From an optimization exercise on the open Yosys and OpenROAD flow, aimed at small area; shortcuts taken in it are not production practice.
At most, simulation tests tie the RTL to the original design; equivalence was not proved.
Not every run is shown, and edits may drop behaviour that the tests do not exercise.
Only the layout flow was run in runs 3, 5 and 11; the RTL was not checked for function there.
No driver is modelled on the clock port, so clocking that relies on it looks cheaper here than on a real chip.

`flow/config.mk`:
```
export PLATFORM = sky130hd
export DESIGN_NAME = GPS
export DESIGN_NICKNAME = GPS
export VERILOG_FILES = /design/flow/design.v
export SDC_FILE = /design/flow/constraint.sdc
export NUM_CORES = 4
export LEC_CHECK = 0
export CAP_MARGIN = 20
export CORE_MARGIN = 2
export CORE_UTILIZATION = 40
export SLEW_MARGIN = 20
```
`flow/run.sh`:
```
#!/bin/bash
# synth_recipe.tcl (not shown) runs the flow's synth.tcl, then flattens the netlist and writes it again
# the make line also repeats each setting of config.mk as NAME=value (left out here)
make -C /OpenROAD-flow-scripts/flow DESIGN_CONFIG=/design/flow/config.mk WORK_HOME=/design/flow/orfs CLKGATE_MAP_FILE= SYNTH_SCRIPT=/design/flow/synth_recipe.tcl finish
```
`flow/design.v`:
```
module GPS
(
input clk,
input rst,  
input  rx,  
output reg err,  
output reg [7:0] Din,
output reg RS, RW,
output reg EN  
);
(* fsm_encoding = "none" *) reg [4:0] a1;  
(* fsm_encoding = "none" *) reg [5:0] state1, nextstate1;  
reg [23:0] count;
parameter init =3'b001;  
parameter up =3'b010;  
parameter clear =3'b011;  
parameter addr_incr =3'b100;  
parameter data_writing =3'b110;  
parameter idle = 2'b00;  
parameter startbit = 2'b01;  
parameter databit = 2'b10;  
parameter stopbit = 2'b11;  
parameter divider = 13'd5208; 
(* fsm_encoding = "none" *) reg [3:0] state, nextstate;  
reg [3:0] bitcount;  
reg [12:0] tickcount;  
reg [7:0] rd;  
(* fsm_encoding = "none" *) reg [4:0] a;
reg [15:0] shirota;
reg [23:0] dolgota;
reg [15:0] hour;
reg [15:0] min;
reg [15:0] sec;
reg [7:0] ZnakDolgoti, ZnakShiroti;
always @(posedge clk)
if (rst)
begin
	state = idle;
	nextstate = idle;
	rd = 0;
	bitcount = 4'b0000;
	tickcount = 0;
	err = 1'b0;
	a <= 0;
	sec <= 0; min <= 0; hour <= 0; shirota <= 0; dolgota <= 0;
	ZnakDolgoti <= 0; ZnakShiroti <= 0;
end
else
begin
	state = nextstate;  
	case (state) 
		idle: 
		begin 
			rd = 8'h00;
			tickcount = 0;
			bitcount = 0;
			err = 1'b0;
			if (rx == 1'b0) 
				nextstate = startbit;
		end
		startbit:
		begin
			tickcount = tickcount + 1;  
			if ( tickcount == divider/2) 
			begin
				if (rx == 1'b0)
				begin
					err = 1'b0;
				end else
				begin 
					err = 1'b1;
					nextstate = idle;
				end 
			end else 	
					if (tickcount == divider)
					begin
						tickcount = 0;
						nextstate = databit;
					end
		end
		databit:
		begin
			tickcount = tickcount + 1;  
			if ( tickcount == divider/2 )
			begin
				rd[bitcount] = rx; 
				bitcount = bitcount + 1;  
			end else			
			if (tickcount == divider) 
			begin
				tickcount = 0;  
				if (bitcount == 4'b1000)
				begin
					bitcount = 0;  
					nextstate = stopbit;  
				end
				else nextstate = databit;
			end
		end	
		stopbit:
		begin	
			tickcount = tickcount + 1;
			if ( tickcount == divider/2 )
			begin
				if (rx == 1'b1)
				begin
					err = 1'b0;
					if (rd==8'b00100100)  
						a<=0;
					else
					if (rd==8'b01000111 & a==0)  
						a<=19;
					else
					if (rd==8'b01010000 & a==19)  
						a<=20;
					else
					if (rd==8'b01000111 & a==20)  
						a<=21;
					else
					if (rd==8'b01000111 & a==21)  
						a<=22;
					else
					if (rd==8'b01000001 & a==22)  
						a<=1;
					else
					if (rd==8'b00101100 & a==1)  
						a <= 2;  
					else
					if (a==2)
					begin
						a<=3;  
						hour[7:0] <= rd;
					end
					else
					if (a==3)
					begin
						a<=4;  
						hour[15:8] <= rd;
					end
					else
					if (a==4)
					begin
						a<=5;  
						min[7:0] <= rd;
					end
					else
					if (a==5)
					begin
						a<=6;  
						min[15:8] <= rd;
					end
					else 
					if (a==6)
					begin
						a<=7;  
						sec[7:0] <= rd;
					end
					else 
					if (a==7)
					begin
						a<=8;  
						sec[15:8] <= rd;
					end	
					else
					if (rd==8'b00101100 & a==8)  
						a <= 9;  
					else
					if (a==9)
					begin
						a<=10;  
						shirota[7:0] <= rd;
					end
					else
					if (a==10)
					begin
						a<=11;  
						shirota[15:8] <= rd;
					end
					else
					if (rd==8'b00101100 & a==11)  
						a <= 12;  
					else
					if (a==12)
					begin 
						a<=13; 
						ZnakShiroti <= rd;
					end
					if (rd==8'b00101100 & a==13)  
						a <= 14;  
					else
					if (a==14)
					begin
						a<=15;  
						dolgota[7:0] <= rd;
					end
					else
					if (a==15)
					begin
						a<=16;  
						dolgota[15:8] <= rd;
					end
					else
					if (a==16)
					begin
						a<=17; 
						dolgota[23:16] <= rd; 
					end		
					if (rd==8'b00101100 & a==17)  
					a <= 18;  
					else
					if (a==18)
					begin  
						ZnakDolgoti <= rd;
						a<=0;  
					end	
					nextstate = stopbit;
				end else
				begin
					err = 1'b1;
					rd=0;
					nextstate = idle;
				end
			end else
			if (tickcount == divider) 
			begin
				tickcount = 0;
				nextstate = idle;
			end else
				nextstate = stopbit;
		end
	default: state = idle;
	endcase;
end
always @(posedge clk)
if (rst)
begin
	state1 = init;
	nextstate1 = init;
	a1 <= 0;
	count = 0;
	RW = 0;
	RS = 0;
	EN = 0;
	Din = 0;
end
else
begin 
state1 = nextstate1;
	case (state1)
		init: 
		begin
			EN = 1;
			Din = 8'b00111000;
			count = count + 1;
			if (count==1000000)
			begin
				EN = 0;
				count=0;
				nextstate1 = clear;
			end
			else 
				nextstate1 = state1;
		end
		clear:
		begin
			EN = 1;
			Din = 8'b00000001;
			count = count + 1;
			if (count==1000000)
			begin
				EN = 0;
				count=0;
				nextstate1 = addr_incr;
			end
			else 
				nextstate1 = state1;
		end
		addr_incr:
		begin
			EN = 1;
			Din = 8'b00000110;
			count = count + 1;
			if (count==1000000)
			begin
				EN = 0;
				count=0;
				nextstate1 = up;
			end
			else 
				nextstate1 = state1;
		end
		up:
		begin
			EN = 1;
			Din = 8'b00001100;
			count = count + 1;
			if (count==1000000)
			begin
				EN = 0;
				count=0;
				nextstate1 = data_writing; 
			end
			else 
				nextstate1 = state1;
		end
		data_writing:
		begin
			RS = 1;
			if (a1==0) 
			begin
				RS=0;
				EN = 1;
				Din = 8'b10000000;
				count = count + 1;
				if (count==125000)
				begin
					RS=1;
					EN = 0;
					count=0;
					a1<=1;
				end
				else 
					nextstate1 = state1;	
			end	
			if (a1==1)
			begin
				EN = 1;
				Din = shirota[7:0];
				count = count + 1;
				if (count==125000)
				begin
					EN = 0;
					count=0;
					a1 <= 2;
				end
				else 
					nextstate1 = state1;
			end	
			if (a1==2)
			begin
				EN = 1;
				Din = shirota[15:8];
				count = count + 1;
				if (count==125000)
				begin
					EN = 0;
					count=0;
					a1<=3;
				end
				else 
					nextstate1 = state1;			
			end
			if (a1==3)
			begin
				EN = 1;
				Din = 8'b11011111;
				count = count + 1;
				if (count==125000)
				begin
					EN = 0;
					count=0;
					a1<=4;
				end
				else 
					nextstate1 = state1;			
			end
			if (a1==4)
			begin
				EN = 1;
				Din = ZnakShiroti; 
				count = count + 1;
				if (count==125000)
				begin
					EN = 0;
					count=0;
					a1<=5;
				end
				else 
					nextstate1 = state1;
			end
			if (a1==5)
			begin
				EN = 1;
				Din = 8'b00100000;
				count = count + 1;
				if (count==125000)
				begin
					EN = 0;
					count=0;
					a1<=6;
				end
				else 
					nextstate1 = state1;
			end	
			if (a1==6)
			begin
				EN = 1;
				Din = dolgota[7:0];
				count = count + 1;
				if (count==125000)
				begin
					EN = 0;
					count=0;
					a1<=7;
				end
				else 
					nextstate1 = state1;
			end	
			if (a1==7)
			begin
				EN = 1;
				Din = dolgota[15:8];
				count = count + 1;
				if (count==125000)
				begin
					EN = 0;
					count=0;
					a1<=8;
				end
				else 
					nextstate1 = state1;
			end	
			if (a1==8)
			begin
				EN = 1;
				Din = dolgota[23:16];
				count = count + 1;
				if (count==125000)
				begin
					EN = 0;
					count=0;
					a1<=9;
				end
				else 
					nextstate1 = state1;
			end
			if (a1==9)
			begin
				EN = 1;
				Din = 8'b11011111;
				count = count + 1;
				if (count==125000)
				begin
					EN = 0;
					count=0;
					a1<=10;
				end
				else 
					nextstate1 = state1;			
			end
			if (a1==10)
			begin
				EN = 1;
				Din = ZnakDolgoti;
				count = count + 1;
				if (count==125000)
				begin
					EN = 0;
					count=0;
					a1<=11;
				end
				else 
					nextstate1 = state1;
			end		
			if (a1==11) 
			begin
				RS=0;
				EN = 1;
				Din = 8'b11000000;
				count = count + 1;
				if (count==125000)
				begin
					RS=1;
					EN = 0;
					count=0;
					a1<=12;
				end
				else 
					nextstate1 = state1;	
			end	
			if (a1==12)
			begin
				EN = 1; 
				Din = hour[7:0];
				count = count + 1;
				if (count==125000)
				begin
					EN = 0;
					count=0;
					a1<=13;
				end
				else 
					nextstate1 = state1;
			end	
			if (a1==13)
			begin
				EN = 1;
				Din = hour[15:8];
				count = count + 1;
				if (count==125000)
				begin
					EN = 0;
					count=0;
					a1<=14;
				end
				else 
					nextstate1 = state1;
			end	
			if (a1==14)
			begin
				EN = 1;
				Din = 8'b00111010;
				count = count + 1;
				if (count==125000)
				begin
					EN = 0;
					count=0;
					a1<=15;
				end
				else 
					nextstate1 = state1;
			end
			if (a1==15)
			begin
				EN = 1;
				Din = min[7:0];
				count = count + 1;
				if (count==125000)
				begin
					EN = 0;
					count=0;
					a1<=16;
				end
				else 
					nextstate1 = state1;
			end
			if (a1==16)
			begin
				EN = 1;
				Din = min[15:8];
				count = count + 1;
				if (count==125000)
				begin
					EN = 0;
					count=0;
					a1<=17;
				end
				else 
					nextstate1 = state1;
			end
			if (a1==17)
			begin
				EN = 1;
				Din = 8'b00111010;
				count = count + 1;
				if (count==125000)
				begin
					EN = 0;
					count=0;
					a1<=18;
				end
				else 
					nextstate1 = state1;
			end
			if (a1==18)
			begin
				EN = 1;
				Din = sec[7:0];
				count = count + 1;
				if (count==125000)
				begin
					EN = 0;
					count=0;
					a1<=19;
				end
				else 
					nextstate1 = state1;
			end
			if (a1==19)
			begin
				EN = 1;
				Din = sec[15:8];
				count = count + 1;
				if (count==125000)
				begin
					EN = 0;
					count=0;
					a1<=0;  
				end
				else 
					nextstate1 = state1;
			end
		end
	endcase;	
end
endmodule 
```
`flow/constraint.sdc`:
```
create_clock -name core_clock -period 48.0 [get_ports {clk}]
set_input_delay 9.6000 -clock core_clock [delete_from_list [all_inputs] [get_ports {clk}]]
set_output_delay 9.6000 -clock core_clock [all_outputs]
set_load 0.01 [all_outputs]
```
**Run 1: cell density map**

31 x 31 tiles, from black (low) to pale yellow (high), 0 to 100% covered.
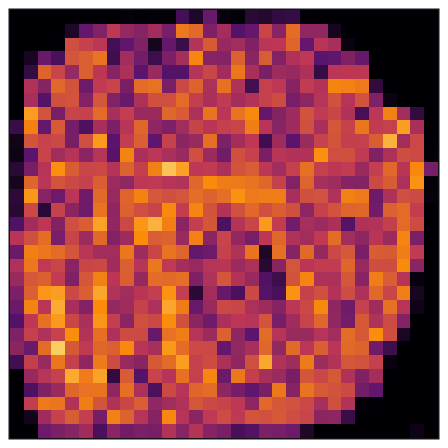
3.4% of the tiles are over 75% full. 13% of the tiles are nearly empty. The mean over all tiles is 42%. The fullest tile reaches 89%.
Starting Density: 40.4%
final core occ: 45.4%
core region area: 93600 sq um

**Run 1: routing view**

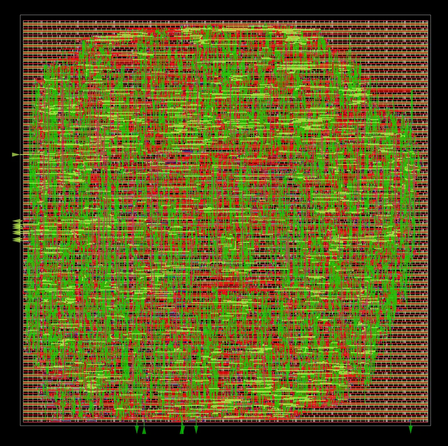
M1 WL: 72400 microns
vias: 45.9k
met3 wire length: 9860 microns

==> out/metrics.csv, run 1 <==
metric,value,unit
Synth area leader,dfxtp_1,
Max Root-Sink Buffers,2,
fill count,9997,
CP Max Fanout,9,
WHS Path Cells,1,
required time worst endpoint,48320,ps
drt drc,0,
status,no timing/DRC/antenna violations,
Worst Setup SP,count[7],
layout cell share with drive strength beyond 1,13.8,%
Max Slew Vio Count,0,
Non-Filler Instances,7003,
number of setup buffers added after CTS,9,
Clock Latency Late Sink,470,ps
Clock Tree Root,clkbuf_16,
CP max stage cell,or4_4,
CTS tree,yes,
CP Buf/Inv Count,24,
drt first pass iters,8,
Routed Antenna Nets,0,
"Clk pin slew, worst setup/hold paths",80,ps
syn nets,5687,
die height,312,microns
Critical R2R Capture,count[3],
Synth cell types,147,
Cells after Synth,5658,
YS warnings,1,
global router's overall resource usage,30.7,%
Die Width,312,microns
grt total ovfl,0,
Crit Path Class,reg2reg,
Min-Delay Endpoint,tickcount[0],
GP Congestion,0.998,
register area share after synthesis,9.46,%
cell area after synthesis,37900,sq um
Final period util,95.1,%
Critical Path Max Stage Delay,630,ps
Clock Skew,14.2,ps
port bufs,13,
proportion of synthesized area in mux cells,4.78,%
Yosys reg bits,179,
WL/cell,22.7,microns
diode count,0,
"Setup violations, final",0,
CP arrival,45990,ps
main combinational cell family by area after synthesis,simple AND/OR/NAND/NOR gates,
R2R Path Start,count[7],
H-tree depth,4,
hold slack,462,ps
clk sinks,179,
CP most frequent cell,nand2_1,
post-CTS sizing,25,
**Run 1: sequential cells colored by netlist name**

Other sequential cells in the stronger gray, the rest of the logic in the fainter gray.
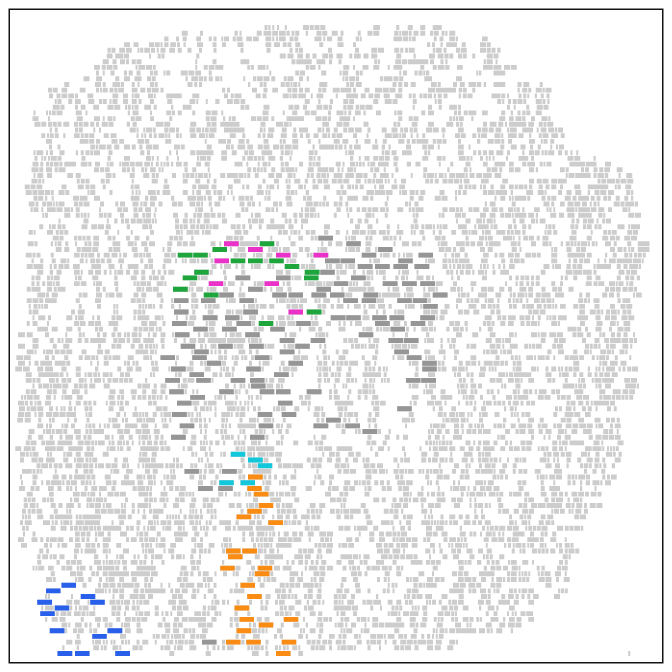
Key: cyan = `a1` [placed flops 5]; green = `hour` [placed flops 16]; magenta = `ZnakDolgoti` [placed flops 8]; blue = `tickcount` [placed flops 13, where bottom left]; orange = `count` [placed flops 24]
Another 113 sequential cells are not colored.
Seq area share: 8.43%
Reg area: 3580 sq um

run 1: final cells by class:
class | instances | area share [%]
Clock buffer | 18 | 1.01
Clock inverter | 14 | 0.362
Inverter | 85 | 0.750
Multi-Input combinational cell | 5104 | 79.5
Sequential cell | 179 | 8.43
Tap cell | 1254 | 3.69
Timing Repair Buffer | 349 | 6.28
run 1: routing by layer:
metal / vias to the layer above / share of wire [%] / track usage (%)
met5: - / 0 / 0
met4: 0 / 2.4 / 7.53
met3: 270 / 6.2 / 2.51
met2: 1936 / 46 / 50.6
met1: 22100 / 46 / 43.1
li1: 21600 / - / -
run 1: synthesized netlist by cell type, types with 28 or more instances:
library cell,instances
a211oi_1,62
dfxtp_1,179
inv_1,81
nor3_1,273
o2111ai_1,28
and2_1,100
o31ai_1,49
xnor2_1,369
o21ai_1,67
xor2_1,173
clkbuf_1,226
a22oi_1,32
o21a_1,60
nor2b_1,41
and4_1,44
o22ai_1,45
o211ai_1,76
or4_1,52
o21ai_0,230
or3_1,79
nand3_1,277
buf_2,38
a31oi_1,101
nor4_1,124
a21o_1,45
nand2_1,572
nand4_1,174
and3_1,99
nor4b_1,39
nor2_1,656
or2_2,41
nand4b_1,32
mux2i_1,153
a21oi_1,271
nand2b_1,63
run 1: per-stage QoR:
step / setup TNS (ps) / util (%) / instance area, sq um
global placement: -3450 / 43.1 / 40300
floorplan: 0 / - / 37900
CTS: 0 / 43.9 / 41100
global route: -1640 / 45.4 / 42500
finish: 0 / 45.4 / 42500
detailed placement: -31170 / 43.1 / 40300
run 1: worst max-delay path by stage:
stage	endpoint	slack, ps	depth (start not counted)
detailed placement	count[13]	-1750	231
floorplan	count[13]	70	242
global placement	count[13]	-360	230
global route	count[6]	-210	238
CTS	count[6]	70	235
finish	count[3]	2340	236
run 1: cell families after synthesis:
kind of cell,Yosys count
adders and majority gates,26
muxes,177
buffers and inverters,376
xor gates and xnor gates,549
AOI/OAI and AO/OA,1505
other,1
and+or+nand+nor,2845
DFF,179
**Run 1: I/O nets highlighted**

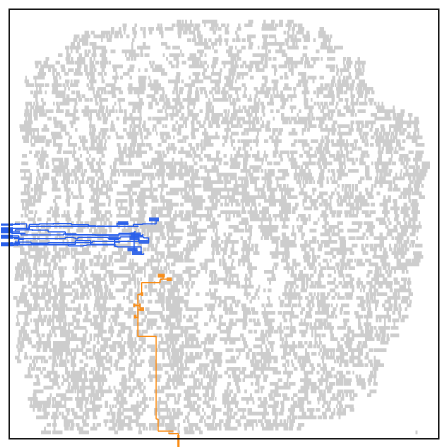

==> run 1 -> run 2 <==
==> flow/design.v (replaced) <==
module GPS
(
input clk,
input rst,             
input  rx,             
output err,            
output [7:0] Din,      
output RS, RW,
output EN
);
localparam [4:0] STOPA = 5'd20, ERRI = 5'd21, IDLE = 5'd22;
reg [4:0]  hp;
reg [11:0] h;      
reg [7:0]  rd;     
wire idle  = (hp == IDLE) | (hp == ERRI);
wire hterm = (h == 12'd3233);           
wire hload = idle | hterm;
always @(posedge clk) begin
	if (hload) h <= 12'd0;
	else       h <= {~h[10:0], h[11] ^ h[0]};
end
always @(posedge clk) begin
	if (rst) hp <= IDLE;
	else if (idle) begin
		if (!rx) hp <= 5'd0;
		else     hp <= IDLE;
	end else if (hp == STOPA)
		hp <= 5'd19;
	else if (hterm) begin
		if (hp == 5'd0)       hp <= rx ? ERRI : 5'd1;
		else if (hp == 5'd18) hp <= rx ? STOPA : ERRI;
		else if (hp == 5'd19) hp <= IDLE;
		else                  hp <= hp + 5'd1;
	end
end
always @(posedge clk)
	if (!idle && hterm && !hp[0] && hp != 5'd0 && hp != 5'd18)
		rd <= {rx, rd[7:1]};
assign err = (hp == ERRI);
wire pstrobe = (hp == STOPA);
reg [4:0] s;
wire is_dollar = (rd == 8'h24);
wire is_comma  = (rd == 8'h2C);
wire is_G      = (rd == 8'h47);
wire is_P      = (rd == 8'h50);
wire is_A      = (rd == 8'h41);
wire take_d = (s >= 5'd6 && s <= 5'd11) || s == 5'd13 || s == 5'd14 || s == 5'd16;
wire take_n = (s >= 5'd18 && s <= 5'd20);
wire match  = ((s == 5'd0 || s == 5'd2 || s == 5'd3) && is_G) ||
              (s == 5'd1 && is_P) || (s == 5'd4 && is_A) ||
              ((s == 5'd5 || s == 5'd12 || s == 5'd15 || s == 5'd17 || s == 5'd21) && is_comma);
always @(posedge clk) begin
	if (rst) s <= 5'd0;
	else if (pstrobe) begin
		if (take_n)                 s <= s + 5'd1;
		else if (s == 5'd22)        s <= 5'd0;
		else if (is_dollar)         s <= 5'd0;
		else if (take_d || match)   s <= s + 5'd1;
	end
end
wire wr  = pstrobe & ~is_dollar;
wire [7:0] wd = rd & {8{~rst}};
reg [7:0] hr0, hr1, mn0, mn1, sc0, sc1, la0, la1, zs, lo0, lo1, lo2, zd;
always @(posedge clk) begin
	if (rst | (wr & s == 5'd6))  hr0 <= wd;
	if (rst | (wr & s == 5'd7))  hr1 <= wd;
	if (rst | (wr & s == 5'd8))  mn0 <= wd;
	if (rst | (wr & s == 5'd9))  mn1 <= wd;
	if (rst | (wr & s == 5'd10)) sc0 <= wd;
	if (rst | (wr & s == 5'd11)) sc1 <= wd;
	if (rst | (wr & s == 5'd13)) la0 <= wd;
	if (rst | (wr & s == 5'd14)) la1 <= wd;
	if (rst | (wr & s == 5'd16)) zs  <= wd;
	if (rst | (pstrobe & s == 5'd18)) lo0 <= wd;
	if (rst | (pstrobe & s == 5'd19)) lo1 <= wd;
	if (rst | (pstrobe & s == 5'd20)) lo2 <= wd;
	if (rst | (pstrobe & s == 5'd22)) zd  <= wd;
end
reg [16:0] c;
reg [5:0]  pos;
wire cterm = (c == 17'd112661);         
always @(posedge clk) begin
	if (rst)        c <= 17'd112661;
	else if (cterm) c <= 17'd0;
	else            c <= {~c[15:0], c[16] ^ c[2]};
end
always @(posedge clk) begin
	if (rst) pos <= 6'd31;
	else if (cterm) begin
		if (pos == 6'd19) pos <= 6'd0;
		else              pos <= pos + 6'd1;
	end
end
reg [7:0] dsel;
always @* begin
	case (pos)
	6'd0:  dsel = 8'h80;
	6'd1:  dsel = la0;
	6'd2:  dsel = la1;
	6'd3:  dsel = 8'hDF;
	6'd4:  dsel = zs;
	6'd5:  dsel = 8'h20;
	6'd6:  dsel = lo0;
	6'd7:  dsel = lo1;
	6'd8:  dsel = lo2;
	6'd9:  dsel = 8'hDF;
	6'd10: dsel = zd;
	6'd11: dsel = 8'hC0;
	6'd12: dsel = hr0;
	6'd13: dsel = hr1;
	6'd14: dsel = 8'h3A;
	6'd15: dsel = mn0;
	6'd16: dsel = mn1;
	6'd17: dsel = 8'h3A;
	6'd18: dsel = sc0;
	6'd19: dsel = sc1;
	default:
		case (pos[5:3])
		3'd4: dsel = 8'h38;
		3'd5: dsel = 8'h01;
		3'd6: dsel = 8'h06;
		3'd7: dsel = 8'h0C;
		default: dsel = 8'h00;
		endcase
	endcase
end
assign Din = dsel;
assign EN  = ~(cterm & (~pos[5] | (pos[2:0] == 3'd7)));
assign RS  = ~pos[5] & (pos != 6'd31) & ((pos != 6'd0 && pos != 6'd11) | cterm);
assign RW  = 1'b0;
endmodule
**Run 2: I/O nets highlighted**

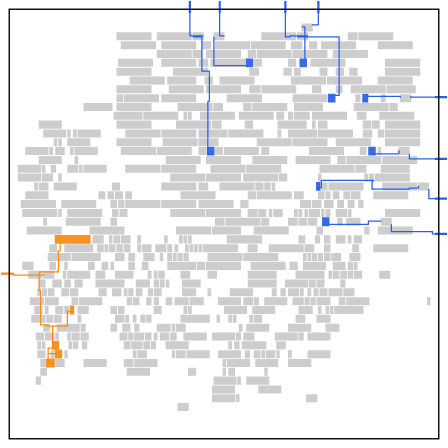
Key: blue = `Din` [direction output, edge 4 right, 4 top, end cells 8, wire 261 microns]; orange = `rx` [direction input, edge left, end cells 5, wire 78.4 microns]

**Run 2: sequential cells colored by netlist name**

Other sequential cells in the stronger gray, the rest of the logic in the fainter gray.
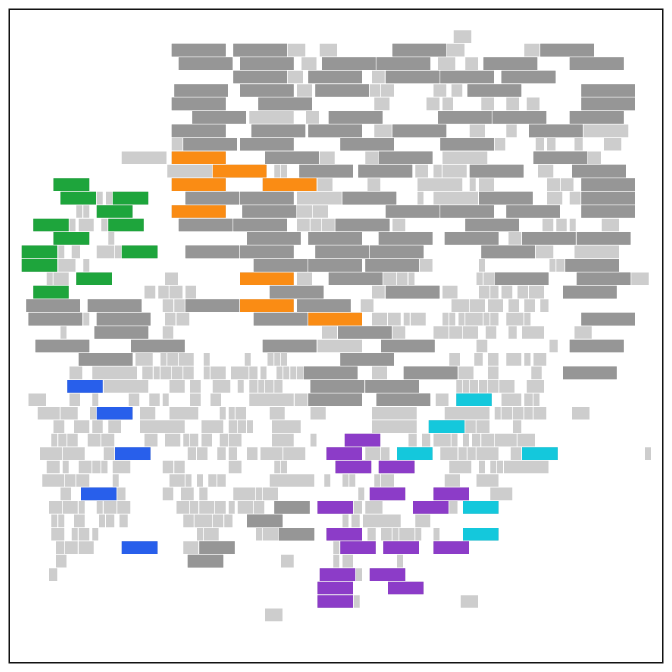
Key: orange = `zd` [placed flops 8]; cyan = `pos` [placed flops 6]; blue = `hp` [placed flops 5]; green = `h` [placed flops 12]; purple = `c` [placed flops 17, where bottom middle]
Reg area: 4260 sq um
final core occ: 46.8%

==> run 2 against run 1 <==
  * Largest cell class is now registers
  * Die area shrank 82%
  * Still clean on timing, DRC and antenna
  * Critical path type is now reg2out
  * Area after synthesis shrank 83%
  * Global-route usage shrank 12 points
==> out/metrics.csv, run 2 <==
metric,value,unit,change
drt drc,0,,unchanged
Cells after Synth,522,,-91%
Max Root-Sink Buffers,2,,unchanged
vias,4487,,-90%
Yosys reg bits,157,,-12%
Final period util,27.3,%,-68 points
grt total ovfl,0,,unchanged
row count,46,,
post-CTS sizing,0,,-100%
post-layout min period,13130,ps,
Fmax,76.2,MHz,
CTS tree,yes,,
Clock Skew,7.47,ps,-6.76 ps
Clock Latency Late Sink,420,ps,-50 ps
"Setup violations, final",0,,unchanged
Post-synth EDFFs,112,,
die height,132,microns,-58%
Setup WS pre-CTS,35340,ps,
CP Max Fanout,7,,-2
drt first pass iters,6,,-2
core region area,15900,sq um,-83%
diode count,0,,unchanged
WHS Path Cells,1,,unchanged
GP Congestion,0.896,,-10%
Max Slew Vio Count,0,,unchanged
Synth cell types,68,,-54%
register area share after synthesis,65.2,%,+56 points
Die Width,132,microns,-58%
required time worst endpoint,38400,ps,-9920 ps
syn nets,539,,-91%
H-tree depth,4,,unchanged
first-pass GRT wire length,24300,microns,
Synth area leader,edfxtp_1,,
top-count cell post-synth,edfxtp_1,,
Fin Setup TNS,0,ps,unchanged
WL/cell,20.9,microns,-7.9%
Non-Filler Instances,760,,-89%
cell area after synthesis,6540,sq um,-83%
Crit Path Class,reg2out,,
number of setup buffers added after CTS,0,,-9
Post-synth top cells,"edfxtp_1 (112), dfxtp_1 (45), nand2_1 (38), nor2_1 (38)",,
layout cell share with drive strength beyond 1,8.46,%,-5.4 points
CP arrival,3530,ps,-42460 ps
max reg flops,17,,
Routed Antenna Nets,0,,unchanged
Starting Density,41.0,%,+0.58 points
final hold viol count,0,,
port bufs,13,,unchanged
status,no timing/DRC/antenna violations,,
Worst Hold Class,reg2reg,,
prevailing post-synth register cell,edfxtp_1,,
clk sinks,157,,-12%
"Clk pin slew, worst setup/hold paths",60,ps,-20 ps
YS warnings,1,,unchanged
Clock Tree Root,clkbuf_16,,
==> run 2: worst max-delay path, stage by stage, from the launching register on <==
cell             delay [ps]
dfxtp_1                 320
inv_1                   140
ha_1                    240
or3b_2                  500
nor3_1                  830
a22oi_1                 140
nand2_1                 150
a221oi_1                 60
nand4_1                 160
clkdlybuf4s50_1         560
==> run 2: through the flow <==
stage / area (sq um) / hold slack (ps)
after detailed placement: 6890 / 366
after CTS: 7460 / 382
final: 7460 / 377
after global placement: 6880 / 367
after floorplan: 6540 / 353
after global routing: 7460 / 401
==> run 2: cell families (layout without fill, tap and decap cells) <==
logic type / Yosys count / count (layout) / share of synthesized area (%)
buffers and inverters: 45 / 67 / 2.66
DFF: 157 / 157 / 65.2
other: 1 / 1 / 0.0573
xor gates and xnor gates: 4 / 4 / 0.536
muxes: 1 / 1 / 0.153
AOI/OAI and AO/OA: 121 / 121 / 13.6
adders and majority gates: 14 / 14 / 2.68
and+or+nand+nor: 179 / 179 / 15.1
==> run 2: layout make-up <==
cell class	instances	area (sq um)
Inverter	16	60.1
Tap cell	216	270
Timing Repair Buffer	19	175
Sequential cell	157	4260
Clock buffer	22	497
Clock inverter	10	77.6
Fill cell	1425	8480
Multi-Input combinational cell	320	2120
==> run 2: worst paths after layout <==
check / startpoint / end / slack [ps]
worst min-delay path: c[11] / c[12] / 380
worst max register to register: rd[1] / sc1[1] / 45200
worst max-delay path: pos[0] / Din[6] / 34870
worst min register to register: c[11] / c[12] / 380
==> run 2: layer usage <==
metal,track usage (%),wire [microns],vias up
met5,0,0,-
met4,6.76,317,0
met3,5.04,1130,21
met2,27.7,7330,189
met1,25.6,7120,2236
li1,-,-,2041
**Run 2: cell density map**

13 x 13 tiles, from black (low) to pale yellow (high), 0 to 100% covered.
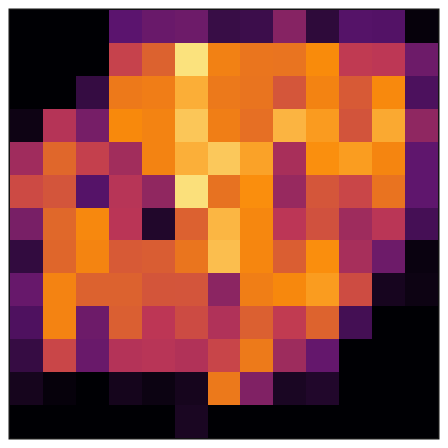

==> run 3: a larger rewrite; changed files in full <==
removed: flow/run.sh
==> flow/design.v <==
module GPS
(
input clk,
input rst,             
input  rx,             
output err,            
output [7:0] Din,      
output RS, RW,
output EN
);
localparam [3:0] F0 = 4'd0,  F1 = 4'd1,  F2 = 4'd3,  F3 = 4'd7,  F4 = 4'd15,
                 F5 = 4'd14, F6 = 4'd13, F7 = 4'd10, F8 = 4'd5,  F9 = 4'd11,
                 F10 = 4'd6, F11 = 4'd12, F12 = 4'd8;
function [3:0] succ;
	input [3:0] x;
	succ = {x[2:0], (~x[0] & x[1]) ^ ~x[3]};
endfunction
localparam [4:0] STOPA = 5'd20, ERRI = 5'd21, IDLE = 5'd22;
reg [4:0]  hp;
reg [11:0] h;      
reg [7:0]  rd;     
reg [3:0]  ph;     
reg [4:0]  s;      
wire idle  = (hp == IDLE) | (hp == ERRI);
wire hterm = (h == 12'd3233);           
wire hload = idle | hterm;
always @(posedge clk) begin
	if (hload) h <= 12'd0;
	else       h <= {~h[10:0], h[11] ^ h[0]};
end
wire is_dollar = (rd == 8'h24);
wire [3:0] sf = s[3:0];
wire sdol    = (sf == F3) | (sf == F4) | (sf == F5) | (sf == F6);
wire writing = s[4] & (sdol | ~is_dollar);
wire pend    = (hp == STOPA);
wire wr_now  = pend & writing & (ph == sf);
always @(posedge clk) begin
	if (rst) hp <= IDLE;
	else if (idle) begin
		if (!rx) hp <= 5'd0;
		else     hp <= IDLE;
	end else if (pend) begin
		if (!writing || ph == sf) hp <= 5'd19;
	end else if (hterm) begin
		if (hp == 5'd0)       hp <= rx ? ERRI : 5'd1;
		else if (hp == 5'd18) hp <= rx ? STOPA : ERRI;
		else if (hp == 5'd19) hp <= IDLE;
		else                  hp <= hp + 5'd1;
	end
end
always @(posedge clk)
	if (!idle && hterm && !hp[0] && hp != 5'd0 && hp != 5'd18)
		rd <= {rx, rd[7:1]};
assign err = (hp == ERRI);
localparam [4:0] W0 = {1'b0, F8},  W1 = {1'b0, F9},  W2 = {1'b0, F10},
                 W3 = {1'b0, F11},    W4 = {1'b0, F12},
                 W5 = {1'b0, F7},    W6 = {1'b0, F0},    W7 = {1'b0, F2},
                 W8 = {1'b0, F3},    W9 = {1'b0, F6};
wire is_comma  = (rd == 8'h2C);
wire is_G      = (rd == 8'h47);
wire is_P      = (rd == 8'h50);
wire is_A      = (rd == 8'h41);
reg match;
reg [4:0] wnext;
always @* begin
	case (s)
	W0: begin match = is_G;     wnext = W1; end
	W1: begin match = is_P;     wnext = W2; end
	W2: begin match = is_G;     wnext = W3; end
	W3: begin match = is_G;     wnext = W4; end
	W4: begin match = is_A;     wnext = W5; end
	default: begin match = is_comma; wnext = {1'b1, sf}; end
	endcase
end
reg [4:0] tnext;
always @* begin
	case (sf)
	F12:     tnext = W6;
	F1:      tnext = W7;
	F2:      tnext = W8;
	F5:      tnext = W9;
	F6:      tnext = W0;
	default: tnext = {1'b1, succ(sf)};
	endcase
end
always @(posedge clk) begin
	if (rst) s <= W0;
	else if (pend) begin
		if (writing) begin
			if (ph == sf) s <= tnext;
		end else if (is_dollar) s <= W0;
		else if (match && !s[4]) s <= wnext;
	end
end
reg [103:0] ring;
reg clr;           
always @(posedge clk) begin
	if (rst) ph <= F0;
	else     ph <= succ(ph);
	clr <= rst | (clr & (ph != F12));
end
wire [7:0] rin = wr_now ? rd : (clr ? 8'h00 : ring[7:0]);
always @(posedge clk) ring <= {rin, ring[103:8]};
localparam [5:0] RSTP = {2'b01, F1};
reg [16:0] c;
reg [5:0]  pos;
wire cterm = (c == 17'd112661);         
always @(posedge clk) begin
	if (rst)        c <= 17'd112661;
	else if (cterm) c <= 17'd0;
	else            c <= {~c[15:0], c[16] ^ c[2]};
end
wire [3:0] pf = pos[3:0];
wire [3:0] pn = succ(pf);
wire cbefore = (pn == F0) | (pn == F2) | (pn == F3) | (pn == F6) |
               (pn == F7) | (pn == F9) | (pn == F11);
always @(posedge clk) begin
	if (rst) pos <= RSTP;
	else if (cterm) begin
		if (pos == RSTP)        pos <= 6'd32;
		else if (pos == 6'd63)  pos <= {2'b01, F0};
		else if (pos[5])        pos <= pos + 6'd1;
		else if (pos[4])        pos <= {2'b00, pf};
		else                    pos <= {1'b0, cbefore, pn};
	end
end
wire [3:0] nf = pos[4] ? pf : pn;
reg [7:0] N, DR;
wire wt  = pend & writing;
wire [7:0] N_in = (wt & (sf == nf)) ? rd : ((ph == nf) ? rin : N);
always @(posedge clk) begin
	N <= N_in;
	if (cterm)                                   DR <= N_in;
	else if (wt & (sf == pf) & (pos[5:4] == 2'b00)) DR <= rd;
end
reg [7:0] cval;
always @* begin
	if (pos[5])
		case (pos[4:3])
		2'd0: cval = 8'h38;
		2'd1: cval = 8'h01;
		2'd2: cval = 8'h06;
		default: cval = 8'h0C;
		endcase
	else
		case (pf)
		F0:  cval = 8'h80;
		F2:  cval = 8'hDF;
		F3:  cval = 8'h20;
		F6:  cval = 8'hDF;
		F7:  cval = 8'hC0;
		F9:  cval = 8'h3A;
		F11: cval = 8'h3A;
		default: cval = 8'h00;
		endcase
end
assign Din = (pos[5] | pos[4]) ? cval : DR;
assign EN  = ~(cterm & (~pos[5] | (pos[2:0] == 3'd7)));
assign RS  = ~pos[5] & (pos != RSTP) &
             ~(pos[4] & ((pf == F0) | (pf == F7)) & ~cterm);
assign RW  = 1'b0;
endmodule
==> flow/flow/run.sh <==
#!/bin/bash
# Standard ORFS layout, with CTS dummy loads off, smaller clock buffers and
# minimum-size port buffers. Full tool output goes to flow.log here and to
# ORFS's own per-step logs under orfs/logs.
set -euo pipefail
export CTS_ARGS="-sink_clustering_enable -repair_clock_nets -dont_use_dummy_load -buf_list {sky130_fd_sc_hd__clkbuf_4 sky130_fd_sc_hd__clkbuf_8}"
export BUFFER_PORTS_ARGS="-buffer_cell sky130_fd_sc_hd__buf_1"
bash standard.sh finish > flow.log 2>&1
==> flow/standard.sh <==
#!/bin/bash
# synth_recipe.tcl (not shown) runs the flow's synth.tcl, then flattens the netlist and writes it again
# the make line also repeats each setting of config.mk as NAME=value (left out here)
make -C /OpenROAD-flow-scripts/flow DESIGN_CONFIG=/design/flow/config.mk WORK_HOME=/design/flow/orfs CLKGATE_MAP_FILE= SYNTH_SCRIPT=/design/flow/synth_recipe.tcl "${@:-finish}"
**Run 3: cell density map**

13 x 13 tiles, from black (low) to pale yellow (high), 0 to 100% covered.
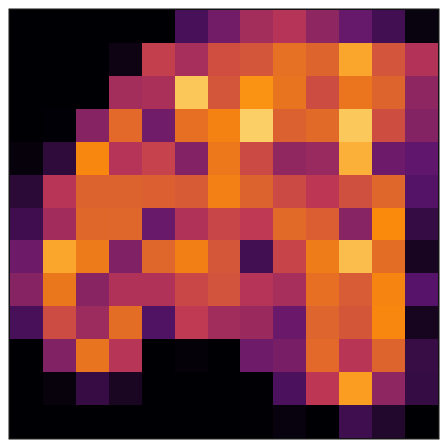
The fullest tile reaches 90%. 20% of the tiles are nearly empty. The mean over all tiles is 39%. The emptiest ninth of the die: top left. 5.3% of the tiles are over 75% full.

**Run 3: PDN straps and rails**

Pins as bars on the die edge. Tap cells in gray.
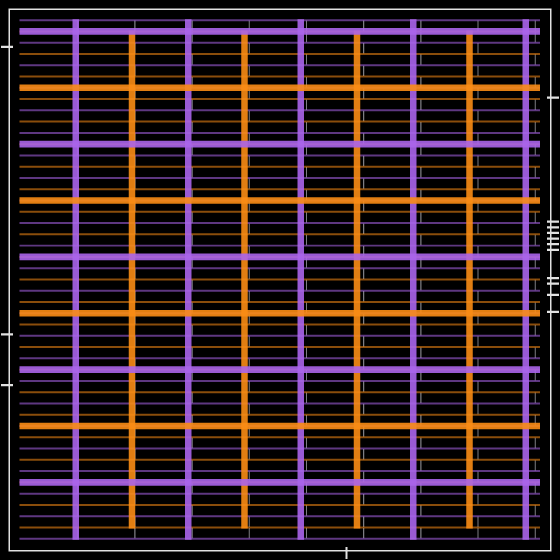
Key: purple = VSS; orange = VDD
15 signal pins sit on the boundary. 9 straps on met4. The core has 46 rows. 47 met1 rails follow the rows.
core region area: 15700 sq um
Die Width: 130 microns
die height: 130 microns

==> run 3 against run 2 <==
  * Critical path type unchanged
  * Non-clock buffer count down 2
  * Cell area fell by 8.5%
  * Clock-buffer cell count decreased by 5
  * Fmax up 10%
  * Critical path depth decreased by 1
  * Clock skew increased by 29 ps
  * Sequential share of layout area fell by 2.6 points
==> out/metrics.csv, run 3 <==
metric,value,unit,change
status,no timing/DRC/antenna violations,,
Worst Hold Class,reg2reg,,
final core occ,43.4,%,-3.4 points
1st-iter DRT viols,279,,
Crit Path Class,reg2out,,
GP Congestion,0.821,,-8.4%
row count,46,,unchanged
fill count,1519,,+6.6%
CP most frequent cell,o21ai_0,,
post-CTS sizing,0,,unchanged
layout cell share with drive strength beyond 1,10.5,%,+2.1 points
Starting Density,40.6,%,-0.43 points
first-pass GRT wire length,18500,microns,-24%
Synth cell types,73,,+7.4%
Post-synth EDFFs,16,,-86%
global router's overall resource usage,13.9,%,
prevailing post-synth register cell,dfxtp_1,,
CP Buf/Inv Count,2,,unchanged
Critical Path Max Stage Delay,590,ps,-240 ps
post-layout min period,11910,ps,-1220 ps
"Clk pin slew, worst setup/hold paths",110,ps,+50 ps
WHS Path Cells,0,,-1
number of global-route vias before repair,3833,,
Post-synth top cells,"dfxtp_1 (162), nor2_1 (53), nand2_1 (29)",,
drt first pass iters,4,,-2
Final period util,24.8,%,-2.5 points
clk sinks,178,,+13%
CP Max Fanout,12,,+5
Cells after Synth,577,,+11%
Clock Tree Root,clkbuf_8,,
required time worst endpoint,38400,ps,about the same
Fmax,84.0,MHz,+10%
register area share after synthesis,58.4,%,-6.8 points
port bufs,13,,unchanged
Fin Setup TNS,0,ps,unchanged
grt total ovfl,0,,unchanged
drt drc,0,,unchanged
H-tree depth,4,,unchanged
R2R Path Start,pos[0],,
CTS tree,yes,,
number of setup buffers added after CTS,0,,unchanged
CP max stage cell,dfxtp_1,,
CP arrival,2310,ps,-1220 ps
WL/cell,13.8,microns,-34%
Max Root-Sink Buffers,2,,unchanged
Critical R2R Capture,DR[2],,
final hold viol count,0,,unchanged
YS warnings,1,,unchanged
max reg flops,104,,+87
Crit path max-delay family,flip-flops,,
diode count,0,,unchanged
Routed Antenna Nets,0,,unchanged
Setup crit end kind,output pin,,
Yosys reg bits,178,,+13%
Clock Skew,36.1,ps,+28.6 ps
vias,4040,,-10%
top cell type's share of synthesized area,50.8,%,
Synth area leader,dfxtp_1,,
Min-Delay Endpoint,ring[80],,
crit path cell chain,inv_1 > ha_1 > mux2i_1 > nor2_1 > a311o_1 > o21ai_0 > o21ai_0 > buf_1,,
relative slew slack,46.9,%,
Hold Startpoint,ring[88],,
top-count cell post-synth,dfxtp_1,,
cell area after synthesis,6380,sq um,-2.5%
Clock Latency Late Sink,470,ps,+50 ps
R2R setup slack,44690,ps,-510 ps
"Setup violations, final",0,,unchanged
syn nets,593,,+10%
Max Slew Vio Count,0,,unchanged
[run 3: metal layers]
layer  GRT usage (%)  share of wire [%]  routed length (microns)
met1            18.9                 51                     5600
met4            5.25                1.2                      127
met3            4.72                4.5                      493
met2            20.4                 43                     4780
met5               0                  0                        0
[run 3: worst max-delay path by stage]
stage	slack [ps]	to	from	depth (start not counted)
5_1_grt	35880	Din[6]	pos[1]	8
3_3_place_gp	36580	Din[3]	pos[4]	5
3_5_place_dp	36550	Din[3]	pos[4]	5
4_1_cts	36070	Din[3]	pos[4]	5
2_1_floorplan	36700	Din[5]	pos[0]	8
6_report	36090	Din[5]	pos[0]	8
[run 3: layout make-up]
type                            count  area, sq um  share of cell area, %
Clock buffer                       17          234                   3.43
Inverter                           14         52.6                  0.770
Multi-Input combinational cell    354         2470                   36.2
Sequential cell                   178         3720                   54.5
Tap cell                          216          270                   3.96
Timing Repair Buffer               17         76.3                   1.12
[run 3: cell families (layout without fill, tap and decap cells)]
family | Yosys count | after routing | synth area share [%]
flip-flops | 178 | 178 | 58.4
AND/OR/NAND/NOR | 160 | 160 | 13.4
AO/OA/AOI/OAI | 123 | 123 | 13.7
buffers and inverters | 45 | 48 | 2.92
multiplexers | 32 | 32 | 5.57
XOR/XNOR | 25 | 25 | 3.43
adder cells (fa/ha/maj) | 13 | 13 | 2.55
other | 1 | 1 | 0.0588
[run 3: stage by stage]
| stage | cells | setup WS (ps) | hold slack (ps) | cell area (sq um) |
|---|---|---|---|---|
| floorplan | 577 | 36700 | 310 | 6380 |
| global placement | 778 | 36580 | 312 | 6590 |
| detailed placement | 779 | 36550 | 312 | 6590 |
| CTS | 796 | 36070 | 310 | 6830 |
| global route | 796 | 35880 | 309 | 6830 |
| finish | 796 | 36090 | 309 | 6830 |
**Run 3: sequential cells colored by netlist name**

Other sequential cells in the stronger gray, the rest of the logic in the fainter gray.
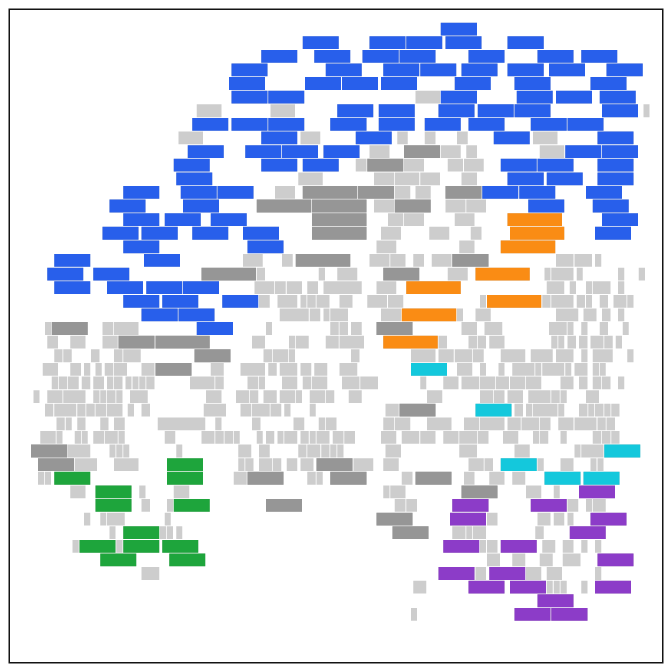

==> run 3 -> run 4 <==
--- a/flow/design.v
+++ b/flow/design.v
@@ -103,3 +103,3 @@
 always @(posedge clk) ring <= {rin, ring[103:8]};
-localparam [5:0] RSTP = {2'b01, F1};
+localparam [5:0] RSTP = {2'b01, F0};
 reg [16:0] c;
@@ -114,4 +114,4 @@
 wire [3:0] pn = succ(pf);
-wire cbefore = (pn == F0) | (pn == F2) | (pn == F3) | (pn == F6) |
-               (pn == F7) | (pn == F9) | (pn == F11);
+wire cafter = (pf == F12) | (pf == F1) | (pf == F2) | (pf == F5) |
+              (pf == F6) | (pf == F8) | (pf == F10);
 always @(posedge clk) begin
@@ -120,15 +120,14 @@
 		if (pos == RSTP)        pos <= 6'd32;
-		else if (pos == 6'd63)  pos <= {2'b01, F0};
+		else if (pos == 6'd63)  pos <= {2'b01, F12};
 		else if (pos[5])        pos <= pos + 6'd1;
-		else if (pos[4])        pos <= {2'b00, pf};
-		else                    pos <= {1'b0, cbefore, pn};
+		else if (pos[4] | ~cafter) pos <= {2'b00, pn};
+		else                    pos <= {2'b01, pf};
 	end
 end
-wire [3:0] nf = pos[4] ? pf : pn;
 reg [7:0] N, DR;
 wire wt  = pend & writing;
-wire [7:0] N_in = (wt & (sf == nf)) ? rd : ((ph == nf) ? rin : N);
+wire [7:0] N_in = (wt & (sf == pn)) ? rd : ((ph == pf) ? ring[15:8] : N);
 always @(posedge clk) begin
 	N <= N_in;
-	if (cterm)                                   DR <= N_in;
+	if (cterm)                                      DR <= N_in;
 	else if (wt & (sf == pf) & (pos[5:4] == 2'b00)) DR <= rd;
@@ -146,9 +145,9 @@
 		case (pf)
-		F0:  cval = 8'h80;
-		F2:  cval = 8'hDF;
-		F3:  cval = 8'h20;
-		F6:  cval = 8'hDF;
-		F7:  cval = 8'hC0;
-		F9:  cval = 8'h3A;
-		F11: cval = 8'h3A;
+		F12: cval = 8'h80;
+		F1:  cval = 8'hDF;
+		F2:  cval = 8'h20;
+		F5:  cval = 8'hDF;
+		F6:  cval = 8'hC0;
+		F8:  cval = 8'h3A;
+		F10: cval = 8'h3A;
 		default: cval = 8'h00;
@@ -159,3 +158,3 @@
 assign RS  = ~pos[5] & (pos != RSTP) &
-             ~(pos[4] & ((pf == F0) | (pf == F7)) & ~cterm);
+             ~(pos[4] & ((pf == F12) | (pf == F6)) & ~cterm);
 assign RW  = 1'b0;
==> flow/flow/run.sh (replaced) <==
#!/bin/bash
set -euo pipefail
HERE=$(pwd)
export CTS_ARGS="-sink_clustering_enable -repair_clock_nets -dont_use_dummy_load -buf_list sky130_fd_sc_hd__clkbuf_4"
export BUFFER_PORTS_ARGS="-buffer_cell sky130_fd_sc_hd__buf_1"
export POST_CTS_TCL="$HERE/flow/post_cts.tcl"
export PC_SLEW_PS=125
bash standard.sh finish > flow.log 2>&1
==> flow/flow/post_cts.tcl (new file) <==
proc pc_worst_sink_slew {inst} {
  set worst 0
  foreach pin [get_pins -of_objects $inst -filter "direction == output"] {
    set net [get_nets -of_objects $pin]
    foreach load [get_pins -of_objects $net -filter "direction == input"] {
      if {![get_property $load is_clock]} { continue }
      foreach e {rise fall} { foreach a {min max} {
        set s [get_property $load slew_${a}_$e]
        set worst [expr {max($worst, [sta::time_ui_sta $s] * 1e12)}]
      } }
    }
  }
  return $worst
}
set pc_lib [get_name [get_property [lindex [get_lib_cells sky130_fd_sc_hd__inv_1] 0] library]]
proc pc_master {inst} { return [get_property [get_cells $inst] ref_name] }
estimate_parasitics -placement
puts "POSTCTS area before [format %.1f [expr {[rsz::design_area] * 1e12}]]"
if {[info exists ::env(PC_NODOWN)]} { set skipdown 1 } else { set skipdown 0 }
# 1. logic cells to their smallest drive strength
set n 0
foreach inst [expr {$skipdown ? {} : [get_cells *]}] {
  set m [pc_master $inst]
  if {[string match "*df*" $m] || [string match "*clkbuf*" $m] || [string match "*tap*" $m] || [string match "*fill*" $m] || [string match "*conb*" $m]} { continue }
  if {![regexp {^(sky130_fd_sc_hd__\w+)_(\d+)$} $m -> base sz]} { continue }
  foreach cand [list ${base}_0 ${base}_1] {
    if {$cand eq $m} { break }
    if {[llength [get_lib_cells -quiet $cand]] && ![get_property [lindex [get_lib_cells $cand] 0] dont_use]} {
      replace_cell $inst $pc_lib/$cand
      incr n
      break
    }
  }
}
puts "POSTCTS downsized $n"
estimate_parasitics -placement
repair_design -slew_margin 20 -cap_margin 20
estimate_parasitics -placement
# 2. clock buffers
for {set pass 0} {$pass < 4} {incr pass} {
  set changed 0
  foreach inst [get_cells *] {
    set m [pc_master $inst]
    if {![string match "*clkbuf*" $m]} { continue }
    if {[pc_worst_sink_slew $inst] > $::env(PC_SLEW_PS)} {
      set up ""
      switch -glob $m {
        *clkbuf_1 { set up sky130_fd_sc_hd__clkbuf_2 }
        *clkbuf_2 { set up sky130_fd_sc_hd__clkbuf_4 }
        *clkbuf_4 { set up sky130_fd_sc_hd__clkbuf_8 }
        *clkbuf_8 { set up sky130_fd_sc_hd__clkbuf_16 }
      }
      if {$up ne ""} { replace_cell $inst $pc_lib/$up; incr changed }
    }
  }
  puts "POSTCTS clock buffers upsized: $changed"
  if {!$changed} { break }
  estimate_parasitics -placement
}
detailed_placement
check_placement -verbose
estimate_parasitics -placement
puts "POSTCTS area after [format %.1f [expr {[rsz::design_area] * 1e12}]]"
--- a/flow/config.mk
+++ b/flow/config.mk
@@ -7,2 +7,3 @@
 export LEC_CHECK = 0
+export ABC_AREA = 1
 export CAP_MARGIN = 20
**Run 4: sequential cells colored by netlist name**

Other sequential cells in the stronger gray, the rest of the logic in the fainter gray.
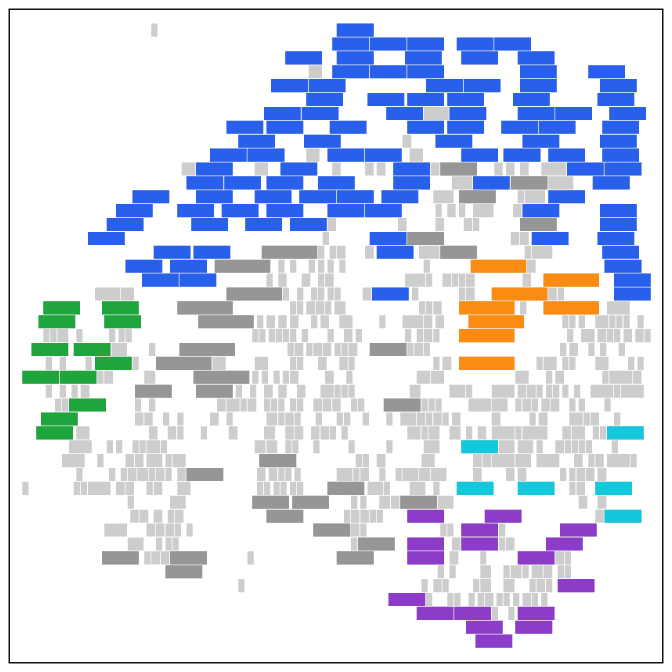
Key: blue = `ring` [placed flops 104]; orange = `DR` [placed flops 8, where right middle]; green = `h` [placed flops 12, where left middle]; cyan = `pos` [placed flops 6, where bottom right]; purple = `c` [placed flops 17, where bottom right]
Another 31 sequential cells are not colored.
Reg area: 3720 sq um
final core occ: 42.4%

==> run 4 against run 3 <==
  * Wire length fell by 2.8%
  * Clock-buffer cell count stayed put
  * Synthesized cell count is 11% higher
  * First-iteration DRC count shrank 13%
  * Sequential cell count unchanged
  * Critical path type unchanged
==> out/metrics.csv, run 4 <==
metric,value,unit,change
YS warnings,1,,unchanged
status,no timing/DRC/antenna violations,,
Post-synth top cells,"dfxtp_1 (162), nand2_1 (95), inv_1 (66), nor2_1 (59), o21ai_0 (42)",,
port bufs,13,,unchanged
Setup crit end kind,output pin,,
syn nets,657,,+11%
Fin Setup TNS,0,ps,unchanged
CP max stage cell,clkinv_1,,
Final period util,25.1,%,+0.26 points
CP Buf/Inv Count,2,,unchanged
row count,45,,-2.2%
CP arrival,2430,ps,+120 ps
drt drc,0,,unchanged
"Setup violations, final",0,,unchanged
top cell type's share of synthesized area,53.0,%,+2.2 points
main combinational cell family by area after synthesis,simple AND/OR/NAND/NOR gates,,
CP Max Fanout,18,,+6
1st-iter DRT viols,242,,-13%
Fmax,83.1,MHz,-1.0%
DP Cell Count,828,,+6.3%
XOR/XNOR Fraction of Synth Area,1.72,%,-1.7 points
cell area after synthesis,6120,sq um,-4.1%
Crit Path Class,reg2out,,
number of global-route vias before repair,3925,,+2.4%
max reg flops,104,,unchanged
crit path cell chain,nand2_1 > nor4_1 > nand4_1 > clkinv_1 > nor2_1 > a21boi_0 > buf_1,,
Synth cell types,42,,-42%
post-synthesis simple-gate area fraction,18.1,%,+4.8 points
Setup WS pre-CTS,36500,ps,-53.6 ps
Synth area leader,dfxtp_1,,
WL/cell,12.6,microns,-8.6%
Post-synth EDFFs,16,,unchanged
grt total ovfl,0,,unchanged
adder-cell share of the synthesized area,2.86,%,+0.31 points
first-pass GRT wire length,18100,microns,-1.9%
drt first pass iters,8,,+4
prevailing post-synth register cell,dfxtp_1,,
Routed Antenna Nets,0,,unchanged
global router's overall resource usage,14.0,%,+0.073 points
register area share after synthesis,60.8,%,+2.5 points
Crit path max-delay family,simple AND/OR/NAND/NOR gates,,
Non-Filler Instances,846,,+6.3%
post-layout min period,12030,ps,+125 ps
Synth Area in Compound Gates,9.18,%,-4.6 points
Worst Hold Class,reg2reg,,
Clock Latency Late Sink,550,ps,+80 ps
GP Congestion,0.880,,+7.1%
top-count cell post-synth,dfxtp_1,,
Yosys reg bits,178,,unchanged
Cells after Synth,640,,+11%
layout cell share with drive strength beyond 1,2.59,%,-7.9 points
CTS tree,yes,,
die height,128,microns,-2.0%
Max Slew Vio Count,0,,unchanged
relative slew slack,59.0,%,+12 points
final setup margin,35970,ps,-125 ps
clk sinks,178,,unchanged
"Clk pin slew, worst setup/hold paths",120,ps,about the same
Clock Skew,37.6,ps,+1.47 ps
required time worst endpoint,38400,ps,about the same
**Run 4: cell density map**

13 x 13 tiles, from black (low) to pale yellow (high), 0 to 100% covered.
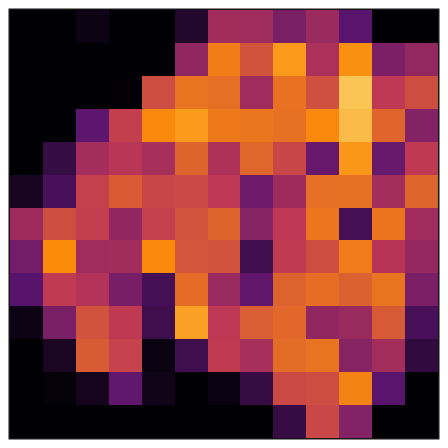
4.1% of the tiles are over 75% full. The emptiest ninth of the die: top left. 20% of the tiles are nearly empty.
Starting Density: 40.6%
core region area: 15100 sq um

-- run 4: area by class of cell --
cell class                 instances  area [sq um]
antenna                            1          2.50
clock buffer                      17           159
fill                            1481          8700
inverter                          74           278
multi-input combinational        374          1940
sequential                       178          3720
tap                              188           235
timing repair buffer              14          52.6
-- run 4: cell families (layout without fill, tap and decap cells) --
logic type,after synthesis,after routing
buffers and inverters,88,105
DFF,178,178
muxes,8,8
and+or+nand+nor,239,239
other,1,2
adders and majority gates,14,14
AOI/OAI and AO/OA,100,100
xor gates and xnor gates,12,12
-- run 4: metal layers --
metal | wire length [microns] | track usage [%] | vias to the layer above | share of wire (%)
met3 | 435 | 4.55 | 10 | 4.1
li1 | - | - | 2123 | -
met4 | 95 | 5.37 | 0 | 0.89
met1 | 5470 | 18.7 | 1933 | 51
met2 | 4690 | 21.1 | 71 | 44
met5 | 0 | 0 | - | 0
-- run 4: per-stage QoR --
| step | hold WS (ps) | instance area [sq um] |
|---|---|---|
| global placement | 310 | 6340 |
| detailed placement | 312 | 6340 |
| global route | 303 | 6390 |
| finish | 299 | 6390 |
| floorplan | 310 | 6120 |
-- run 4: worst paths after layout --
path,slack [ps],startpoint,depth (start not counted),end
worst min-delay path,300,ring[16],0,ring[8]
worst max register to register,44960,s[0],9,DR[6]
worst min register to register,300,ring[16],0,ring[8]
worst max-delay path,35970,c[2],7,RS
**Run 4: I/O nets highlighted**

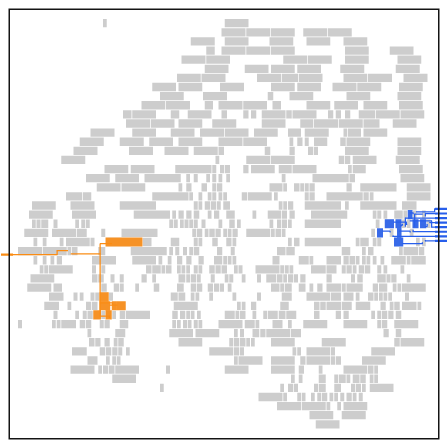

==> run 4 -> run 5 <==
--- a/flow/design.v
+++ b/flow/design.v
@@ -62,34 +62,17 @@
 wire is_A      = (rd == 8'h41);
-reg match;
-reg [4:0] wnext;
-always @* begin
-	case (s)
-	W0: begin match = is_G;     wnext = W1; end
-	W1: begin match = is_P;     wnext = W2; end
-	W2: begin match = is_G;     wnext = W3; end
-	W3: begin match = is_G;     wnext = W4; end
-	W4: begin match = is_A;     wnext = W5; end
-	default: begin match = is_comma; wnext = {1'b1, sf}; end
-	endcase
-end
-reg [4:0] tnext;
-always @* begin
-	case (sf)
-	F12:     tnext = W6;
-	F1:      tnext = W7;
-	F2:      tnext = W8;
-	F5:      tnext = W9;
-	F6:      tnext = W0;
-	default: tnext = {1'b1, succ(sf)};
-	endcase
-end
-always @(posedge clk) begin
-	if (rst) s <= W0;
-	else if (pend) begin
-		if (writing) begin
-			if (ph == sf) s <= tnext;
-		end else if (is_dollar) s <= W0;
-		else if (match && !s[4]) s <= wnext;
-	end
-end
+wire tk    = s[4];
+wire wcom  = (sf == F7) | (sf == F0) | (sf == F2) | (sf == F3) | (sf == F6);
+wire m_G   = (sf == F8) | (sf == F10) | (sf == F11);
+wire match = ~tk & ((m_G & is_G) | ((sf == F9) & is_P) | ((sf == F12) & is_A) |
+                    (~m_G & (sf != F9) & (sf != F12) & is_comma));
+wire [3:0] ssucc = succ(sf);
+wire [3:0] ncode = (~tk & wcom) ? sf :
+                   (~tk & (sf == F12)) ? F7 :
+                   (tk & (sf == F6)) ? F8 : ssucc;
+wire ntk = ~tk ? wcom : ~((sf == F12) | (sf == F1) | (sf == F2) | (sf == F5) | (sf == F6));
+wire adv  = pend & (writing ? (ph == sf) : match);
+wire dres = rst | (pend & ~writing & is_dollar);
+always @(posedge clk)
+	if (dres)     s <= W0;
+	else if (adv) s <= {ntk, ncode};
 reg [103:0] ring;
==> flow/flow/run.sh (replaced) <==
#!/bin/bash
# The standard ORFS layout with these changes:
#  - synthesis: the standard script, but abc uses flow/area.abc (area
#    oriented) for the combinational logic; registers are unchanged;
#  - port buffers: buf_1.
# Full tool output: flow.log here, and ORFS's per-step logs under orfs/logs.
set -euo pipefail
HERE=$(pwd)
export AREA_ABC_SCRIPT="$HERE/flow/area.abc"
export CTS_ARGS="-sink_clustering_enable -repair_clock_nets -dont_use_dummy_load -buf_list sky130_fd_sc_hd__clkbuf_4"
export BUFFER_PORTS_ARGS="-buffer_cell sky130_fd_sc_hd__buf_1"
export POST_CTS_TCL="$HERE/flow/post_cts.tcl"
export PC_SLEW_PS=122
bash standard.sh SYNTH_SCRIPT="$HERE/flow/synth.tcl" finish > flow.log 2>&1
==> flow/flow/area.abc (new file) <==
strash
dc2
strash
dch -f
map -a
strash
dch -f
map -a
strash
dc2
dch -f
amap
topo
==> flow/flow/synth.tcl (new file) <==
# synth_recipe.tcl (the standard synthesis) with one change: abc maps the
# combinational logic with flow/area.abc, an area-oriented script, in place
# of ORFS's speed script. Everything before abc (and so every register, its
# name and its cell) is as in the standard synthesis.
proc synth {args} { yosys synth -nofsm -noshare {*}$args }
proc abc {args} {
  set i [lsearch $args -script]
  if {$i >= 0} { lset args [expr {$i + 1}] $::env(AREA_ABC_SCRIPT) }
  yosys abc {*}$args
}
source $::env(SCRIPTS_DIR)/synth.tcl
# left out here: clear keep_hierarchy, flatten, clean up, hide names made inside functions, write 1_2_yosys.v
--- a/flow/config.mk
+++ b/flow/config.mk
@@ -7,3 +7,2 @@
 export LEC_CHECK = 0
-export ABC_AREA = 1
 export CAP_MARGIN = 20
**Run 5: I/O nets highlighted**

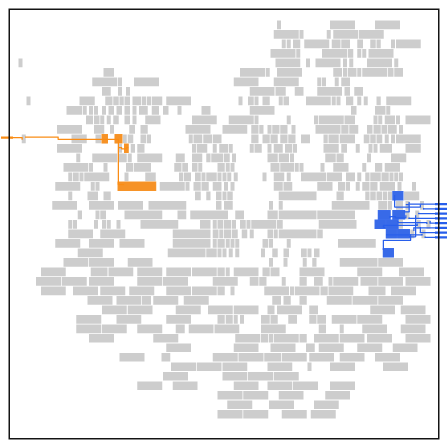
Key: blue = `Din` [direction output, edge right, end cells 8, wire 115 microns]; orange = `rx` [direction input, edge left, end cells 4, wire 48.8 microns]
IO Count: 15
port bufs: 13

**Run 5: routing view**

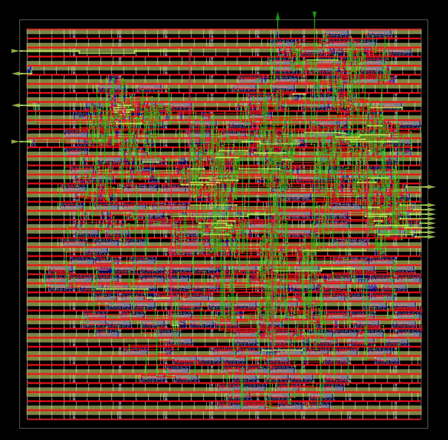
metal2 WL: 4510 microns
Post-Route WL: 10300 microns
global router's overall resource usage: 14.7%

==> run 5 against run 4 <==
  * Still clean on timing, DRC and antenna
  * First-iteration DRC count grew 15%
  * Setup slack worse by 330 ps
==> out/metrics.csv, run 5 <==
metric,value,unit,change
Post-synth top cells,"dfxtp_1 (162), nor2_1 (67), clkinv_1 (64), o22ai_1 (29), nand2_1 (24)",,
status,no timing/DRC/antenna violations,,
1st-iter DRT viols,279,,+15%
final hold viol count,0,,
required time worst endpoint,38400,ps,about the same
Hold Startpoint,ring[44],,
grt total ovfl,0,,unchanged
diode count,0,,-1
core region area,13800,sq um,-8.4%
CTS tree,yes,,
Min-Delay Endpoint,ring[36],,
WHS Path Cells,0,,unchanged
die height,123,microns,-4.0%
drt first pass iters,6,,-2
Starting Density,40.7,%,+0.11 points
hold slack,289,ps,-10.0 ps
YS warnings,1,,unchanged
Fmax,80.9,MHz,-2.6%
"Setup violations, final",0,,unchanged
Crit Path Class,reg2out,,
"Most flops, register",ring,,
post-layout min period,12360,ps,+326 ps
Worst Hold Class,reg2reg,,
"Clk pin slew, worst setup/hold paths",120,ps,about the same
Max Slew Vio Count,0,,unchanged
Final period util,25.7,%,+0.68 points
R2R Path Start,hp[2],,
Clock Latency Late Sink,560,ps,about the same
number of global-route vias before repair,3496,,-11%
Synth area leader,dfxtp_1,,
layout cell share with drive strength beyond 1,3.07,%,+0.48 points
Setup crit end kind,output pin,,
Die ar.,15000,sq um,
WL/cell,14.0,microns,+11%
Clock Skew,38.1,ps,+0.529 ps
synth top area cells,"dfxtp_1 (58%), edfxtp_1 (8.5%), nor2_1 (4.5%)",,
max reg flops,104,,unchanged
drt drc,0,,unchanged
Yosys reg bits,178,,unchanged
"most common cell after layout, fill and taps aside",dfxtp_1,,
vias,3845,,
async set-reset flop share out of synthesis,0,%,
crit start category,register,,
FF-to-FF path depth,11,,+2
via-per-instance ratio,5.24,,
row count,43,,-4.4%
Fin Setup TNS,0,ps,unchanged
Layout Area Growth over Synthesis,7.90,%,
Routed Antenna Nets,0,,unchanged
CP arrival,2760,ps,+330 ps
Cells after Synth,520,,-19%
CP Max Fanout,12,,-6
first-pass GRT wire length,17000,microns,-6.1%
Synth cell types,42,,unchanged
R2R setup slack,44490,ps,-470 ps
prevailing post-synth register cell,dfxtp_1,,
most frequent cells in the layout,"dfxtp_1 (162), nor2_1 (67), clkinv_1 (64)",,
maximum capacitance violations,0,,
clk sinks,178,,unchanged
relative slew slack,59.5,%,+0.49 points
top cell type's share of synthesized area,57.7,%,+4.7 points
top-count cell post-synth,dfxtp_1,,
Die Width,123,microns,
worst slew pin tran,607,ps,
Final HPWL DP,7090,microns,
unrepaired setup endpoints after global routing,no,,
Post-Synthesis Mean Instance Area,10.8,sq um,
cell area after synthesis,5620,sq um,-8.1%
initial antenna violation count,0,,
largest net degree at the start of global routing,20,,
Critical R2R Capture,DR[3],,
GP Congestion,0.885,,+0.63%
nets@finish,573,,
Post-synth EDFFs,16,,unchanged
final core occ,43.9,%,+1.5 points
syn nets,537,,-18%
register area share after synthesis,66.2,%,+5.4 points
run 5: per-layer routing:
layer / global-route usage (%) / routed length, microns / up-vias
li1: - / - / 1920
met1: 20.5 / 5100 / 1792
met2: 20.8 / 4510 / 111
met3: 4.32 / 506 / 22
met4: 7.11 / 192 / 0
met5: 0 / 0 / -
run 5: logic make-up after synthesis:
| kind of cell | share of synthesized area (%) |
|---|---|
| buffers and inverters | 4.40 |
| flip-flops | 66.2 |
| other | 0.0667 |
| adder cells (fa/ha/maj) | 3.11 |
| AO/OA/AOI/OAI | 15.3 |
| AND/OR/NAND/NOR | 10.9 |
run 5: worst max path at each step:
| stage | slack, ps | end | depth (start not counted) | from |
|---|---|---|---|---|
| after detailed placement | 36220 | RS | 6 | c[2] |
| after global placement | 36270 | RS | 6 | c[2] |
| after global routing | 35400 | RS | 6 | c[2] |
| after floorplan | 36060 | RS | 5 | c[2] |
| final | 35640 | RS | 6 | c[2] |
run 5: worst max-delay path: stages (launching register included):
cell and delay, ps:
dfxtp_1 350, clkinv_1 100, or4_1 510, nor4_1 360, clkinv_1 410, a31oi_1 290
buf_1 170
run 5: per-stage QoR:
step | cells | worst slack (ps) | cell area, sq um
floorplan | 520 | 36060 | 5620
global placement | 717 | 36270 | 5930
detailed placement | 717 | 36220 | 5930
global route | 734 | 35400 | 6070
finish | 734 | 35640 | 6070
run 5: layout make-up:
cell class	instances	area (sq um)
Inverter	64	240
Sequential cell	178	3720
Fill cell	1322	7760
Tap cell	180	225
Multi-Input combinational cell	277	1650
Timing Repair Buffer	18	67.6
Clock buffer	17	159
**Run 5: sequential cells colored by netlist name**

Other sequential cells in the stronger gray, the rest of the logic in the fainter gray.
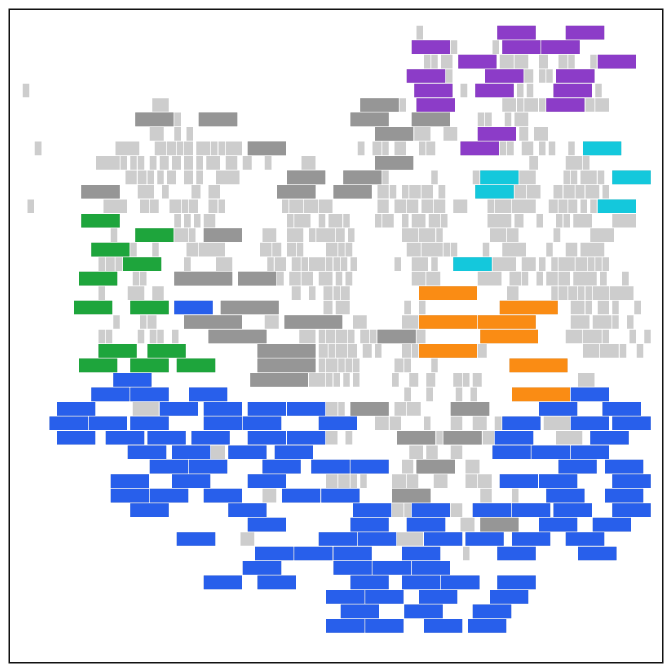

==> run 5 -> run 6 <==
--- a/flow/design.v
+++ b/flow/design.v
@@ -17,4 +17,4 @@
 endfunction
-localparam [4:0] STOPA = 5'd20, ERRI = 5'd21, IDLE = 5'd22;
-reg [4:0]  hp;
+reg [3:0]  rb;
+reg        half;
 reg [11:0] h;      
@@ -23,3 +23,4 @@
 reg [4:0]  s;      
-wire idle  = (hp == IDLE) | (hp == ERRI);
+wire idle  = (rb == F10);
+wire pend  = (rb == F11);
 wire hterm = (h == 12'd3233);           
@@ -34,16 +35,18 @@
 wire writing = s[4] & (sdol | ~is_dollar);
-wire pend    = (hp == STOPA);
 wire wr_now  = pend & writing & (ph == sf);
 always @(posedge clk) begin
-	if (rst) hp <= IDLE;
-	else if (idle) begin
-		if (!rx) hp <= 5'd0;
-		else     hp <= IDLE;
+	if (rst) begin
+		rb <= F10; half <= 1'b0;
+	end else if (idle) begin
+		rb <= rx ? F10 : F0; half <= 1'b0;
 	end else if (pend) begin
-		if (!writing || ph == sf) hp <= 5'd19;
+		if (!writing || ph == sf) begin rb <= F9; half <= 1'b1; end
 	end else if (hterm) begin
-		if (hp == 5'd0)       hp <= rx ? ERRI : 5'd1;
-		else if (hp == 5'd18) hp <= rx ? STOPA : ERRI;
-		else if (hp == 5'd19) hp <= IDLE;
-		else                  hp <= hp + 5'd1;
+		if (!half) begin
+			if (rb == F0 && rx)   begin rb <= F10; half <= 1'b1; end
+			else if (rb == F9)    begin rb <= rx ? F11 : F10; half <= ~rx; end
+			else                  half <= 1'b1;
+		end else begin
+			rb <= (rb == F9) ? F10 : succ(rb); half <= 1'b0;
+		end
 	end
@@ -51,5 +54,5 @@
 always @(posedge clk)
-	if (!idle && hterm && !hp[0] && hp != 5'd0 && hp != 5'd18)
+	if (hterm && !half && rb != F9)
 		rd <= {rx, rd[7:1]};
-assign err = (hp == ERRI);
+assign err = idle & half;
 localparam [4:0] W0 = {1'b0, F8},  W1 = {1'b0, F9},  W2 = {1'b0, F10},
@@ -99,2 +102,4 @@
               (pf == F6) | (pf == F8) | (pf == F10);
+wire [2:0] unit = pos[2:0];
+wire ulast = (unit == 3'd4);
 always @(posedge clk) begin
@@ -102,7 +107,8 @@
 	else if (cterm) begin
-		if (pos == RSTP)        pos <= 6'd32;
-		else if (pos == 6'd63)  pos <= {2'b01, F12};
-		else if (pos[5])        pos <= pos + 6'd1;
-		else if (pos[4] | ~cafter) pos <= {2'b00, pn};
-		else                    pos <= {2'b01, pf};
+		if (pos == RSTP)                      pos <= 6'd32;
+		else if (pos[5] & ulast & (pos[4:3] == 2'b10)) pos <= {2'b01, F12};
+		else if (pos[5])                      pos <= {1'b1, ulast ? {pos[3], ~pos[4]} : pos[4:3],
+		                                              unit[1:0], ~(unit[2] ^ (unit[0] & ~unit[1]))};
+		else if (pos[4] | ~cafter)            pos <= {2'b00, pn};
+		else                                  pos <= {2'b01, pf};
 	end
@@ -121,5 +127,5 @@
 		case (pos[4:3])
-		2'd0: cval = 8'h38;
-		2'd1: cval = 8'h01;
-		2'd2: cval = 8'h06;
+		2'b00: cval = 8'h38;
+		2'b01: cval = 8'h01;
+		2'b11: cval = 8'h06;
 		default: cval = 8'h0C;
@@ -139,3 +145,3 @@
 assign Din = (pos[5] | pos[4]) ? cval : DR;
-assign EN  = ~(cterm & (~pos[5] | (pos[2:0] == 3'd7)));
+assign EN  = ~(cterm & (~pos[5] | ulast));
 assign RS  = ~pos[5] & (pos != RSTP) &
--- a/flow/config.mk
+++ b/flow/config.mk
@@ -9,3 +9,4 @@
 export CORE_MARGIN = 2
-export CORE_UTILIZATION = 40
+export CORE_UTILIZATION = 70
+export PLACE_DENSITY = 0.85
 export SLEW_MARGIN = 20
**Run 6: sequential cells colored by netlist name**

Other sequential cells in the stronger gray, the rest of the logic in the fainter gray.
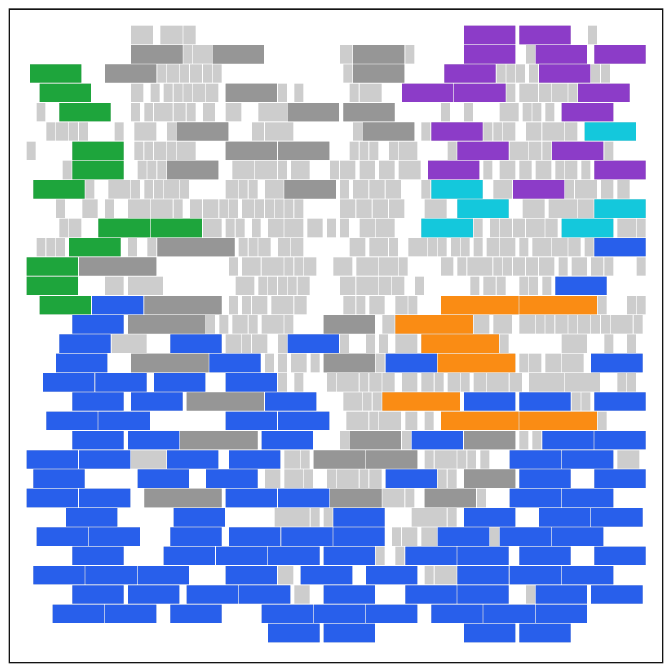
Key: orange = `DR` [placed flops 8, where right middle]; blue = `ring` [placed flops 104]; cyan = `pos` [placed flops 6]; green = `h` [placed flops 12]; purple = `c` [placed flops 17, where top right]

**Run 6: cell density map**

9 x 9 tiles, from black (low) to pale yellow (high), 0 to 100% covered.
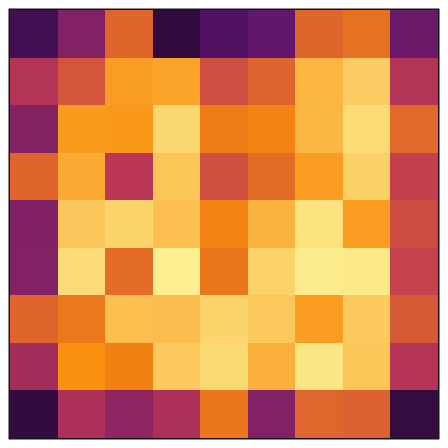
The mean over all tiles is 67%. 44% of the tiles are over 75% full. The fullest tile reaches 97%.
final core occ: 75.7%
Starting Density: 71.1%

==> run 6 against run 5 <==
  * Die area decreased by 44%
  * First-iteration DRC count increased by 41%
  * Still clean
  * Largest cell class unchanged
  * Critical path depth increased by 2
==> out/metrics.csv, run 6 <==
metric,value,unit,change
status,no timing/DRC/antenna violations,,
YS warnings,1,,unchanged
IO Count,15,,unchanged
post-synthesis simple-gate area fraction,12.6,%,+1.7 points
Synth Area in Compound Gates,14.1,%,-1.2 points
clk sinks,178,,unchanged
Post-synth EDFFs,16,,unchanged
"Design Area, Final",5760,sq um,-5.1%
largest net degree at the start of global routing,21,,+5.0%
Synth area leader,dfxtp_1,,
CP Max Fanout,20,,+8
global router's overall resource usage,25.9,%,+11 points
"Clk pin slew, worst setup/hold paths",110,ps,about the same
drt drc,0,,unchanged
Critical R2R Capture,pos[4],,
grt total ovfl,0,,unchanged
layout cell share with drive strength beyond 1,3.13,%,+0.062 points
DP Area,5600,sq um,-5.6%
hold slack,318,ps,+28.5 ps
final hold viol count,0,,unchanged
drt first pass iters,7,,+1
most frequent cells in the layout,"dfxtp_1 (162), nor2_1 (91), clkinv_1 (62)",,
vias,3882,,+0.96%
nets@finish,548,,-4.4%
Post-Synthesis Mean Instance Area,10.6,sq um,-2.3%
diode count,0,,unchanged
Min-Delay Endpoint,ring[10],,
Crit Path Class,reg2out,,
initial antenna violation count,0,,unchanged
FF-to-FF path depth,10,,-1
Hold Startpoint,ring[18],,
Clock Latency Late Sink,540,ps,-20 ps
Post-synth top cells,"dfxtp_1 (162), nor2_1 (91), clkinv_1 (62), nand2_1 (27), a21oi_1 (23)",,
WL/cell,16.2,microns,+15%
"Setup violations, final",0,,unchanged
Max Slew Vio Count,0,,unchanged
"most common cell after layout, fill and taps aside",dfxtp_1,,
Fmax,78.1,MHz,-3.5%
Layout Area Growth over Synthesis,6.43,%,
main combinational cell family by area after synthesis,compound AO/OA/AOI/OAI gates,,
max reg flops,104,,unchanged
top cell type's share of synthesized area,59.9,%,+2.3 points
via-per-instance ratio,6.02,,+15%
R2R Path Start,c[12],,
prevailing post-synth register cell,dfxtp_1,,
row count,32,,-26%
maximum capacitance violations,0,,unchanged
die height,91.9,microns,-25%
WHS Path Cells,0,,unchanged
first-pass GRT wire length,17200,microns,+0.93%
async set-reset flop share out of synthesis,0,%,unchanged
Fin Setup TNS,0,ps,unchanged
Die Width,91.9,microns,-25%
register area share after synthesis,68.8,%,+2.6 points
proportion of synthesized area in mux cells,0,%,unchanged
"Most flops, register",ring,,
R2R setup slack,44590,ps,+100 ps
Setup crit end kind,output pin,,
relative slew slack,44.2,%,-15 points
required time worst endpoint,38400,ps,about the same
fill count,489,,-63%
port bufs,13,,unchanged
Cells after Synth,512,,-1.5%
syn nets,515,,-4.1%
Post-Route WL,10400,microns,+1.3%
1st-iter DRT viols,392,,+41%
worst slew pin tran,833,ps,+225 ps
Worst Hold Class,reg2reg,,
XOR/XNOR Fraction of Synth Area,0,%,unchanged
GP Congestion,0.864,,-2.4%
Die ar.,8450,sq um,-44%
synth top area cells,"dfxtp_1 (60%), edfxtp_1 (8.9%), nor2_1 (6.3%)",,
CP arrival,3210,ps,+450 ps
Yosys reg bits,178,,unchanged
crit start category,register,,
Final HPWL DP,6970,microns,-1.7%
core region area,7610,sq um,-45%
Routed Antenna Nets,0,,unchanged
unrepaired setup endpoints after global routing,no,,
top-count cell post-synth,dfxtp_1,,
post-layout min period,12810,ps,+455 ps
Clock Skew,33.5,ps,-4.62 ps
CTS tree,yes,,
Synth cell types,36,,-14%
Final period util,26.7,%,+0.95 points
adder-cell share of the synthesized area,0,%,-3.1 points
number of global-route vias before repair,3713,,+6.2%
cell area after synthesis,5410,sq um,-3.8%
==> run 6: cell type report <==
type | instances | area [sq um] | share of cell area [%]
flip-flops and latches | 178 | 3720 | 64.7
repair buffers | 15 | 56.3 | 0.978
inverters | 62 | 233 | 4.04
well taps | 102 | 128 | 2.22
multi-input cells | 271 | 1450 | 25.1
clock buffers | 17 | 171 | 2.98
==> run 6: per-stage QoR <==
stage          instances  setup slack [ps]
2_1_floorplan        512             36260
3_3_place_gp         628             35910
3_5_place_dp         628             35800
5_1_grt              645             34890
6_report             645             35190
==> run 6: how the worst max path moves through the flow <==
stage / from / end / slack, ps / cells past startpoint
floorplan: c[12] / RS / 36260 / 7
global placement: c[12] / RS / 35910 / 8
detailed placement: c[12] / RS / 35800 / 8
global route: c[12] / RS / 34890 / 8
finish: c[12] / RS / 35190 / 8
==> run 6: cells by family after synthesis <==
group           after synthesis
compound gates              112
flops                       178
simple gates                158
other cells                   1
buf+inv                      63
==> run 6: worst max-delay path, cell delays in order, from the launching register on <==
cell and delay, ps:
dfxtp_1 360, clkinv_1 80, or4_1 500, nor4_1 240
nand4b_1 700, clkinv_1 410, nor3_1 80, nor3_1 140
buf_1 170
==> run 6: per-layer routing <==
metal	global-route usage, %	routed length [microns]	up-vias
met5	0	0	-
met2	42.3	5050	181
met4	12.1	280	0
li1	-	-	1851
met1	32.8	4470	1815
met3	6.00	640	35
**Run 6: I/O nets highlighted**

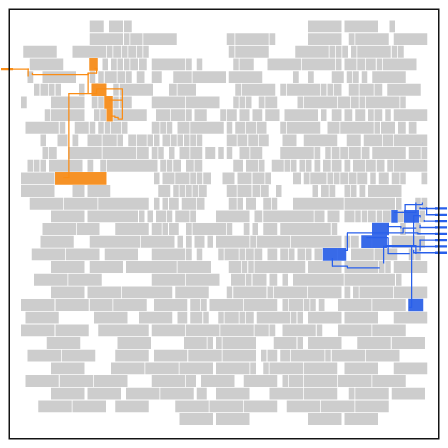

==> run 6 -> run 7 <==
--- a/flow/config.mk
+++ b/flow/config.mk
@@ -9,4 +9,4 @@
 export CORE_MARGIN = 2
-export CORE_UTILIZATION = 70
-export PLACE_DENSITY = 0.85
+export CORE_UTILIZATION = 60
+export PLACE_DENSITY = 0.75
 export SLEW_MARGIN = 20
**Run 7: I/O nets highlighted**

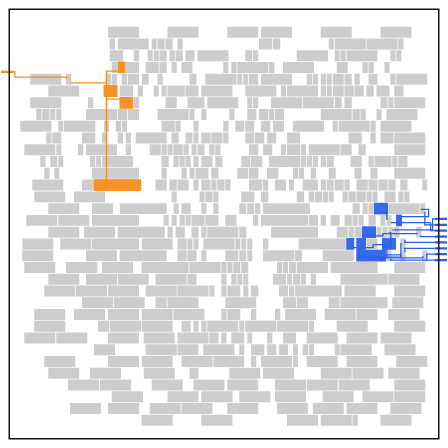
Key: orange = `rx` [direction input, edge left, end cells 5, wire 61.4 microns]; blue = `Din` [direction output, edge right, end cells 8, wire 141 microns]

**Run 7: routing view**

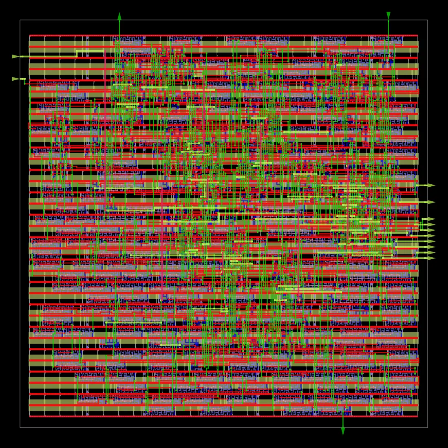
Post-Route WL: 9800 microns
met3 wire length: 517 microns
metal2 WL: 4400 microns
global router's overall resource usage: 21.1%
WL/cell: 15.1 microns

==> run 7 against run 6 <==
  * Clock skew up 9.6 ps
  * Global-route usage shrank 4.8 points
  * Still clean
  * Clock-buffer cell count is the same
  * Register-to-register slack better by 50 ps
  * Utilization fell by 9.8 points
  * Critical endpoint unchanged
  * Area after synthesis did not move
  * Die area is 16% higher
  * Synthesized cell count is the same
  * Highest routed layer unchanged
  * First-iteration DRC count is 23% lower
==> out/metrics.csv, run 7 <==
metric,value,unit,change
YS warnings,1,,unchanged
Worst Hold Class,reg2reg,,
Yosys reg bits,178,,unchanged
Die ar.,9800,sq um,+16%
crit start category,register,,
Setup crit end kind,output pin,,
prevailing post-synth register cell,dfxtp_1,,
Top Usage Layer GRT,met2,,
Worst Setup SP,c[12],,
drt first pass iters,6,,-1
"Most flops, register",ring,,
layout cell share with drive strength beyond 1,3.14,%,+0.0058 points
Final period util,26.6,%,-0.11 points
most frequent cells in the layout,"dfxtp_1 (162), nor2_1 (91), clkinv_1 (62)",,
CTS tree,yes,,
final core occ,65.9,%,-9.8 points
required time worst endpoint,38400,ps,about the same
"Design Area, Final",5740,sq um,-0.26%
Clock Skew,43.1,ps,+9.61 ps
Hold Startpoint,ring[35],,
top-count cell post-synth,dfxtp_1,,
clk sinks,178,,unchanged
Starting Density,62.1,%,-9.1 points
Clock Latency Late Sink,520,ps,-20 ps
"Setup violations, final",0,,unchanged
max reg flops,104,,unchanged
Post-synth EDFFs,16,,unchanged
diode count,0,,unchanged
port bufs,13,,unchanged
Die Width,99.0,microns,+7.7%
GP Congestion,0.887,,+2.6%
hold slack,299,ps,-18.9 ps
"most common cell after layout, fill and taps aside",dfxtp_1,,
final hold viol count,0,,unchanged
cell area after synthesis,5410,sq um,unchanged
Synth area leader,dfxtp_1,,
CP Max Fanout,20,,unchanged
Cells after Synth,512,,unchanged
register area share after synthesis,68.8,%,unchanged
IO Count,15,,unchanged
drt drc,0,,unchanged
status,no timing/DRC/antenna violations,,
number of global-route vias before repair,3528,,-5.0%
"Clk pin slew, worst setup/hold paths",120,ps,about the same
die height,99.0,microns,+7.7%
nets@finish,547,,-0.18%
Final HPWL DP,6570,microns,-5.8%
async set-reset flop share out of synthesis,0,%,unchanged
Layout Area Growth over Synthesis,6.15,%,
worst slew pin tran,823,ps,-9.79 ps
top cell type's share of synthesized area,59.9,%,unchanged
Synth cell types,36,,unchanged
1st-iter DRT viols,301,,-23%
unrepaired setup endpoints after global routing,no,,
Crit Path Class,reg2out,,
Post-Synthesis Mean Instance Area,10.6,sq um,unchanged
initial antenna violation count,0,,unchanged
Post-synth top cells,"dfxtp_1 (162), nor2_1 (91), clkinv_1 (62), nand2_1 (27), a21oi_1 (23)",,
largest net degree at the start of global routing,21,,unchanged
grt total ovfl,0,,unchanged
synth top area cells,"dfxtp_1 (60%), edfxtp_1 (8.9%), nor2_1 (6.3%)",,
DP Area,5600,sq um,unchanged
vias,3771,,-2.9%
Routed Antenna Nets,0,,unchanged
Fmax,78.4,MHz,+0.41%
post-layout min period,12760,ps,-51.9 ps
Fin Setup TNS,0,ps,unchanged
met1 usage,28.8,%,-3.9 points
first-pass GRT wire length,16400,microns,-4.9%
row count,34,,+6.3%
R2R Path Start,c[12],,
M3 GR Usage,6.38,%,+0.38 points
syn nets,515,,unchanged
CP arrival,3160,ps,-50 ps
Max Slew Vio Count,0,,unchanged
core region area,8720,sq um,+15%
relative slew slack,44.8,%,+0.66 points
GRT met2 Usage,31.8,%,-11 points
maximum capacitance violations,0,,unchanged
via-per-instance ratio,5.80,,-3.6%
## run 7: final cells by class
type | count | area (sq um)
Inverter | 62 | 233
Tap cell | 108 | 135
Clock buffer | 17 | 153
Fill cell | 683 | 2980
Multi-Input combinational cell | 271 | 1450
Sequential cell | 178 | 3720
Timing Repair Buffer | 14 | 52.6
## run 7: metrics by stage
stage	worst slack [ps]	cells
finish	35240	650
global route	34970	650
detailed placement	35800	633
global placement	35880	633
floorplan	36260	512
## run 7: final timing paths
kind | slack, ps | end | depth (start not counted)
max | 35240 | RS | 8
min | 300 | ring[27] | 0
max reg2reg | 44640 | pos[4] | 10
min reg2reg | 300 | ring[27] | 0
## run 7: cells by family after synthesis
| logic type | count (synthesis) | share of synthesized area, % |
|---|---|---|
| DFF | 178 | 68.8 |
| and+or+nand+nor | 158 | 12.6 |
| buffers and inverters | 63 | 4.44 |
| other | 1 | 0.0693 |
| AOI/OAI and AO/OA | 112 | 14.1 |
## run 7: critical path, cell delays in order, from the launching register on
cell and delay, ps:
dfxtp_1 350, clkinv_1 70, or4_1 500, nor4_1 260
nand4b_1 690, clkinv_1 390, nor3_1 80, nor3_1 160
buf_1 180
## run 7: layer usage
layer / wire length (microns) / vias to the layer above
met5: 0 / -
met4: 142 / 0
met3: 517 / 19
met2: 4400 / 141
met1: 4740 / 1772
li1: - / 1839
**Run 7: PDN straps and rails**

Pins as bars on the die edge. Tap cells in gray.
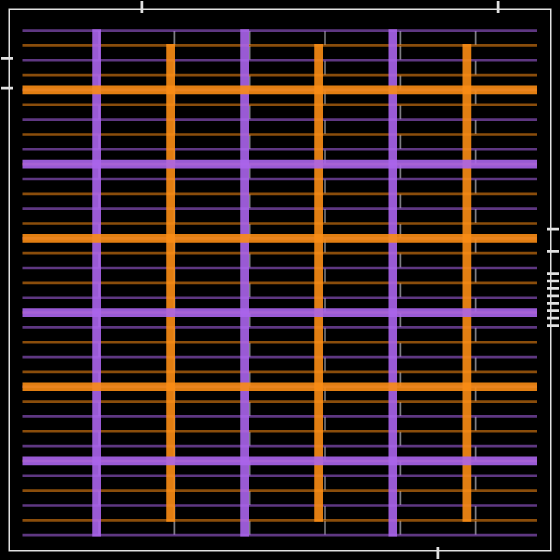

==> run 7 -> run 8 <==
--- a/flow/config.mk
+++ b/flow/config.mk
@@ -9,4 +9,3 @@
 export CORE_MARGIN = 2
-export CORE_UTILIZATION = 60
-export PLACE_DENSITY = 0.75
+export CORE_UTILIZATION = 40
 export SLEW_MARGIN = 20
**Run 8: PDN straps and rails**

Pins as bars on the die edge. Tap cells in gray.
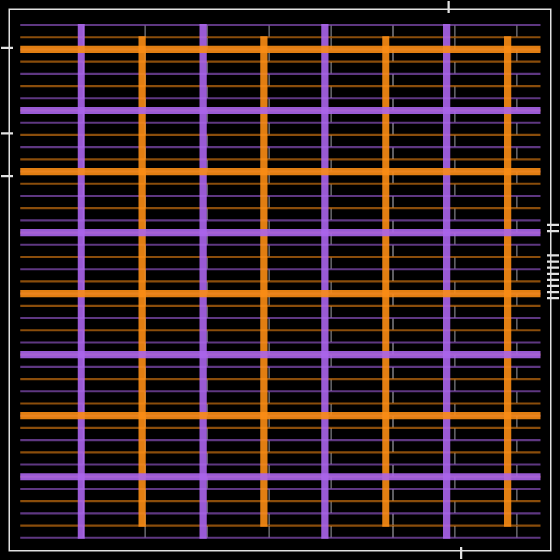
Key: purple = VSS; orange = VDD
8 straps on met4. 8 straps on met5. 176 tap cells. 15 signal pins sit on the boundary. The core has 42 rows.
core region area: 13200 sq um
Die Width: 120 microns

==> run 8 against run 7 <==
  * Register-to-register slack lost 50 ps
  * Wire length grew 3.4%
  * Non-clock buffer count grew 1
  * First-iteration DRC count shrank 7.6%
  * Synthesized cell count is the same
  * Cell area grew 1.8%
  * Critical endpoint unchanged
==> out/metrics.csv, run 8 <==
metric,value,unit,change
status,no timing/DRC/antenna violations,,
DP Area,5690,sq um,+1.7%
initial antenna violation count,1,,+1
port bufs,13,,unchanged
final setup margin,35200,ps,-44.4 ps
max reg flops,104,,unchanged
"most common cell after layout, fill and taps aside",dfxtp_1,,
Setup WS pre-CTS,35820,ps,+16.9 ps
row count,42,,+24%
Routed Antenna Nets,0,,unchanged
Setup crit end kind,output pin,,
"Clk pin slew, worst setup/hold paths",110,ps,about the same
top cell type's share of synthesized area,59.9,%,unchanged
multi-input logic area,1450,sq um,unchanged
WHS Path Cells,0,,unchanged
Final HPWL DP,6840,microns,+4.1%
relative slew slack,44.2,%,-0.65 points
R2R setup slack,44590,ps,-50 ps
YS warnings,1,,unchanged
XOR/XNOR Fraction of Synth Area,0,%,unchanged
Cells after Synth,512,,unchanged
clk sinks,178,,unchanged
Synth area leader,dfxtp_1,,
Starting Density,40.9,%,-21 points
Post-Synthesis Mean Instance Area,10.6,sq um,unchanged
Fin Setup TNS,0,ps,unchanged
Clock Skew,29.2,ps,-13.9 ps
grt total ovfl,0,,unchanged
Critical R2R Capture,pos[4],,
synth top area cells,"dfxtp_1 (60%), edfxtp_1 (8.9%), nor2_1 (6.3%)",,
Die ar.,14500,sq um,+48%
Min-Delay Endpoint,ring[8],,
Yosys reg bits,178,,unchanged
unrepaired setup endpoints after global routing,no,,
FF-to-FF path depth,10,,unchanged
"Design Area, Final",5850,sq um,+1.8%
number of global-route vias before repair,3584,,+1.6%
cell area after synthesis,5410,sq um,unchanged
Crit Path Class,reg2out,,
R2R Path Start,c[12],,
first-pass GRT wire length,17200,microns,+5.0%
fill count,1263,,+85%
post-synthesis simple-gate area fraction,12.6,%,unchanged
crit start category,register,,
post-layout min period,12800,ps,+44.4 ps
WL/cell,14.1,microns,-6.7%
Layout Area Growth over Synthesis,8.07,%,
async set-reset flop share out of synthesis,0,%,unchanged
IO Count,15,,unchanged
top-count cell post-synth,dfxtp_1,,
1st-iter DRT viols,278,,-7.6%
Max Slew Vio Count,0,,unchanged
Hold Startpoint,ring[16],,
Synth cell types,36,,unchanged
vias,3731,,-1.1%
Post-synth EDFFs,16,,unchanged
global router's overall resource usage,15.0,%,-6.1 points
via-per-instance ratio,5.18,,-11%
final hold viol count,0,,unchanged
"Most flops, register",ring,,
Reg area,3720,sq um,unchanged
Fmax,78.1,MHz,-0.35%
Synth Area in Compound Gates,14.1,%,unchanged
drt first pass iters,5,,-1
required time worst endpoint,38400,ps,about the same
final core occ,44.2,%,-22 points
"Setup violations, final",0,,unchanged
proportion of synthesized area in mux cells,0,%,unchanged
most frequent cells in the layout,"dfxtp_1 (162), nor2_1 (91), clkinv_1 (62)",,
**Run 8: I/O nets highlighted**

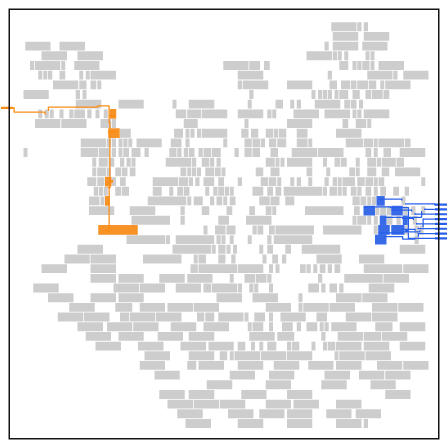
Key: orange = `rx` [direction input, edge left, end cells 5, wire 73.5 microns]; blue = `Din` [direction output, edge right, end cells 8, wire 125 microns]

run 8: cell counts after synthesis:
Identical to the previous run, type by type.
run 8: how the worst max path moves through the flow:
stage               endpoint  slack, ps  cells after the start  startpoint
global placement          RS      35860                      8       c[12]
finish                    RS      35200                      8       c[12]
floorplan                 RS      36260                      7       c[12]
global route              RS      34830                      8       c[12]
detailed placement        RS      35820                      8       c[12]
run 8: worst max-delay path, stage by stage, from the launching register on:
cell	delay, ps
dfxtp_1	350
clkinv_1	80
or4_1	490
nor4_1	240
nand4b_1	700
clkinv_1	410
nor3_1	80
nor3_1	150
buf_1	180
run 8: cell type report:
type	instances	area share, %
diodes	1	0.0428
clock buffers	17	2.82
inverters	62	3.98
multi-input cells	271	24.8
flip-flops and latches	178	63.7
well taps	176	3.77
repair buffers	15	0.963
run 8: cell families (layout without fill, tap and decap cells):
| logic type | after synthesis | count (layout) |
|---|---|---|
| AOI/OAI and AO/OA | 112 | 112 |
| buffers and inverters | 63 | 94 |
| DFF | 178 | 178 |
| other | 1 | 2 |
| and+or+nand+nor | 158 | 158 |
run 8: through the flow:
step | std cells
floorplan | 512
global placement | 702
detailed placement | 702
global route | 720
finish | 720
run 8: metal layers:
layer / part of all wire (%) / wire (microns) / track usage (%)
met1: 51 / 5150 / 20.6
met2: 42 / 4260 / 21.8
met3: 4.8 / 484 / 4.62
met4: 2.4 / 240 / 6.47
met5: 0 / 0 / 0
**Run 8: cell density map**

12 x 12 tiles, from black (low) to pale yellow (high), 0 to 100% covered.
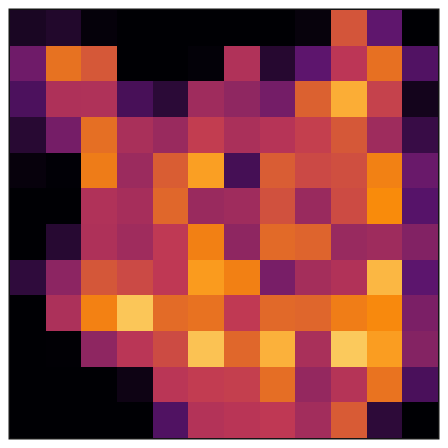

==> run 8 -> run 9 <==
--- a/flow/design.v
+++ b/flow/design.v
@@ -117,6 +117,6 @@
 wire wt  = pend & writing;
-wire [7:0] N_in = (wt & (sf == pn)) ? rd : ((ph == pf) ? ring[15:8] : N);
+wire [7:0] N_in = (ph == pn) ? rin : N;
 always @(posedge clk) begin
 	N <= N_in;
-	if (cterm)                                      DR <= N_in;
+	if (cterm)                                      DR <= (wt & (sf == pn)) ? rd : N_in;
 	else if (wt & (sf == pf) & (pos[5:4] == 2'b00)) DR <= rd;
==> flow/flow/area.abc (replaced) <==
strash
dc2
dch -f
amap
strash
dch -f
amap
topo
**Run 9: cell density map**

12 x 12 tiles, from black (low) to pale yellow (high), 0 to 100% covered.
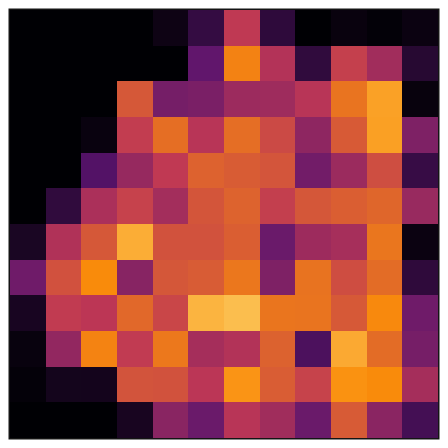
16% of the tiles are nearly empty. 5.6% of the tiles are over 75% full. The fullest tile reaches 86%. The mean over all tiles is 39%.

**Run 9: sequential cells colored by netlist name**

Other sequential cells in the stronger gray, the rest of the logic in the fainter gray.
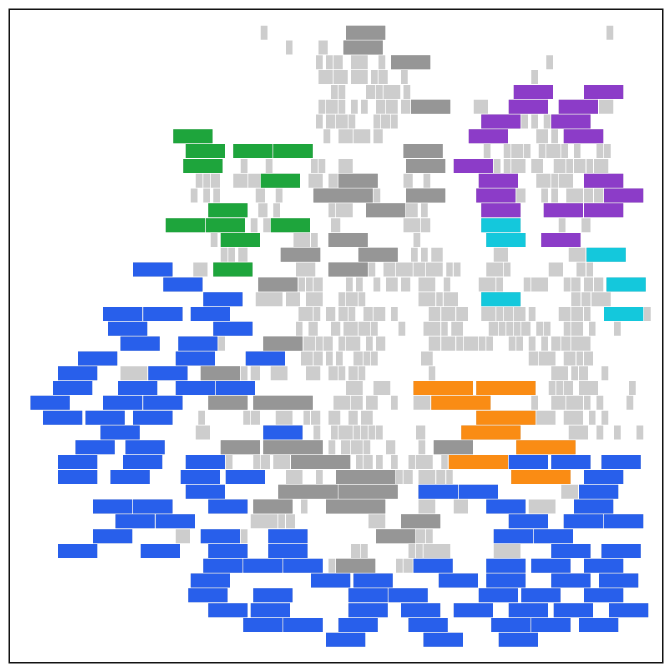
Key: purple = `c` [placed flops 17, where top right]; cyan = `pos` [placed flops 6, where right middle]; orange = `DR` [placed flops 8]; blue = `ring` [placed flops 104]; green = `h` [placed flops 12]
Another 31 sequential cells are not colored.

==> run 9 against run 8 <==
  * Register-to-register slack worse by 190 ps
  * Hold slack worse by 6.5 ps
  * Critical path type unchanged
  * Largest cell class unchanged
  * Highest routed layer unchanged
==> out/metrics.csv, run 9 <==
metric,value,unit,change
via-per-instance ratio,5.18,,about the same
register area share after synthesis,69.5,%,
Crit Path Class,reg2out,,
DP Area,5640,sq um,-0.90%
required time worst endpoint,38400,ps,about the same
Layout Area Growth over Synthesis,8.15,%,about the same
die height,120,microns,
clk sinks,178,,unchanged
prevailing post-synth register cell,dfxtp_1,,
async set-reset flop share out of synthesis,0,%,unchanged
relative slew slack,50.2,%,+6.0 points
top cell type's share of synthesized area,60.5,%,+0.57 points
CTS tree,yes,,
largest net degree at the start of global routing,19,,
Setup crit end kind,output pin,,
layout cell share with drive strength beyond 1,3.25,%,
WP depth,6,,-2
Final period util,25.1,%,
YS warnings,1,,unchanged
status,no timing/DRC/antenna violations,,
drt first pass iters,8,,+3
CP Max Fanout,4,,
GP Congestion,0.839,,
global router's overall resource usage,14.5,%,-0.50 points
Clock Skew,33.3,ps,+4.17 ps
Die ar.,14300,sq um,-0.91%
port bufs,13,,unchanged
1st-iter DRT viols,260,,-6.5%
Worst Hold Class,reg2reg,,
initial antenna violation count,1,,unchanged
Fmax,83.0,MHz,+6.3%
WL/cell,13.7,microns,-2.4%
Max Slew Vio Count,0,,unchanged
"most common cell after layout, fill and taps aside",dfxtp_1,,
Critical Path Sink,RS,,
top-count cell post-synth,dfxtp_1,,
most frequent cells in the layout,"dfxtp_1 (162), nor2_1 (78), clkinv_1 (55)",,
Post-Route WL,9620,microns,
Synth area leader,dfxtp_1,,
Starting Density,40.6,%,-0.23 points
grt total ovfl,0,,unchanged
Fin Setup TNS,0,ps,unchanged
syn nets,495,,
cell area after synthesis,5360,sq um,-0.95%
vias,3625,,-2.8%
Post-synth EDFFs,16,,unchanged
number of global-route vias before repair,3419,,-4.6%
Worst Setup SP,c[8],,
IO Count,15,,unchanged
CP max stage cell,a311oi_1,,
synth top area cells,"dfxtp_1 (61%), edfxtp_1 (9.0%), nor2_1 (5.5%)",,
Critical Path Max Stage Delay,370,ps,-330 ps
crit path cell chain,or2_0 > or3_1 > nor4_1 > nand4b_1 > a311oi_1 > buf_1,,
final hold viol count,0,,unchanged
R2R Path Start,rd[1],,
core region area,13200,sq um,-0.40%
first-pass GRT wire length,16200,microns,-5.7%
Post-Synthesis Mean Instance Area,10.9,sq um,+3.1%
worst slew pin tran,744,ps,
post-layout min period,12050,ps,-756 ps
Clock Latency Late Sink,550,ps,
R2R setup slack,44400,ps,-190 ps
CP Buf/Inv Count,1,,-2
"Setup violations, final",0,,unchanged
crit start category,register,,
Critical R2R Capture,DR[3],,
Yosys reg bits,178,,unchanged
unrepaired setup endpoints after global routing,no,,
Cells after Synth,492,,-3.9%
"Clk pin slew, worst setup/hold paths",110,ps,about the same
Synth cell types,42,,+17%
Routed Antenna Nets,0,,unchanged
maximum capacitance violations,0,,
nets@finish,528,,
drt drc,0,,
row count,42,,unchanged
FF-to-FF path depth,13,,+3
"Design Area, Final",5800,sq um,-0.88%
Post-synth top cells,"dfxtp_1 (162), nor2_1 (78), clkinv_1 (55), a21oi_1 (27), o21ai_0 (23)",,
Final HPWL DP,6520,microns,-4.6%
Crit path max-delay family,simple AND/OR/NAND/NOR gates,,
Die Width,120,microns,-0.46%
"Most flops, register",ring,,
max reg flops,104,,unchanged
CP arrival,2450,ps,
## run 9: stage by stage
| step | setup slack, ps | hold slack (ps) | utilization, % | cells |
|---|---|---|---|---|
| final | 35950 | 304 | 43.9 | 700 |
| after global routing | 35730 | 308 | 43.9 | 700 |
| after detailed placement | 36510 | 312 | 42.7 | 682 |
| after global placement | 36610 | 311 | 42.7 | 682 |
| after floorplan | 36760 | 310 | - | 492 |
## run 9: worst min-delay path by stage
stage / from / end / slack [ps] / cells after the start
6_report: ring[26] / ring[18] / 300 / 0
5_1_grt: ring[26] / ring[18] / 310 / 0
3_5_place_dp: ring[22] / ring[14] / 310 / 0
3_3_place_gp: ring[10] / ring[2] / 310 / 0
2_1_floorplan: ring[8] / ring[0] / 310 / 0
## run 9: final cells by class
cell class | count | area (sq um)
fillers | 1251 | 7390
flip-flops and latches | 178 | 3720
multi-input cells | 258 | 1420
well taps | 176 | 220
inverters | 55 | 206
clock buffers | 17 | 165
repair buffers | 15 | 56.3
diodes | 1 | 2.50
## run 9: cells by family (layout without fill, tap and decap cells)
family	Yosys count	after routing	share of synthesized area, %
other	1	2	0.0700
AO/OA/AOI/OAI	121	121	15.3
flip-flops	178	178	69.5
buffers and inverters	56	87	3.99
AND/OR/NAND/NOR	136	136	11.2
## run 9: routing by layer
layer  up-vias  part of all wire (%)  global-route usage [%]
met5         -                     0                       0
met2        99                    44                    21.4
met1      1705                    49                    18.5
met4         0                   3.1                    8.16
met3        26                   4.6                    4.99
li1       1795                     -                       -
**Run 9: I/O nets highlighted**

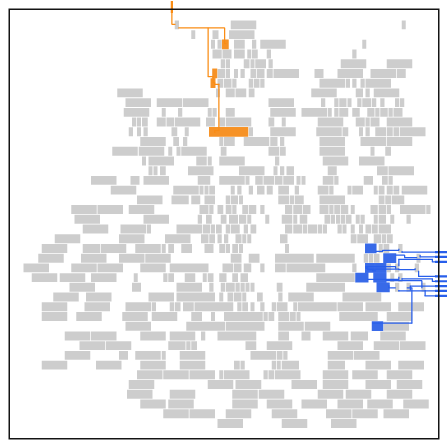

==> run 9 -> run 10 <==
==> flow/flow/area.abc (replaced) <==
strash
dc2
&get -n
&deepsyn -T 60 -I 4
&put
dch -f
amap
strash
dch -f
amap
topo
**Run 10: I/O nets highlighted**

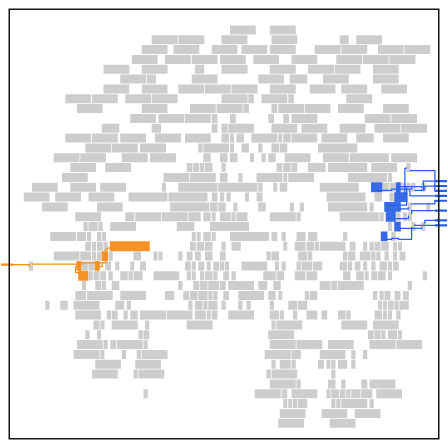
Key: blue = `Din` [direction output, edge right, end cells 8, wire 125 microns]; orange = `rx` [direction input, edge left, end cells 5, wire 39.9 microns]

==> run 10 against run 9 <==
  * Critical path depth increased by 5
  * Global-route usage decreased by 0.62 points
  * Register-to-register slack got worse by 1700 ps
  * Wire length decreased by 6.3%
  * Cell area decreased by 2.2%
  * Fmax decreased by 2.8%
==> out/metrics.csv, run 10 <==
metric,value,unit,change
port bufs,13,,unchanged
"Clk pin slew, worst setup/hold paths",110,ps,about the same
largest net degree at the start of global routing,18,,-1
nets@finish,518,,-1.9%
Yosys reg bits,178,,unchanged
status,no timing/DRC/antenna violations,,
layout cell share with drive strength beyond 1,3.31,%,+0.063 points
GP Congestion,0.953,,+13%
via-per-instance ratio,4.92,,-4.9%
CP Max Fanout,9,,+5
1st-iter DRT viols,239,,-8.1%
number of global-route vias before repair,3168,,-7.3%
Die ar.,14000,sq um,-2.3%
Fmax,80.7,MHz,-2.8%
Critical R2R Capture,rb[1],,
syn nets,483,,-2.4%
drt first pass iters,5,,-3
CP arrival,2800,ps,+350 ps
CTS tree,yes,,
Crit Path Class,reg2out,,
Cells after Synth,480,,-2.4%
"Setup violations, final",0,,unchanged
Clock Skew,40.5,ps,+7.14 ps
async set-reset flop share out of synthesis,0,%,unchanged
Setup crit end kind,output pin,,
Layout Area Growth over Synthesis,8.27,%,
Starting Density,41.1,%,+0.50 points
required time worst endpoint,38400,ps,about the same
Die Width,118,microns,-1.1%
"Most flops, register",ring,,
Post-Synthesis Mean Instance Area,10.9,sq um,about the same
row count,41,,-2.4%
Synth area leader,dfxtp_1,,
R2R Path Start,s[3],,
maximum capacitance violations,0,,unchanged
R2R setup slack,42740,ps,-1660 ps
vias,3377,,-6.8%
hold slack,303,ps,-1.72 ps
relative slew slack,49.0,%,-1.2 points
WL/cell,13.1,microns,-4.4%
FF-to-FF path depth,20,,+7
Clock Latency Late Sink,540,ps,about the same
multi-input logic area,1300,sq um,-8.6%
first-pass GRT wire length,15200,microns,-6.0%
Fin Setup TNS,0,ps,unchanged
CP max stage cell,dfxtp_1,,
Final period util,25.8,%,+0.72 points
Synth cell types,35,,-17%
max reg flops,104,,unchanged
worst slew pin tran,759,ps,+15.2 ps
cell area after synthesis,5230,sq um,-2.4%
Min-Delay Endpoint,ring[90],,
"most common cell after layout, fill and taps aside",dfxtp_1,,
WHS Path Cells,0,,unchanged
Post-synth top cells,"dfxtp_1 (162), nor2_1 (64), clkinv_1 (54), nand2_1 (30), o21ai_0 (28)",,
grt total ovfl,0,,unchanged
Post-Route WL,9010,microns,-6.3%
clk sinks,178,,unchanged
Final HPWL DP,6220,microns,-4.7%
global router's overall resource usage,13.9,%,-0.62 points
synth top area cells,"dfxtp_1 (62%), edfxtp_1 (9.2%), nor2_1 (4.6%)",,
IO Count,15,,unchanged
final hold viol count,0,,unchanged
Hold Startpoint,ring[98],,
core region area,12700,sq um,-3.5%
crit start category,register,,
Critical Path Max Stage Delay,490,ps,+120 ps
Reg area,3720,sq um,unchanged
initial antenna violation count,1,,unchanged
drt drc,0,,unchanged
**Run 10: sequential cells colored by netlist name**

Other sequential cells in the stronger gray, the rest of the logic in the fainter gray.
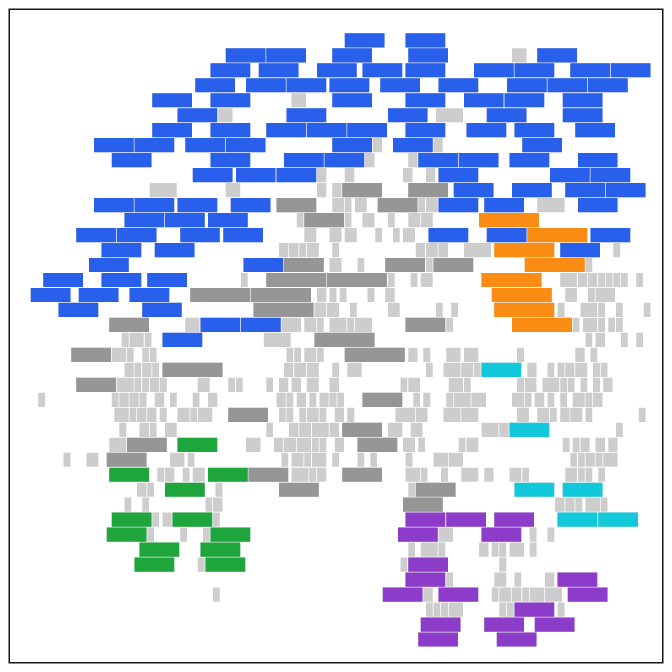
Key: green = `h` [placed flops 12, where bottom left]; cyan = `pos` [placed flops 6, where bottom right]; blue = `ring` [placed flops 104]; purple = `c` [placed flops 17]; orange = `DR` [placed flops 8, where right middle]
Another 31 sequential cells are not colored.
final core occ: 44.5%

run 10: critical path, delay by kind of cell (launching register included):
family,cells,cell delay (ps)
AND/OR/NAND/NOR,7,1250
flip-flops,1,490
buffers and inverters,2,380
AO/OA/AOI/OAI,2,160
run 10: per-stage QoR:
stage	setup slack, ps	instances	area (sq um)
2_1_floorplan	36530	480	5230
3_3_place_gp	36290	668	5530
3_5_place_dp	36200	668	5530
5_1_grt	35280	686	5670
6_report	35600	686	5670
run 10: layout make-up:
class / instances / area share, %
clock buffer: 17 / 2.80
inverter: 54 / 3.58
multi-input combinational: 247 / 22.9
antenna: 1 / 0.0442
timing repair buffer: 17 / 1.13
tap: 172 / 3.80
sequential: 178 / 65.7
run 10: worst max-delay path by stage:
| stage | startpoint | cells past startpoint | to | slack, ps |
|---|---|---|---|---|
| after floorplan | pos[1] | 10 | RS | 36530 |
| after global placement | pos[1] | 10 | Din[4] | 36290 |
| after detailed placement | pos[1] | 10 | Din[2] | 36200 |
| after global routing | pos[1] | 10 | Din[4] | 35280 |
| final | pos[1] | 11 | RS | 35600 |
run 10: kinds of logic (layout without fill, tap and decap cells):
logic type      count (synthesis)  in the layout  share of synthesized area [%]
simple gates                  132            132                           11.0
flops                         178            178                           71.1
compound gates                114            114                           13.7
buf+inv                        55             88                           4.02
other cells                     1              2                         0.0717
run 10: routing by layer:
layer / global-route usage [%] / vias to the layer above / share of wire, % / routed length [microns]
li1: - / 1732 / - / -
met1: 18.9 / 1551 / 51 / 4570
met2: 19.9 / 85 / 43 / 3880
met3: 4.83 / 9 / 4.8 / 434
met4: 5.88 / 0 / 1.4 / 123
met5: 0 / - / 0 / 0
**Run 10: PDN straps and rails**

Pins as bars on the die edge. Tap cells in gray.
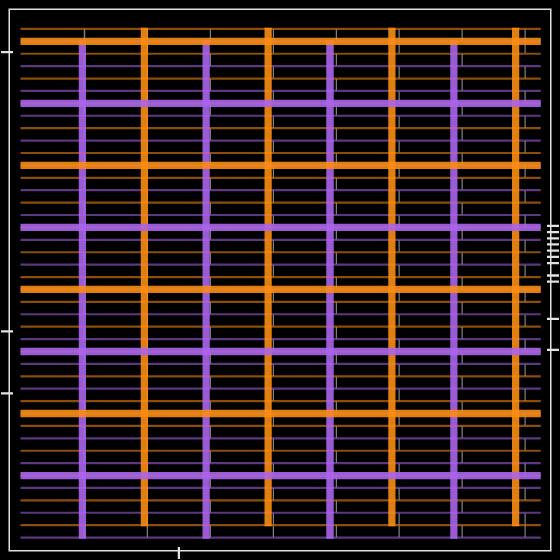

==> run 10 -> run 11 <==
--- a/flow/design.v
+++ b/flow/design.v
@@ -10,8 +10,18 @@
 );
-localparam [3:0] F0 = 4'd0,  F1 = 4'd1,  F2 = 4'd3,  F3 = 4'd7,  F4 = 4'd15,
-                 F5 = 4'd14, F6 = 4'd13, F7 = 4'd10, F8 = 4'd5,  F9 = 4'd11,
-                 F10 = 4'd6, F11 = 4'd12, F12 = 4'd8;
+localparam [3:0] F0 = 4'd0,
+                 F1 = 4'd1,
+                 F2 = 4'd3,
+                 F3 = 4'd7,
+                 F4 = 4'd15,
+                 F5 = 4'd14,
+                 F6 = 4'd12,
+                 F7 = 4'd9,
+                 F8 = 4'd2,
+                 F9 = 4'd5,
+                 F10 = 4'd10,
+                 F11 = 4'd4,
+                 F12 = 4'd8;
 function [3:0] succ;
 	input [3:0] x;
-	succ = {x[2:0], (~x[0] & x[1]) ^ ~x[3]};
+	succ = {x[2:0], ~(x[1] | ~x[2]) ^ ~x[3]};
 endfunction
**Run 11: PDN straps and rails**

Pins as bars on the die edge. Tap cells in gray.
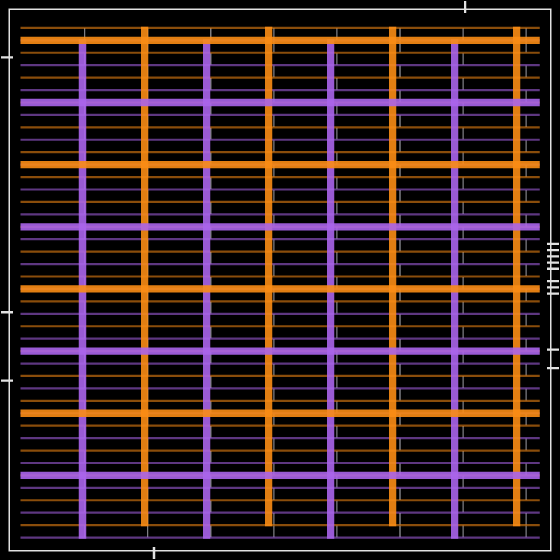
Key: purple = VSS; orange = VDD
42 met1 rails follow the rows. 172 tap cells. The core has 41 rows.
die height: 118 microns
Die Width: 118 microns
core region area: 12700 sq um

**Run 11: sequential cells colored by netlist name**

Other sequential cells in the stronger gray, the rest of the logic in the fainter gray.
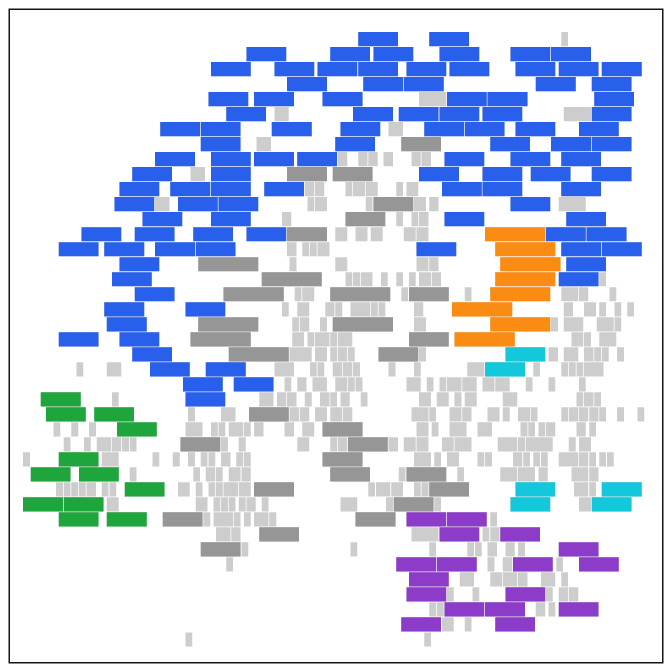
Key: green = `h` [placed flops 12]; purple = `c` [placed flops 17]; cyan = `pos` [placed flops 6, where bottom right]; blue = `ring` [placed flops 104]; orange = `DR` [placed flops 8, where right middle]
Another 31 sequential cells are not colored.
Seq area share: 66.0%
final core occ: 44.5%

==> run 11 against run 10 <==
  * Synthesized cell count shrank 1.7%
  * Utilization is essentially flat
  * Still clean on timing, DRC and antenna
==> out/metrics.csv, run 11 <==
metric,value,unit,change
Critical Path Max Stage Delay,410,ps,-80 ps
DP Cell Count,659,,-1.3%
Synth cell types,40,,+14%
met1 usage,18.7,%,-0.28 points
status,no timing/DRC/antenna violations,,
final hold viol count,0,,unchanged
CP Max Fanout,8,,-1
vias,3410,,+0.98%
maximum capacitance violations,0,,unchanged
grt total ovfl,0,,unchanged
GRT met2 Usage,20.1,%,+0.14 points
Reg area,3720,sq um,unchanged
nets@finish,509,,-1.7%
global router's overall resource usage,13.9,%,+0.070 points
layout cell share with drive strength beyond 1,3.37,%,+0.059 points
final setup margin,35850,ps,+242 ps
crit start category,register,,
worst slew pin tran,796,ps,+37.0 ps
largest net degree at the start of global routing,19,,+1
Clock Latency Late Sink,550,ps,about the same
IO Count,15,,unchanged
M3 GR Usage,4.87,%,+0.048 points
async set-reset flop share out of synthesis,0,%,unchanged
drt drc,0,,unchanged
clk sinks,178,,unchanged
Final HPWL DP,6270,microns,+0.77%
Non-Filler Instances,676,,-1.5%
Top Usage Layer GRT,met2,,
CP Buf/Inv Count,3,,+1
Post-synth top cells,"dfxtp_1 (162), nor2_1 (71), clkinv_1 (57), o22ai_1 (29), a21oi_1 (26)",,
row count,41,,unchanged
initial antenna violation count,0,,-1
relative slew slack,46.5,%,-2.6 points
diode count,0,,-1
via-per-instance ratio,5.04,,+2.5%
CTS tree,yes,,
max reg flops,104,,unchanged
number of global-route vias before repair,3161,,-0.22%
Clock Skew,40.7,ps,+0.185 ps
Die ar.,14000,sq um,-0.39%
synth top area cells,"dfxtp_1 (62%), edfxtp_1 (9.2%), nor2_1 (5.1%)",,
first-pass GRT wire length,15300,microns,+0.41%
port bufs,13,,unchanged
WL/cell,13.5,microns,+2.9%
"Most flops, register",ring,,
-- run 11: changes by cell type after synthesis, sizes merged, moves of 2 or more --
cell,delta
nand2,-15
nand3b,+3
o22ai,+4
nor2,+7
o21ai,-5
or3,-2
o211ai,-2
a221oi,+2
o221ai,-3
clkinv,+3
a21oi,+3
a211oi,-3
and2,-2
-- run 11: cells by family (layout without fill, tap and decap cells) --
logic type,Yosys count,in the layout,share of synthesized area (%)
flops,178,178,71.4
compound gates,114,114,14.0
other cells,1,1,0.0719
buf+inv,58,90,4.25
simple gates,121,121,10.2
-- run 11: cell type report --
type	instances	area share, %
multi-input cells	236	22.5
inverters	57	3.79
clock buffers	17	2.82
flip-flops and latches	178	66.0
well taps	172	3.82
repair buffers	16	1.07
-- run 11: final timing paths --
path                                from  endpoint  cells past startpoint
worst max-delay path              pos[2]    Din[2]                      8
worst min-delay path            ring[19]  ring[11]                      0
worst max register to register      s[2]      s[3]                     16
worst min register to register  ring[19]  ring[11]                      0
-- run 11: per-stage QoR --
step | hold WS [ps] | instance area, sq um
2_1_floorplan | 310 | 5210
3_3_place_gp | 312 | 5500
3_5_place_dp | 312 | 5500
5_1_grt | 305 | 5640
6_report | 304 | 5640
-- run 11: worst register-to-register path: stages (launching register included) --
cell and delay, ps:
dfxtp_1 510, clkinv_1 350, nor3_1 370, nor2_1 90, o21ai_0 120, nor2_1 60, nor2_1 100, o21ai_0 110
nor3_1 400, clkinv_1 210, nor4_1 210, buf_1 580, clkinv_1 270, o21ai_0 240, o21ai_0 200, or2_0 310
o32ai_1 310
-- run 11: layer usage --
metal / vias to the layer above / part of all wire (%)
li1: 1706 / -
met1: 1585 / 49
met2: 101 / 43
met3: 18 / 5.9
met4: 0 / 2.1
met5: - / 0

==> gallery <==
Cell density map.
picture 1
12 x 12 tiles, from black (low) to pale yellow (high), 0 to 100% covered.
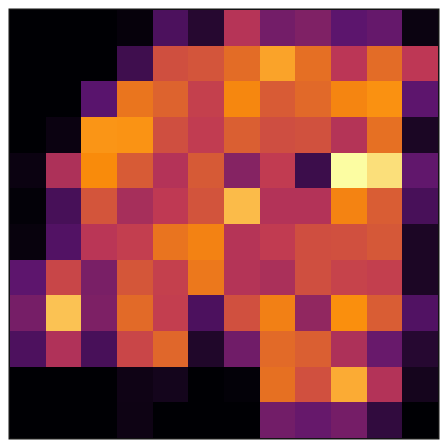
picture 2
12 x 12 tiles, from black (low) to pale yellow (high), 0 to 100% covered.
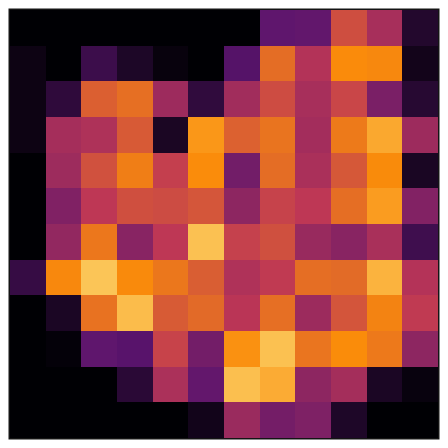
picture 3
10 x 10 tiles, from black (low) to pale yellow (high), 0 to 100% covered.
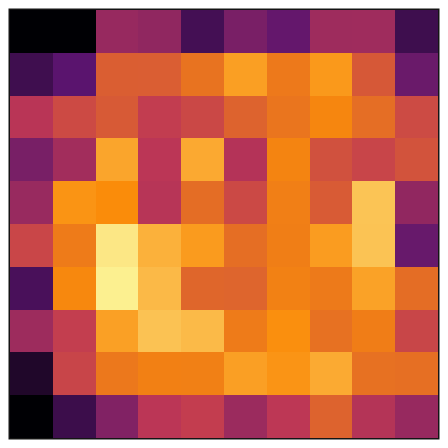
picture 4
12 x 12 tiles, from black (low) to pale yellow (high), 0 to 100% covered.
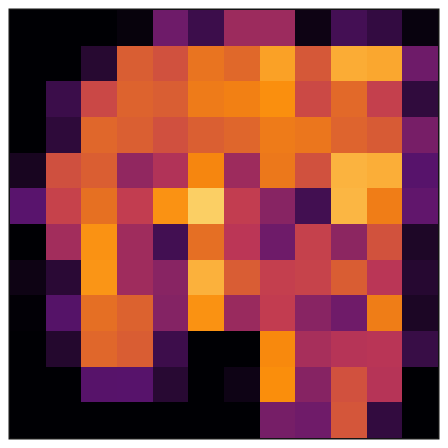
picture 4 -> run 10
picture 2 -> run 5
picture 1 -> run 11
picture 3 -> run 7
The one with the highest utilization is picture 3.

Key to picture 3:
The fullest tile reaches 97%. 3.0% of the tiles are nearly empty. 22% of the tiles are over 75% full. The emptiest ninth of the die: top left. The mean over all tiles is 57%.


==> gallery <==
PDN straps and rails.
Pins as bars on the die edge. Tap cells in gray.
Plate I
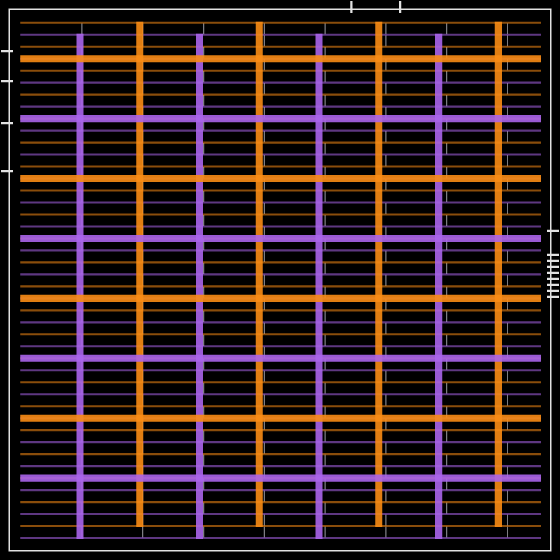
Plate II
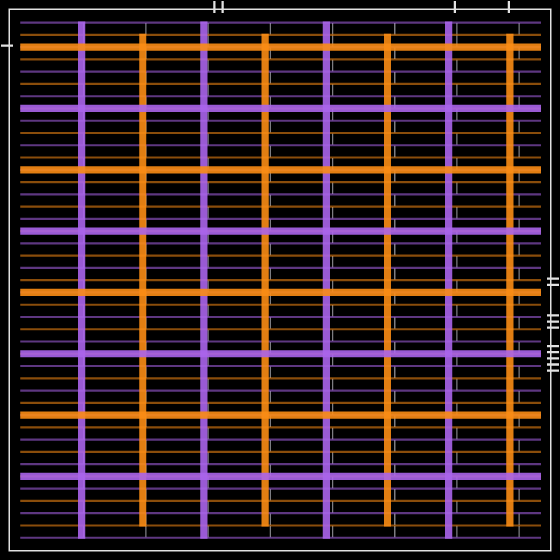
Plate III
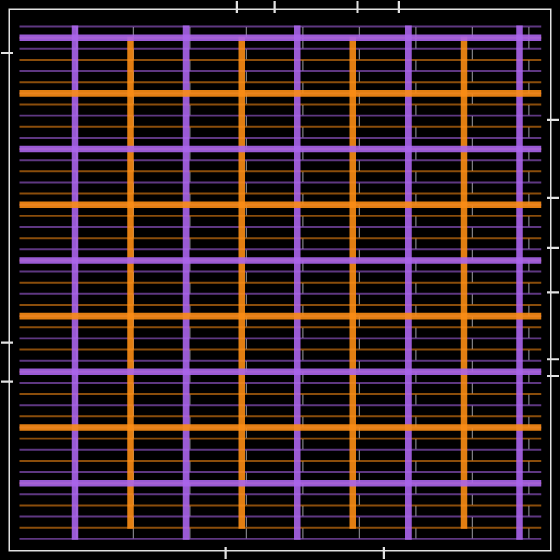
Plate IV
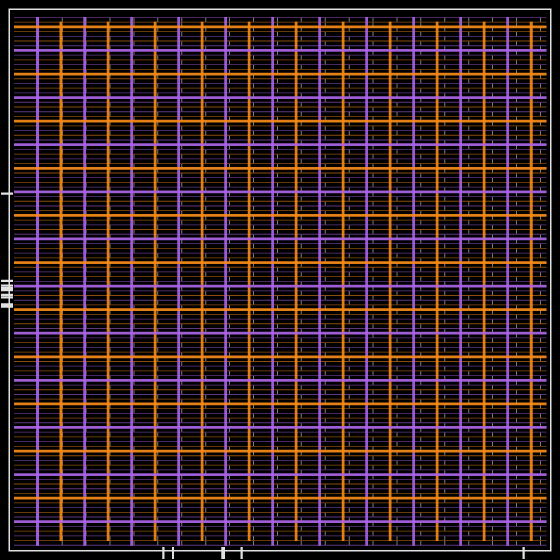
- Plate II = run 9
- Plate I = run 5
- Plate IV = run 1
- Plate III = run 2
- largest die: Plate IV

Key to Plate IV:
Key: orange = VDD; purple = VSS
The core has 112 rows. 1254 tap cells.

afterwards: timing with drivers on the ports:
The flow's constraints put no driver on any port. The routed layouts listed below were extracted and timed again, unchanged, in two steps. Step 1 sets driving cells, clkbuf_16 on the clock port and buf_2 on the other inputs (assumed; they add their load-dependent delay and slew). Step 2, shift: input delay + t, output delay - t, t = (earliest + latest rising clock arrival at the registers) / 2. This alone moves slack from input paths to output paths. Three values: ideal ports, drivers, drivers and shift; two values: the first two.
| run | t (ns) | setup slack, ns | worst hold slack (ns) | worst setup path at the end | pins driven straight from the clock port |
|---|---|---|---|---|---|
| run 1 | 0.524 | 2.338 / 2.338 / 2.338 | 0.462 / 0.462 / 0.462 | register to register | 1 |
| run 2 | 0.460 | 34.874 / 34.830 / 35.289 | 0.377 / 0.377 / 0.377 | register to output | 1 |
| run 3 | 0.482 | 36.093 / 36.057 / 36.539 | 0.309 / 0.309 / 0.309 | register to output | 1 |
| run 4 | 0.564 | 35.968 / 35.932 / 36.496 | 0.299 / 0.299 / 0.299 | register to output | 1 |
| run 5 | 0.575 | 35.643 / 35.609 / 36.184 | 0.289 / 0.289 / 0.289 | register to output | 1 |
| run 6 | 0.551 | 35.188 / 35.161 / 35.712 | 0.318 / 0.318 / 0.318 | register to output | 1 |
| run 7 | 0.534 | 35.240 / 35.209 / 35.742 | 0.299 / 0.299 / 0.299 | register to output | 1 |
| run 8 | 0.574 | 35.196 / 35.158 / 35.732 | 0.311 / 0.311 / 0.311 | register to output | 1 |
| run 9 | 0.568 | 35.952 / 35.916 / 36.483 | 0.304 / 0.304 / 0.304 | register to output | 1 |
| run 10 | 0.556 | 35.605 / 35.572 / 36.128 | 0.303 / 0.303 / 0.303 | register to output | 1 |
| run 11 | 0.565 | 35.847 / 35.815 / 36.379 | 0.304 / 0.304 / 0.304 | register to output | 1 |
After both steps every run listed still meets setup and hold.
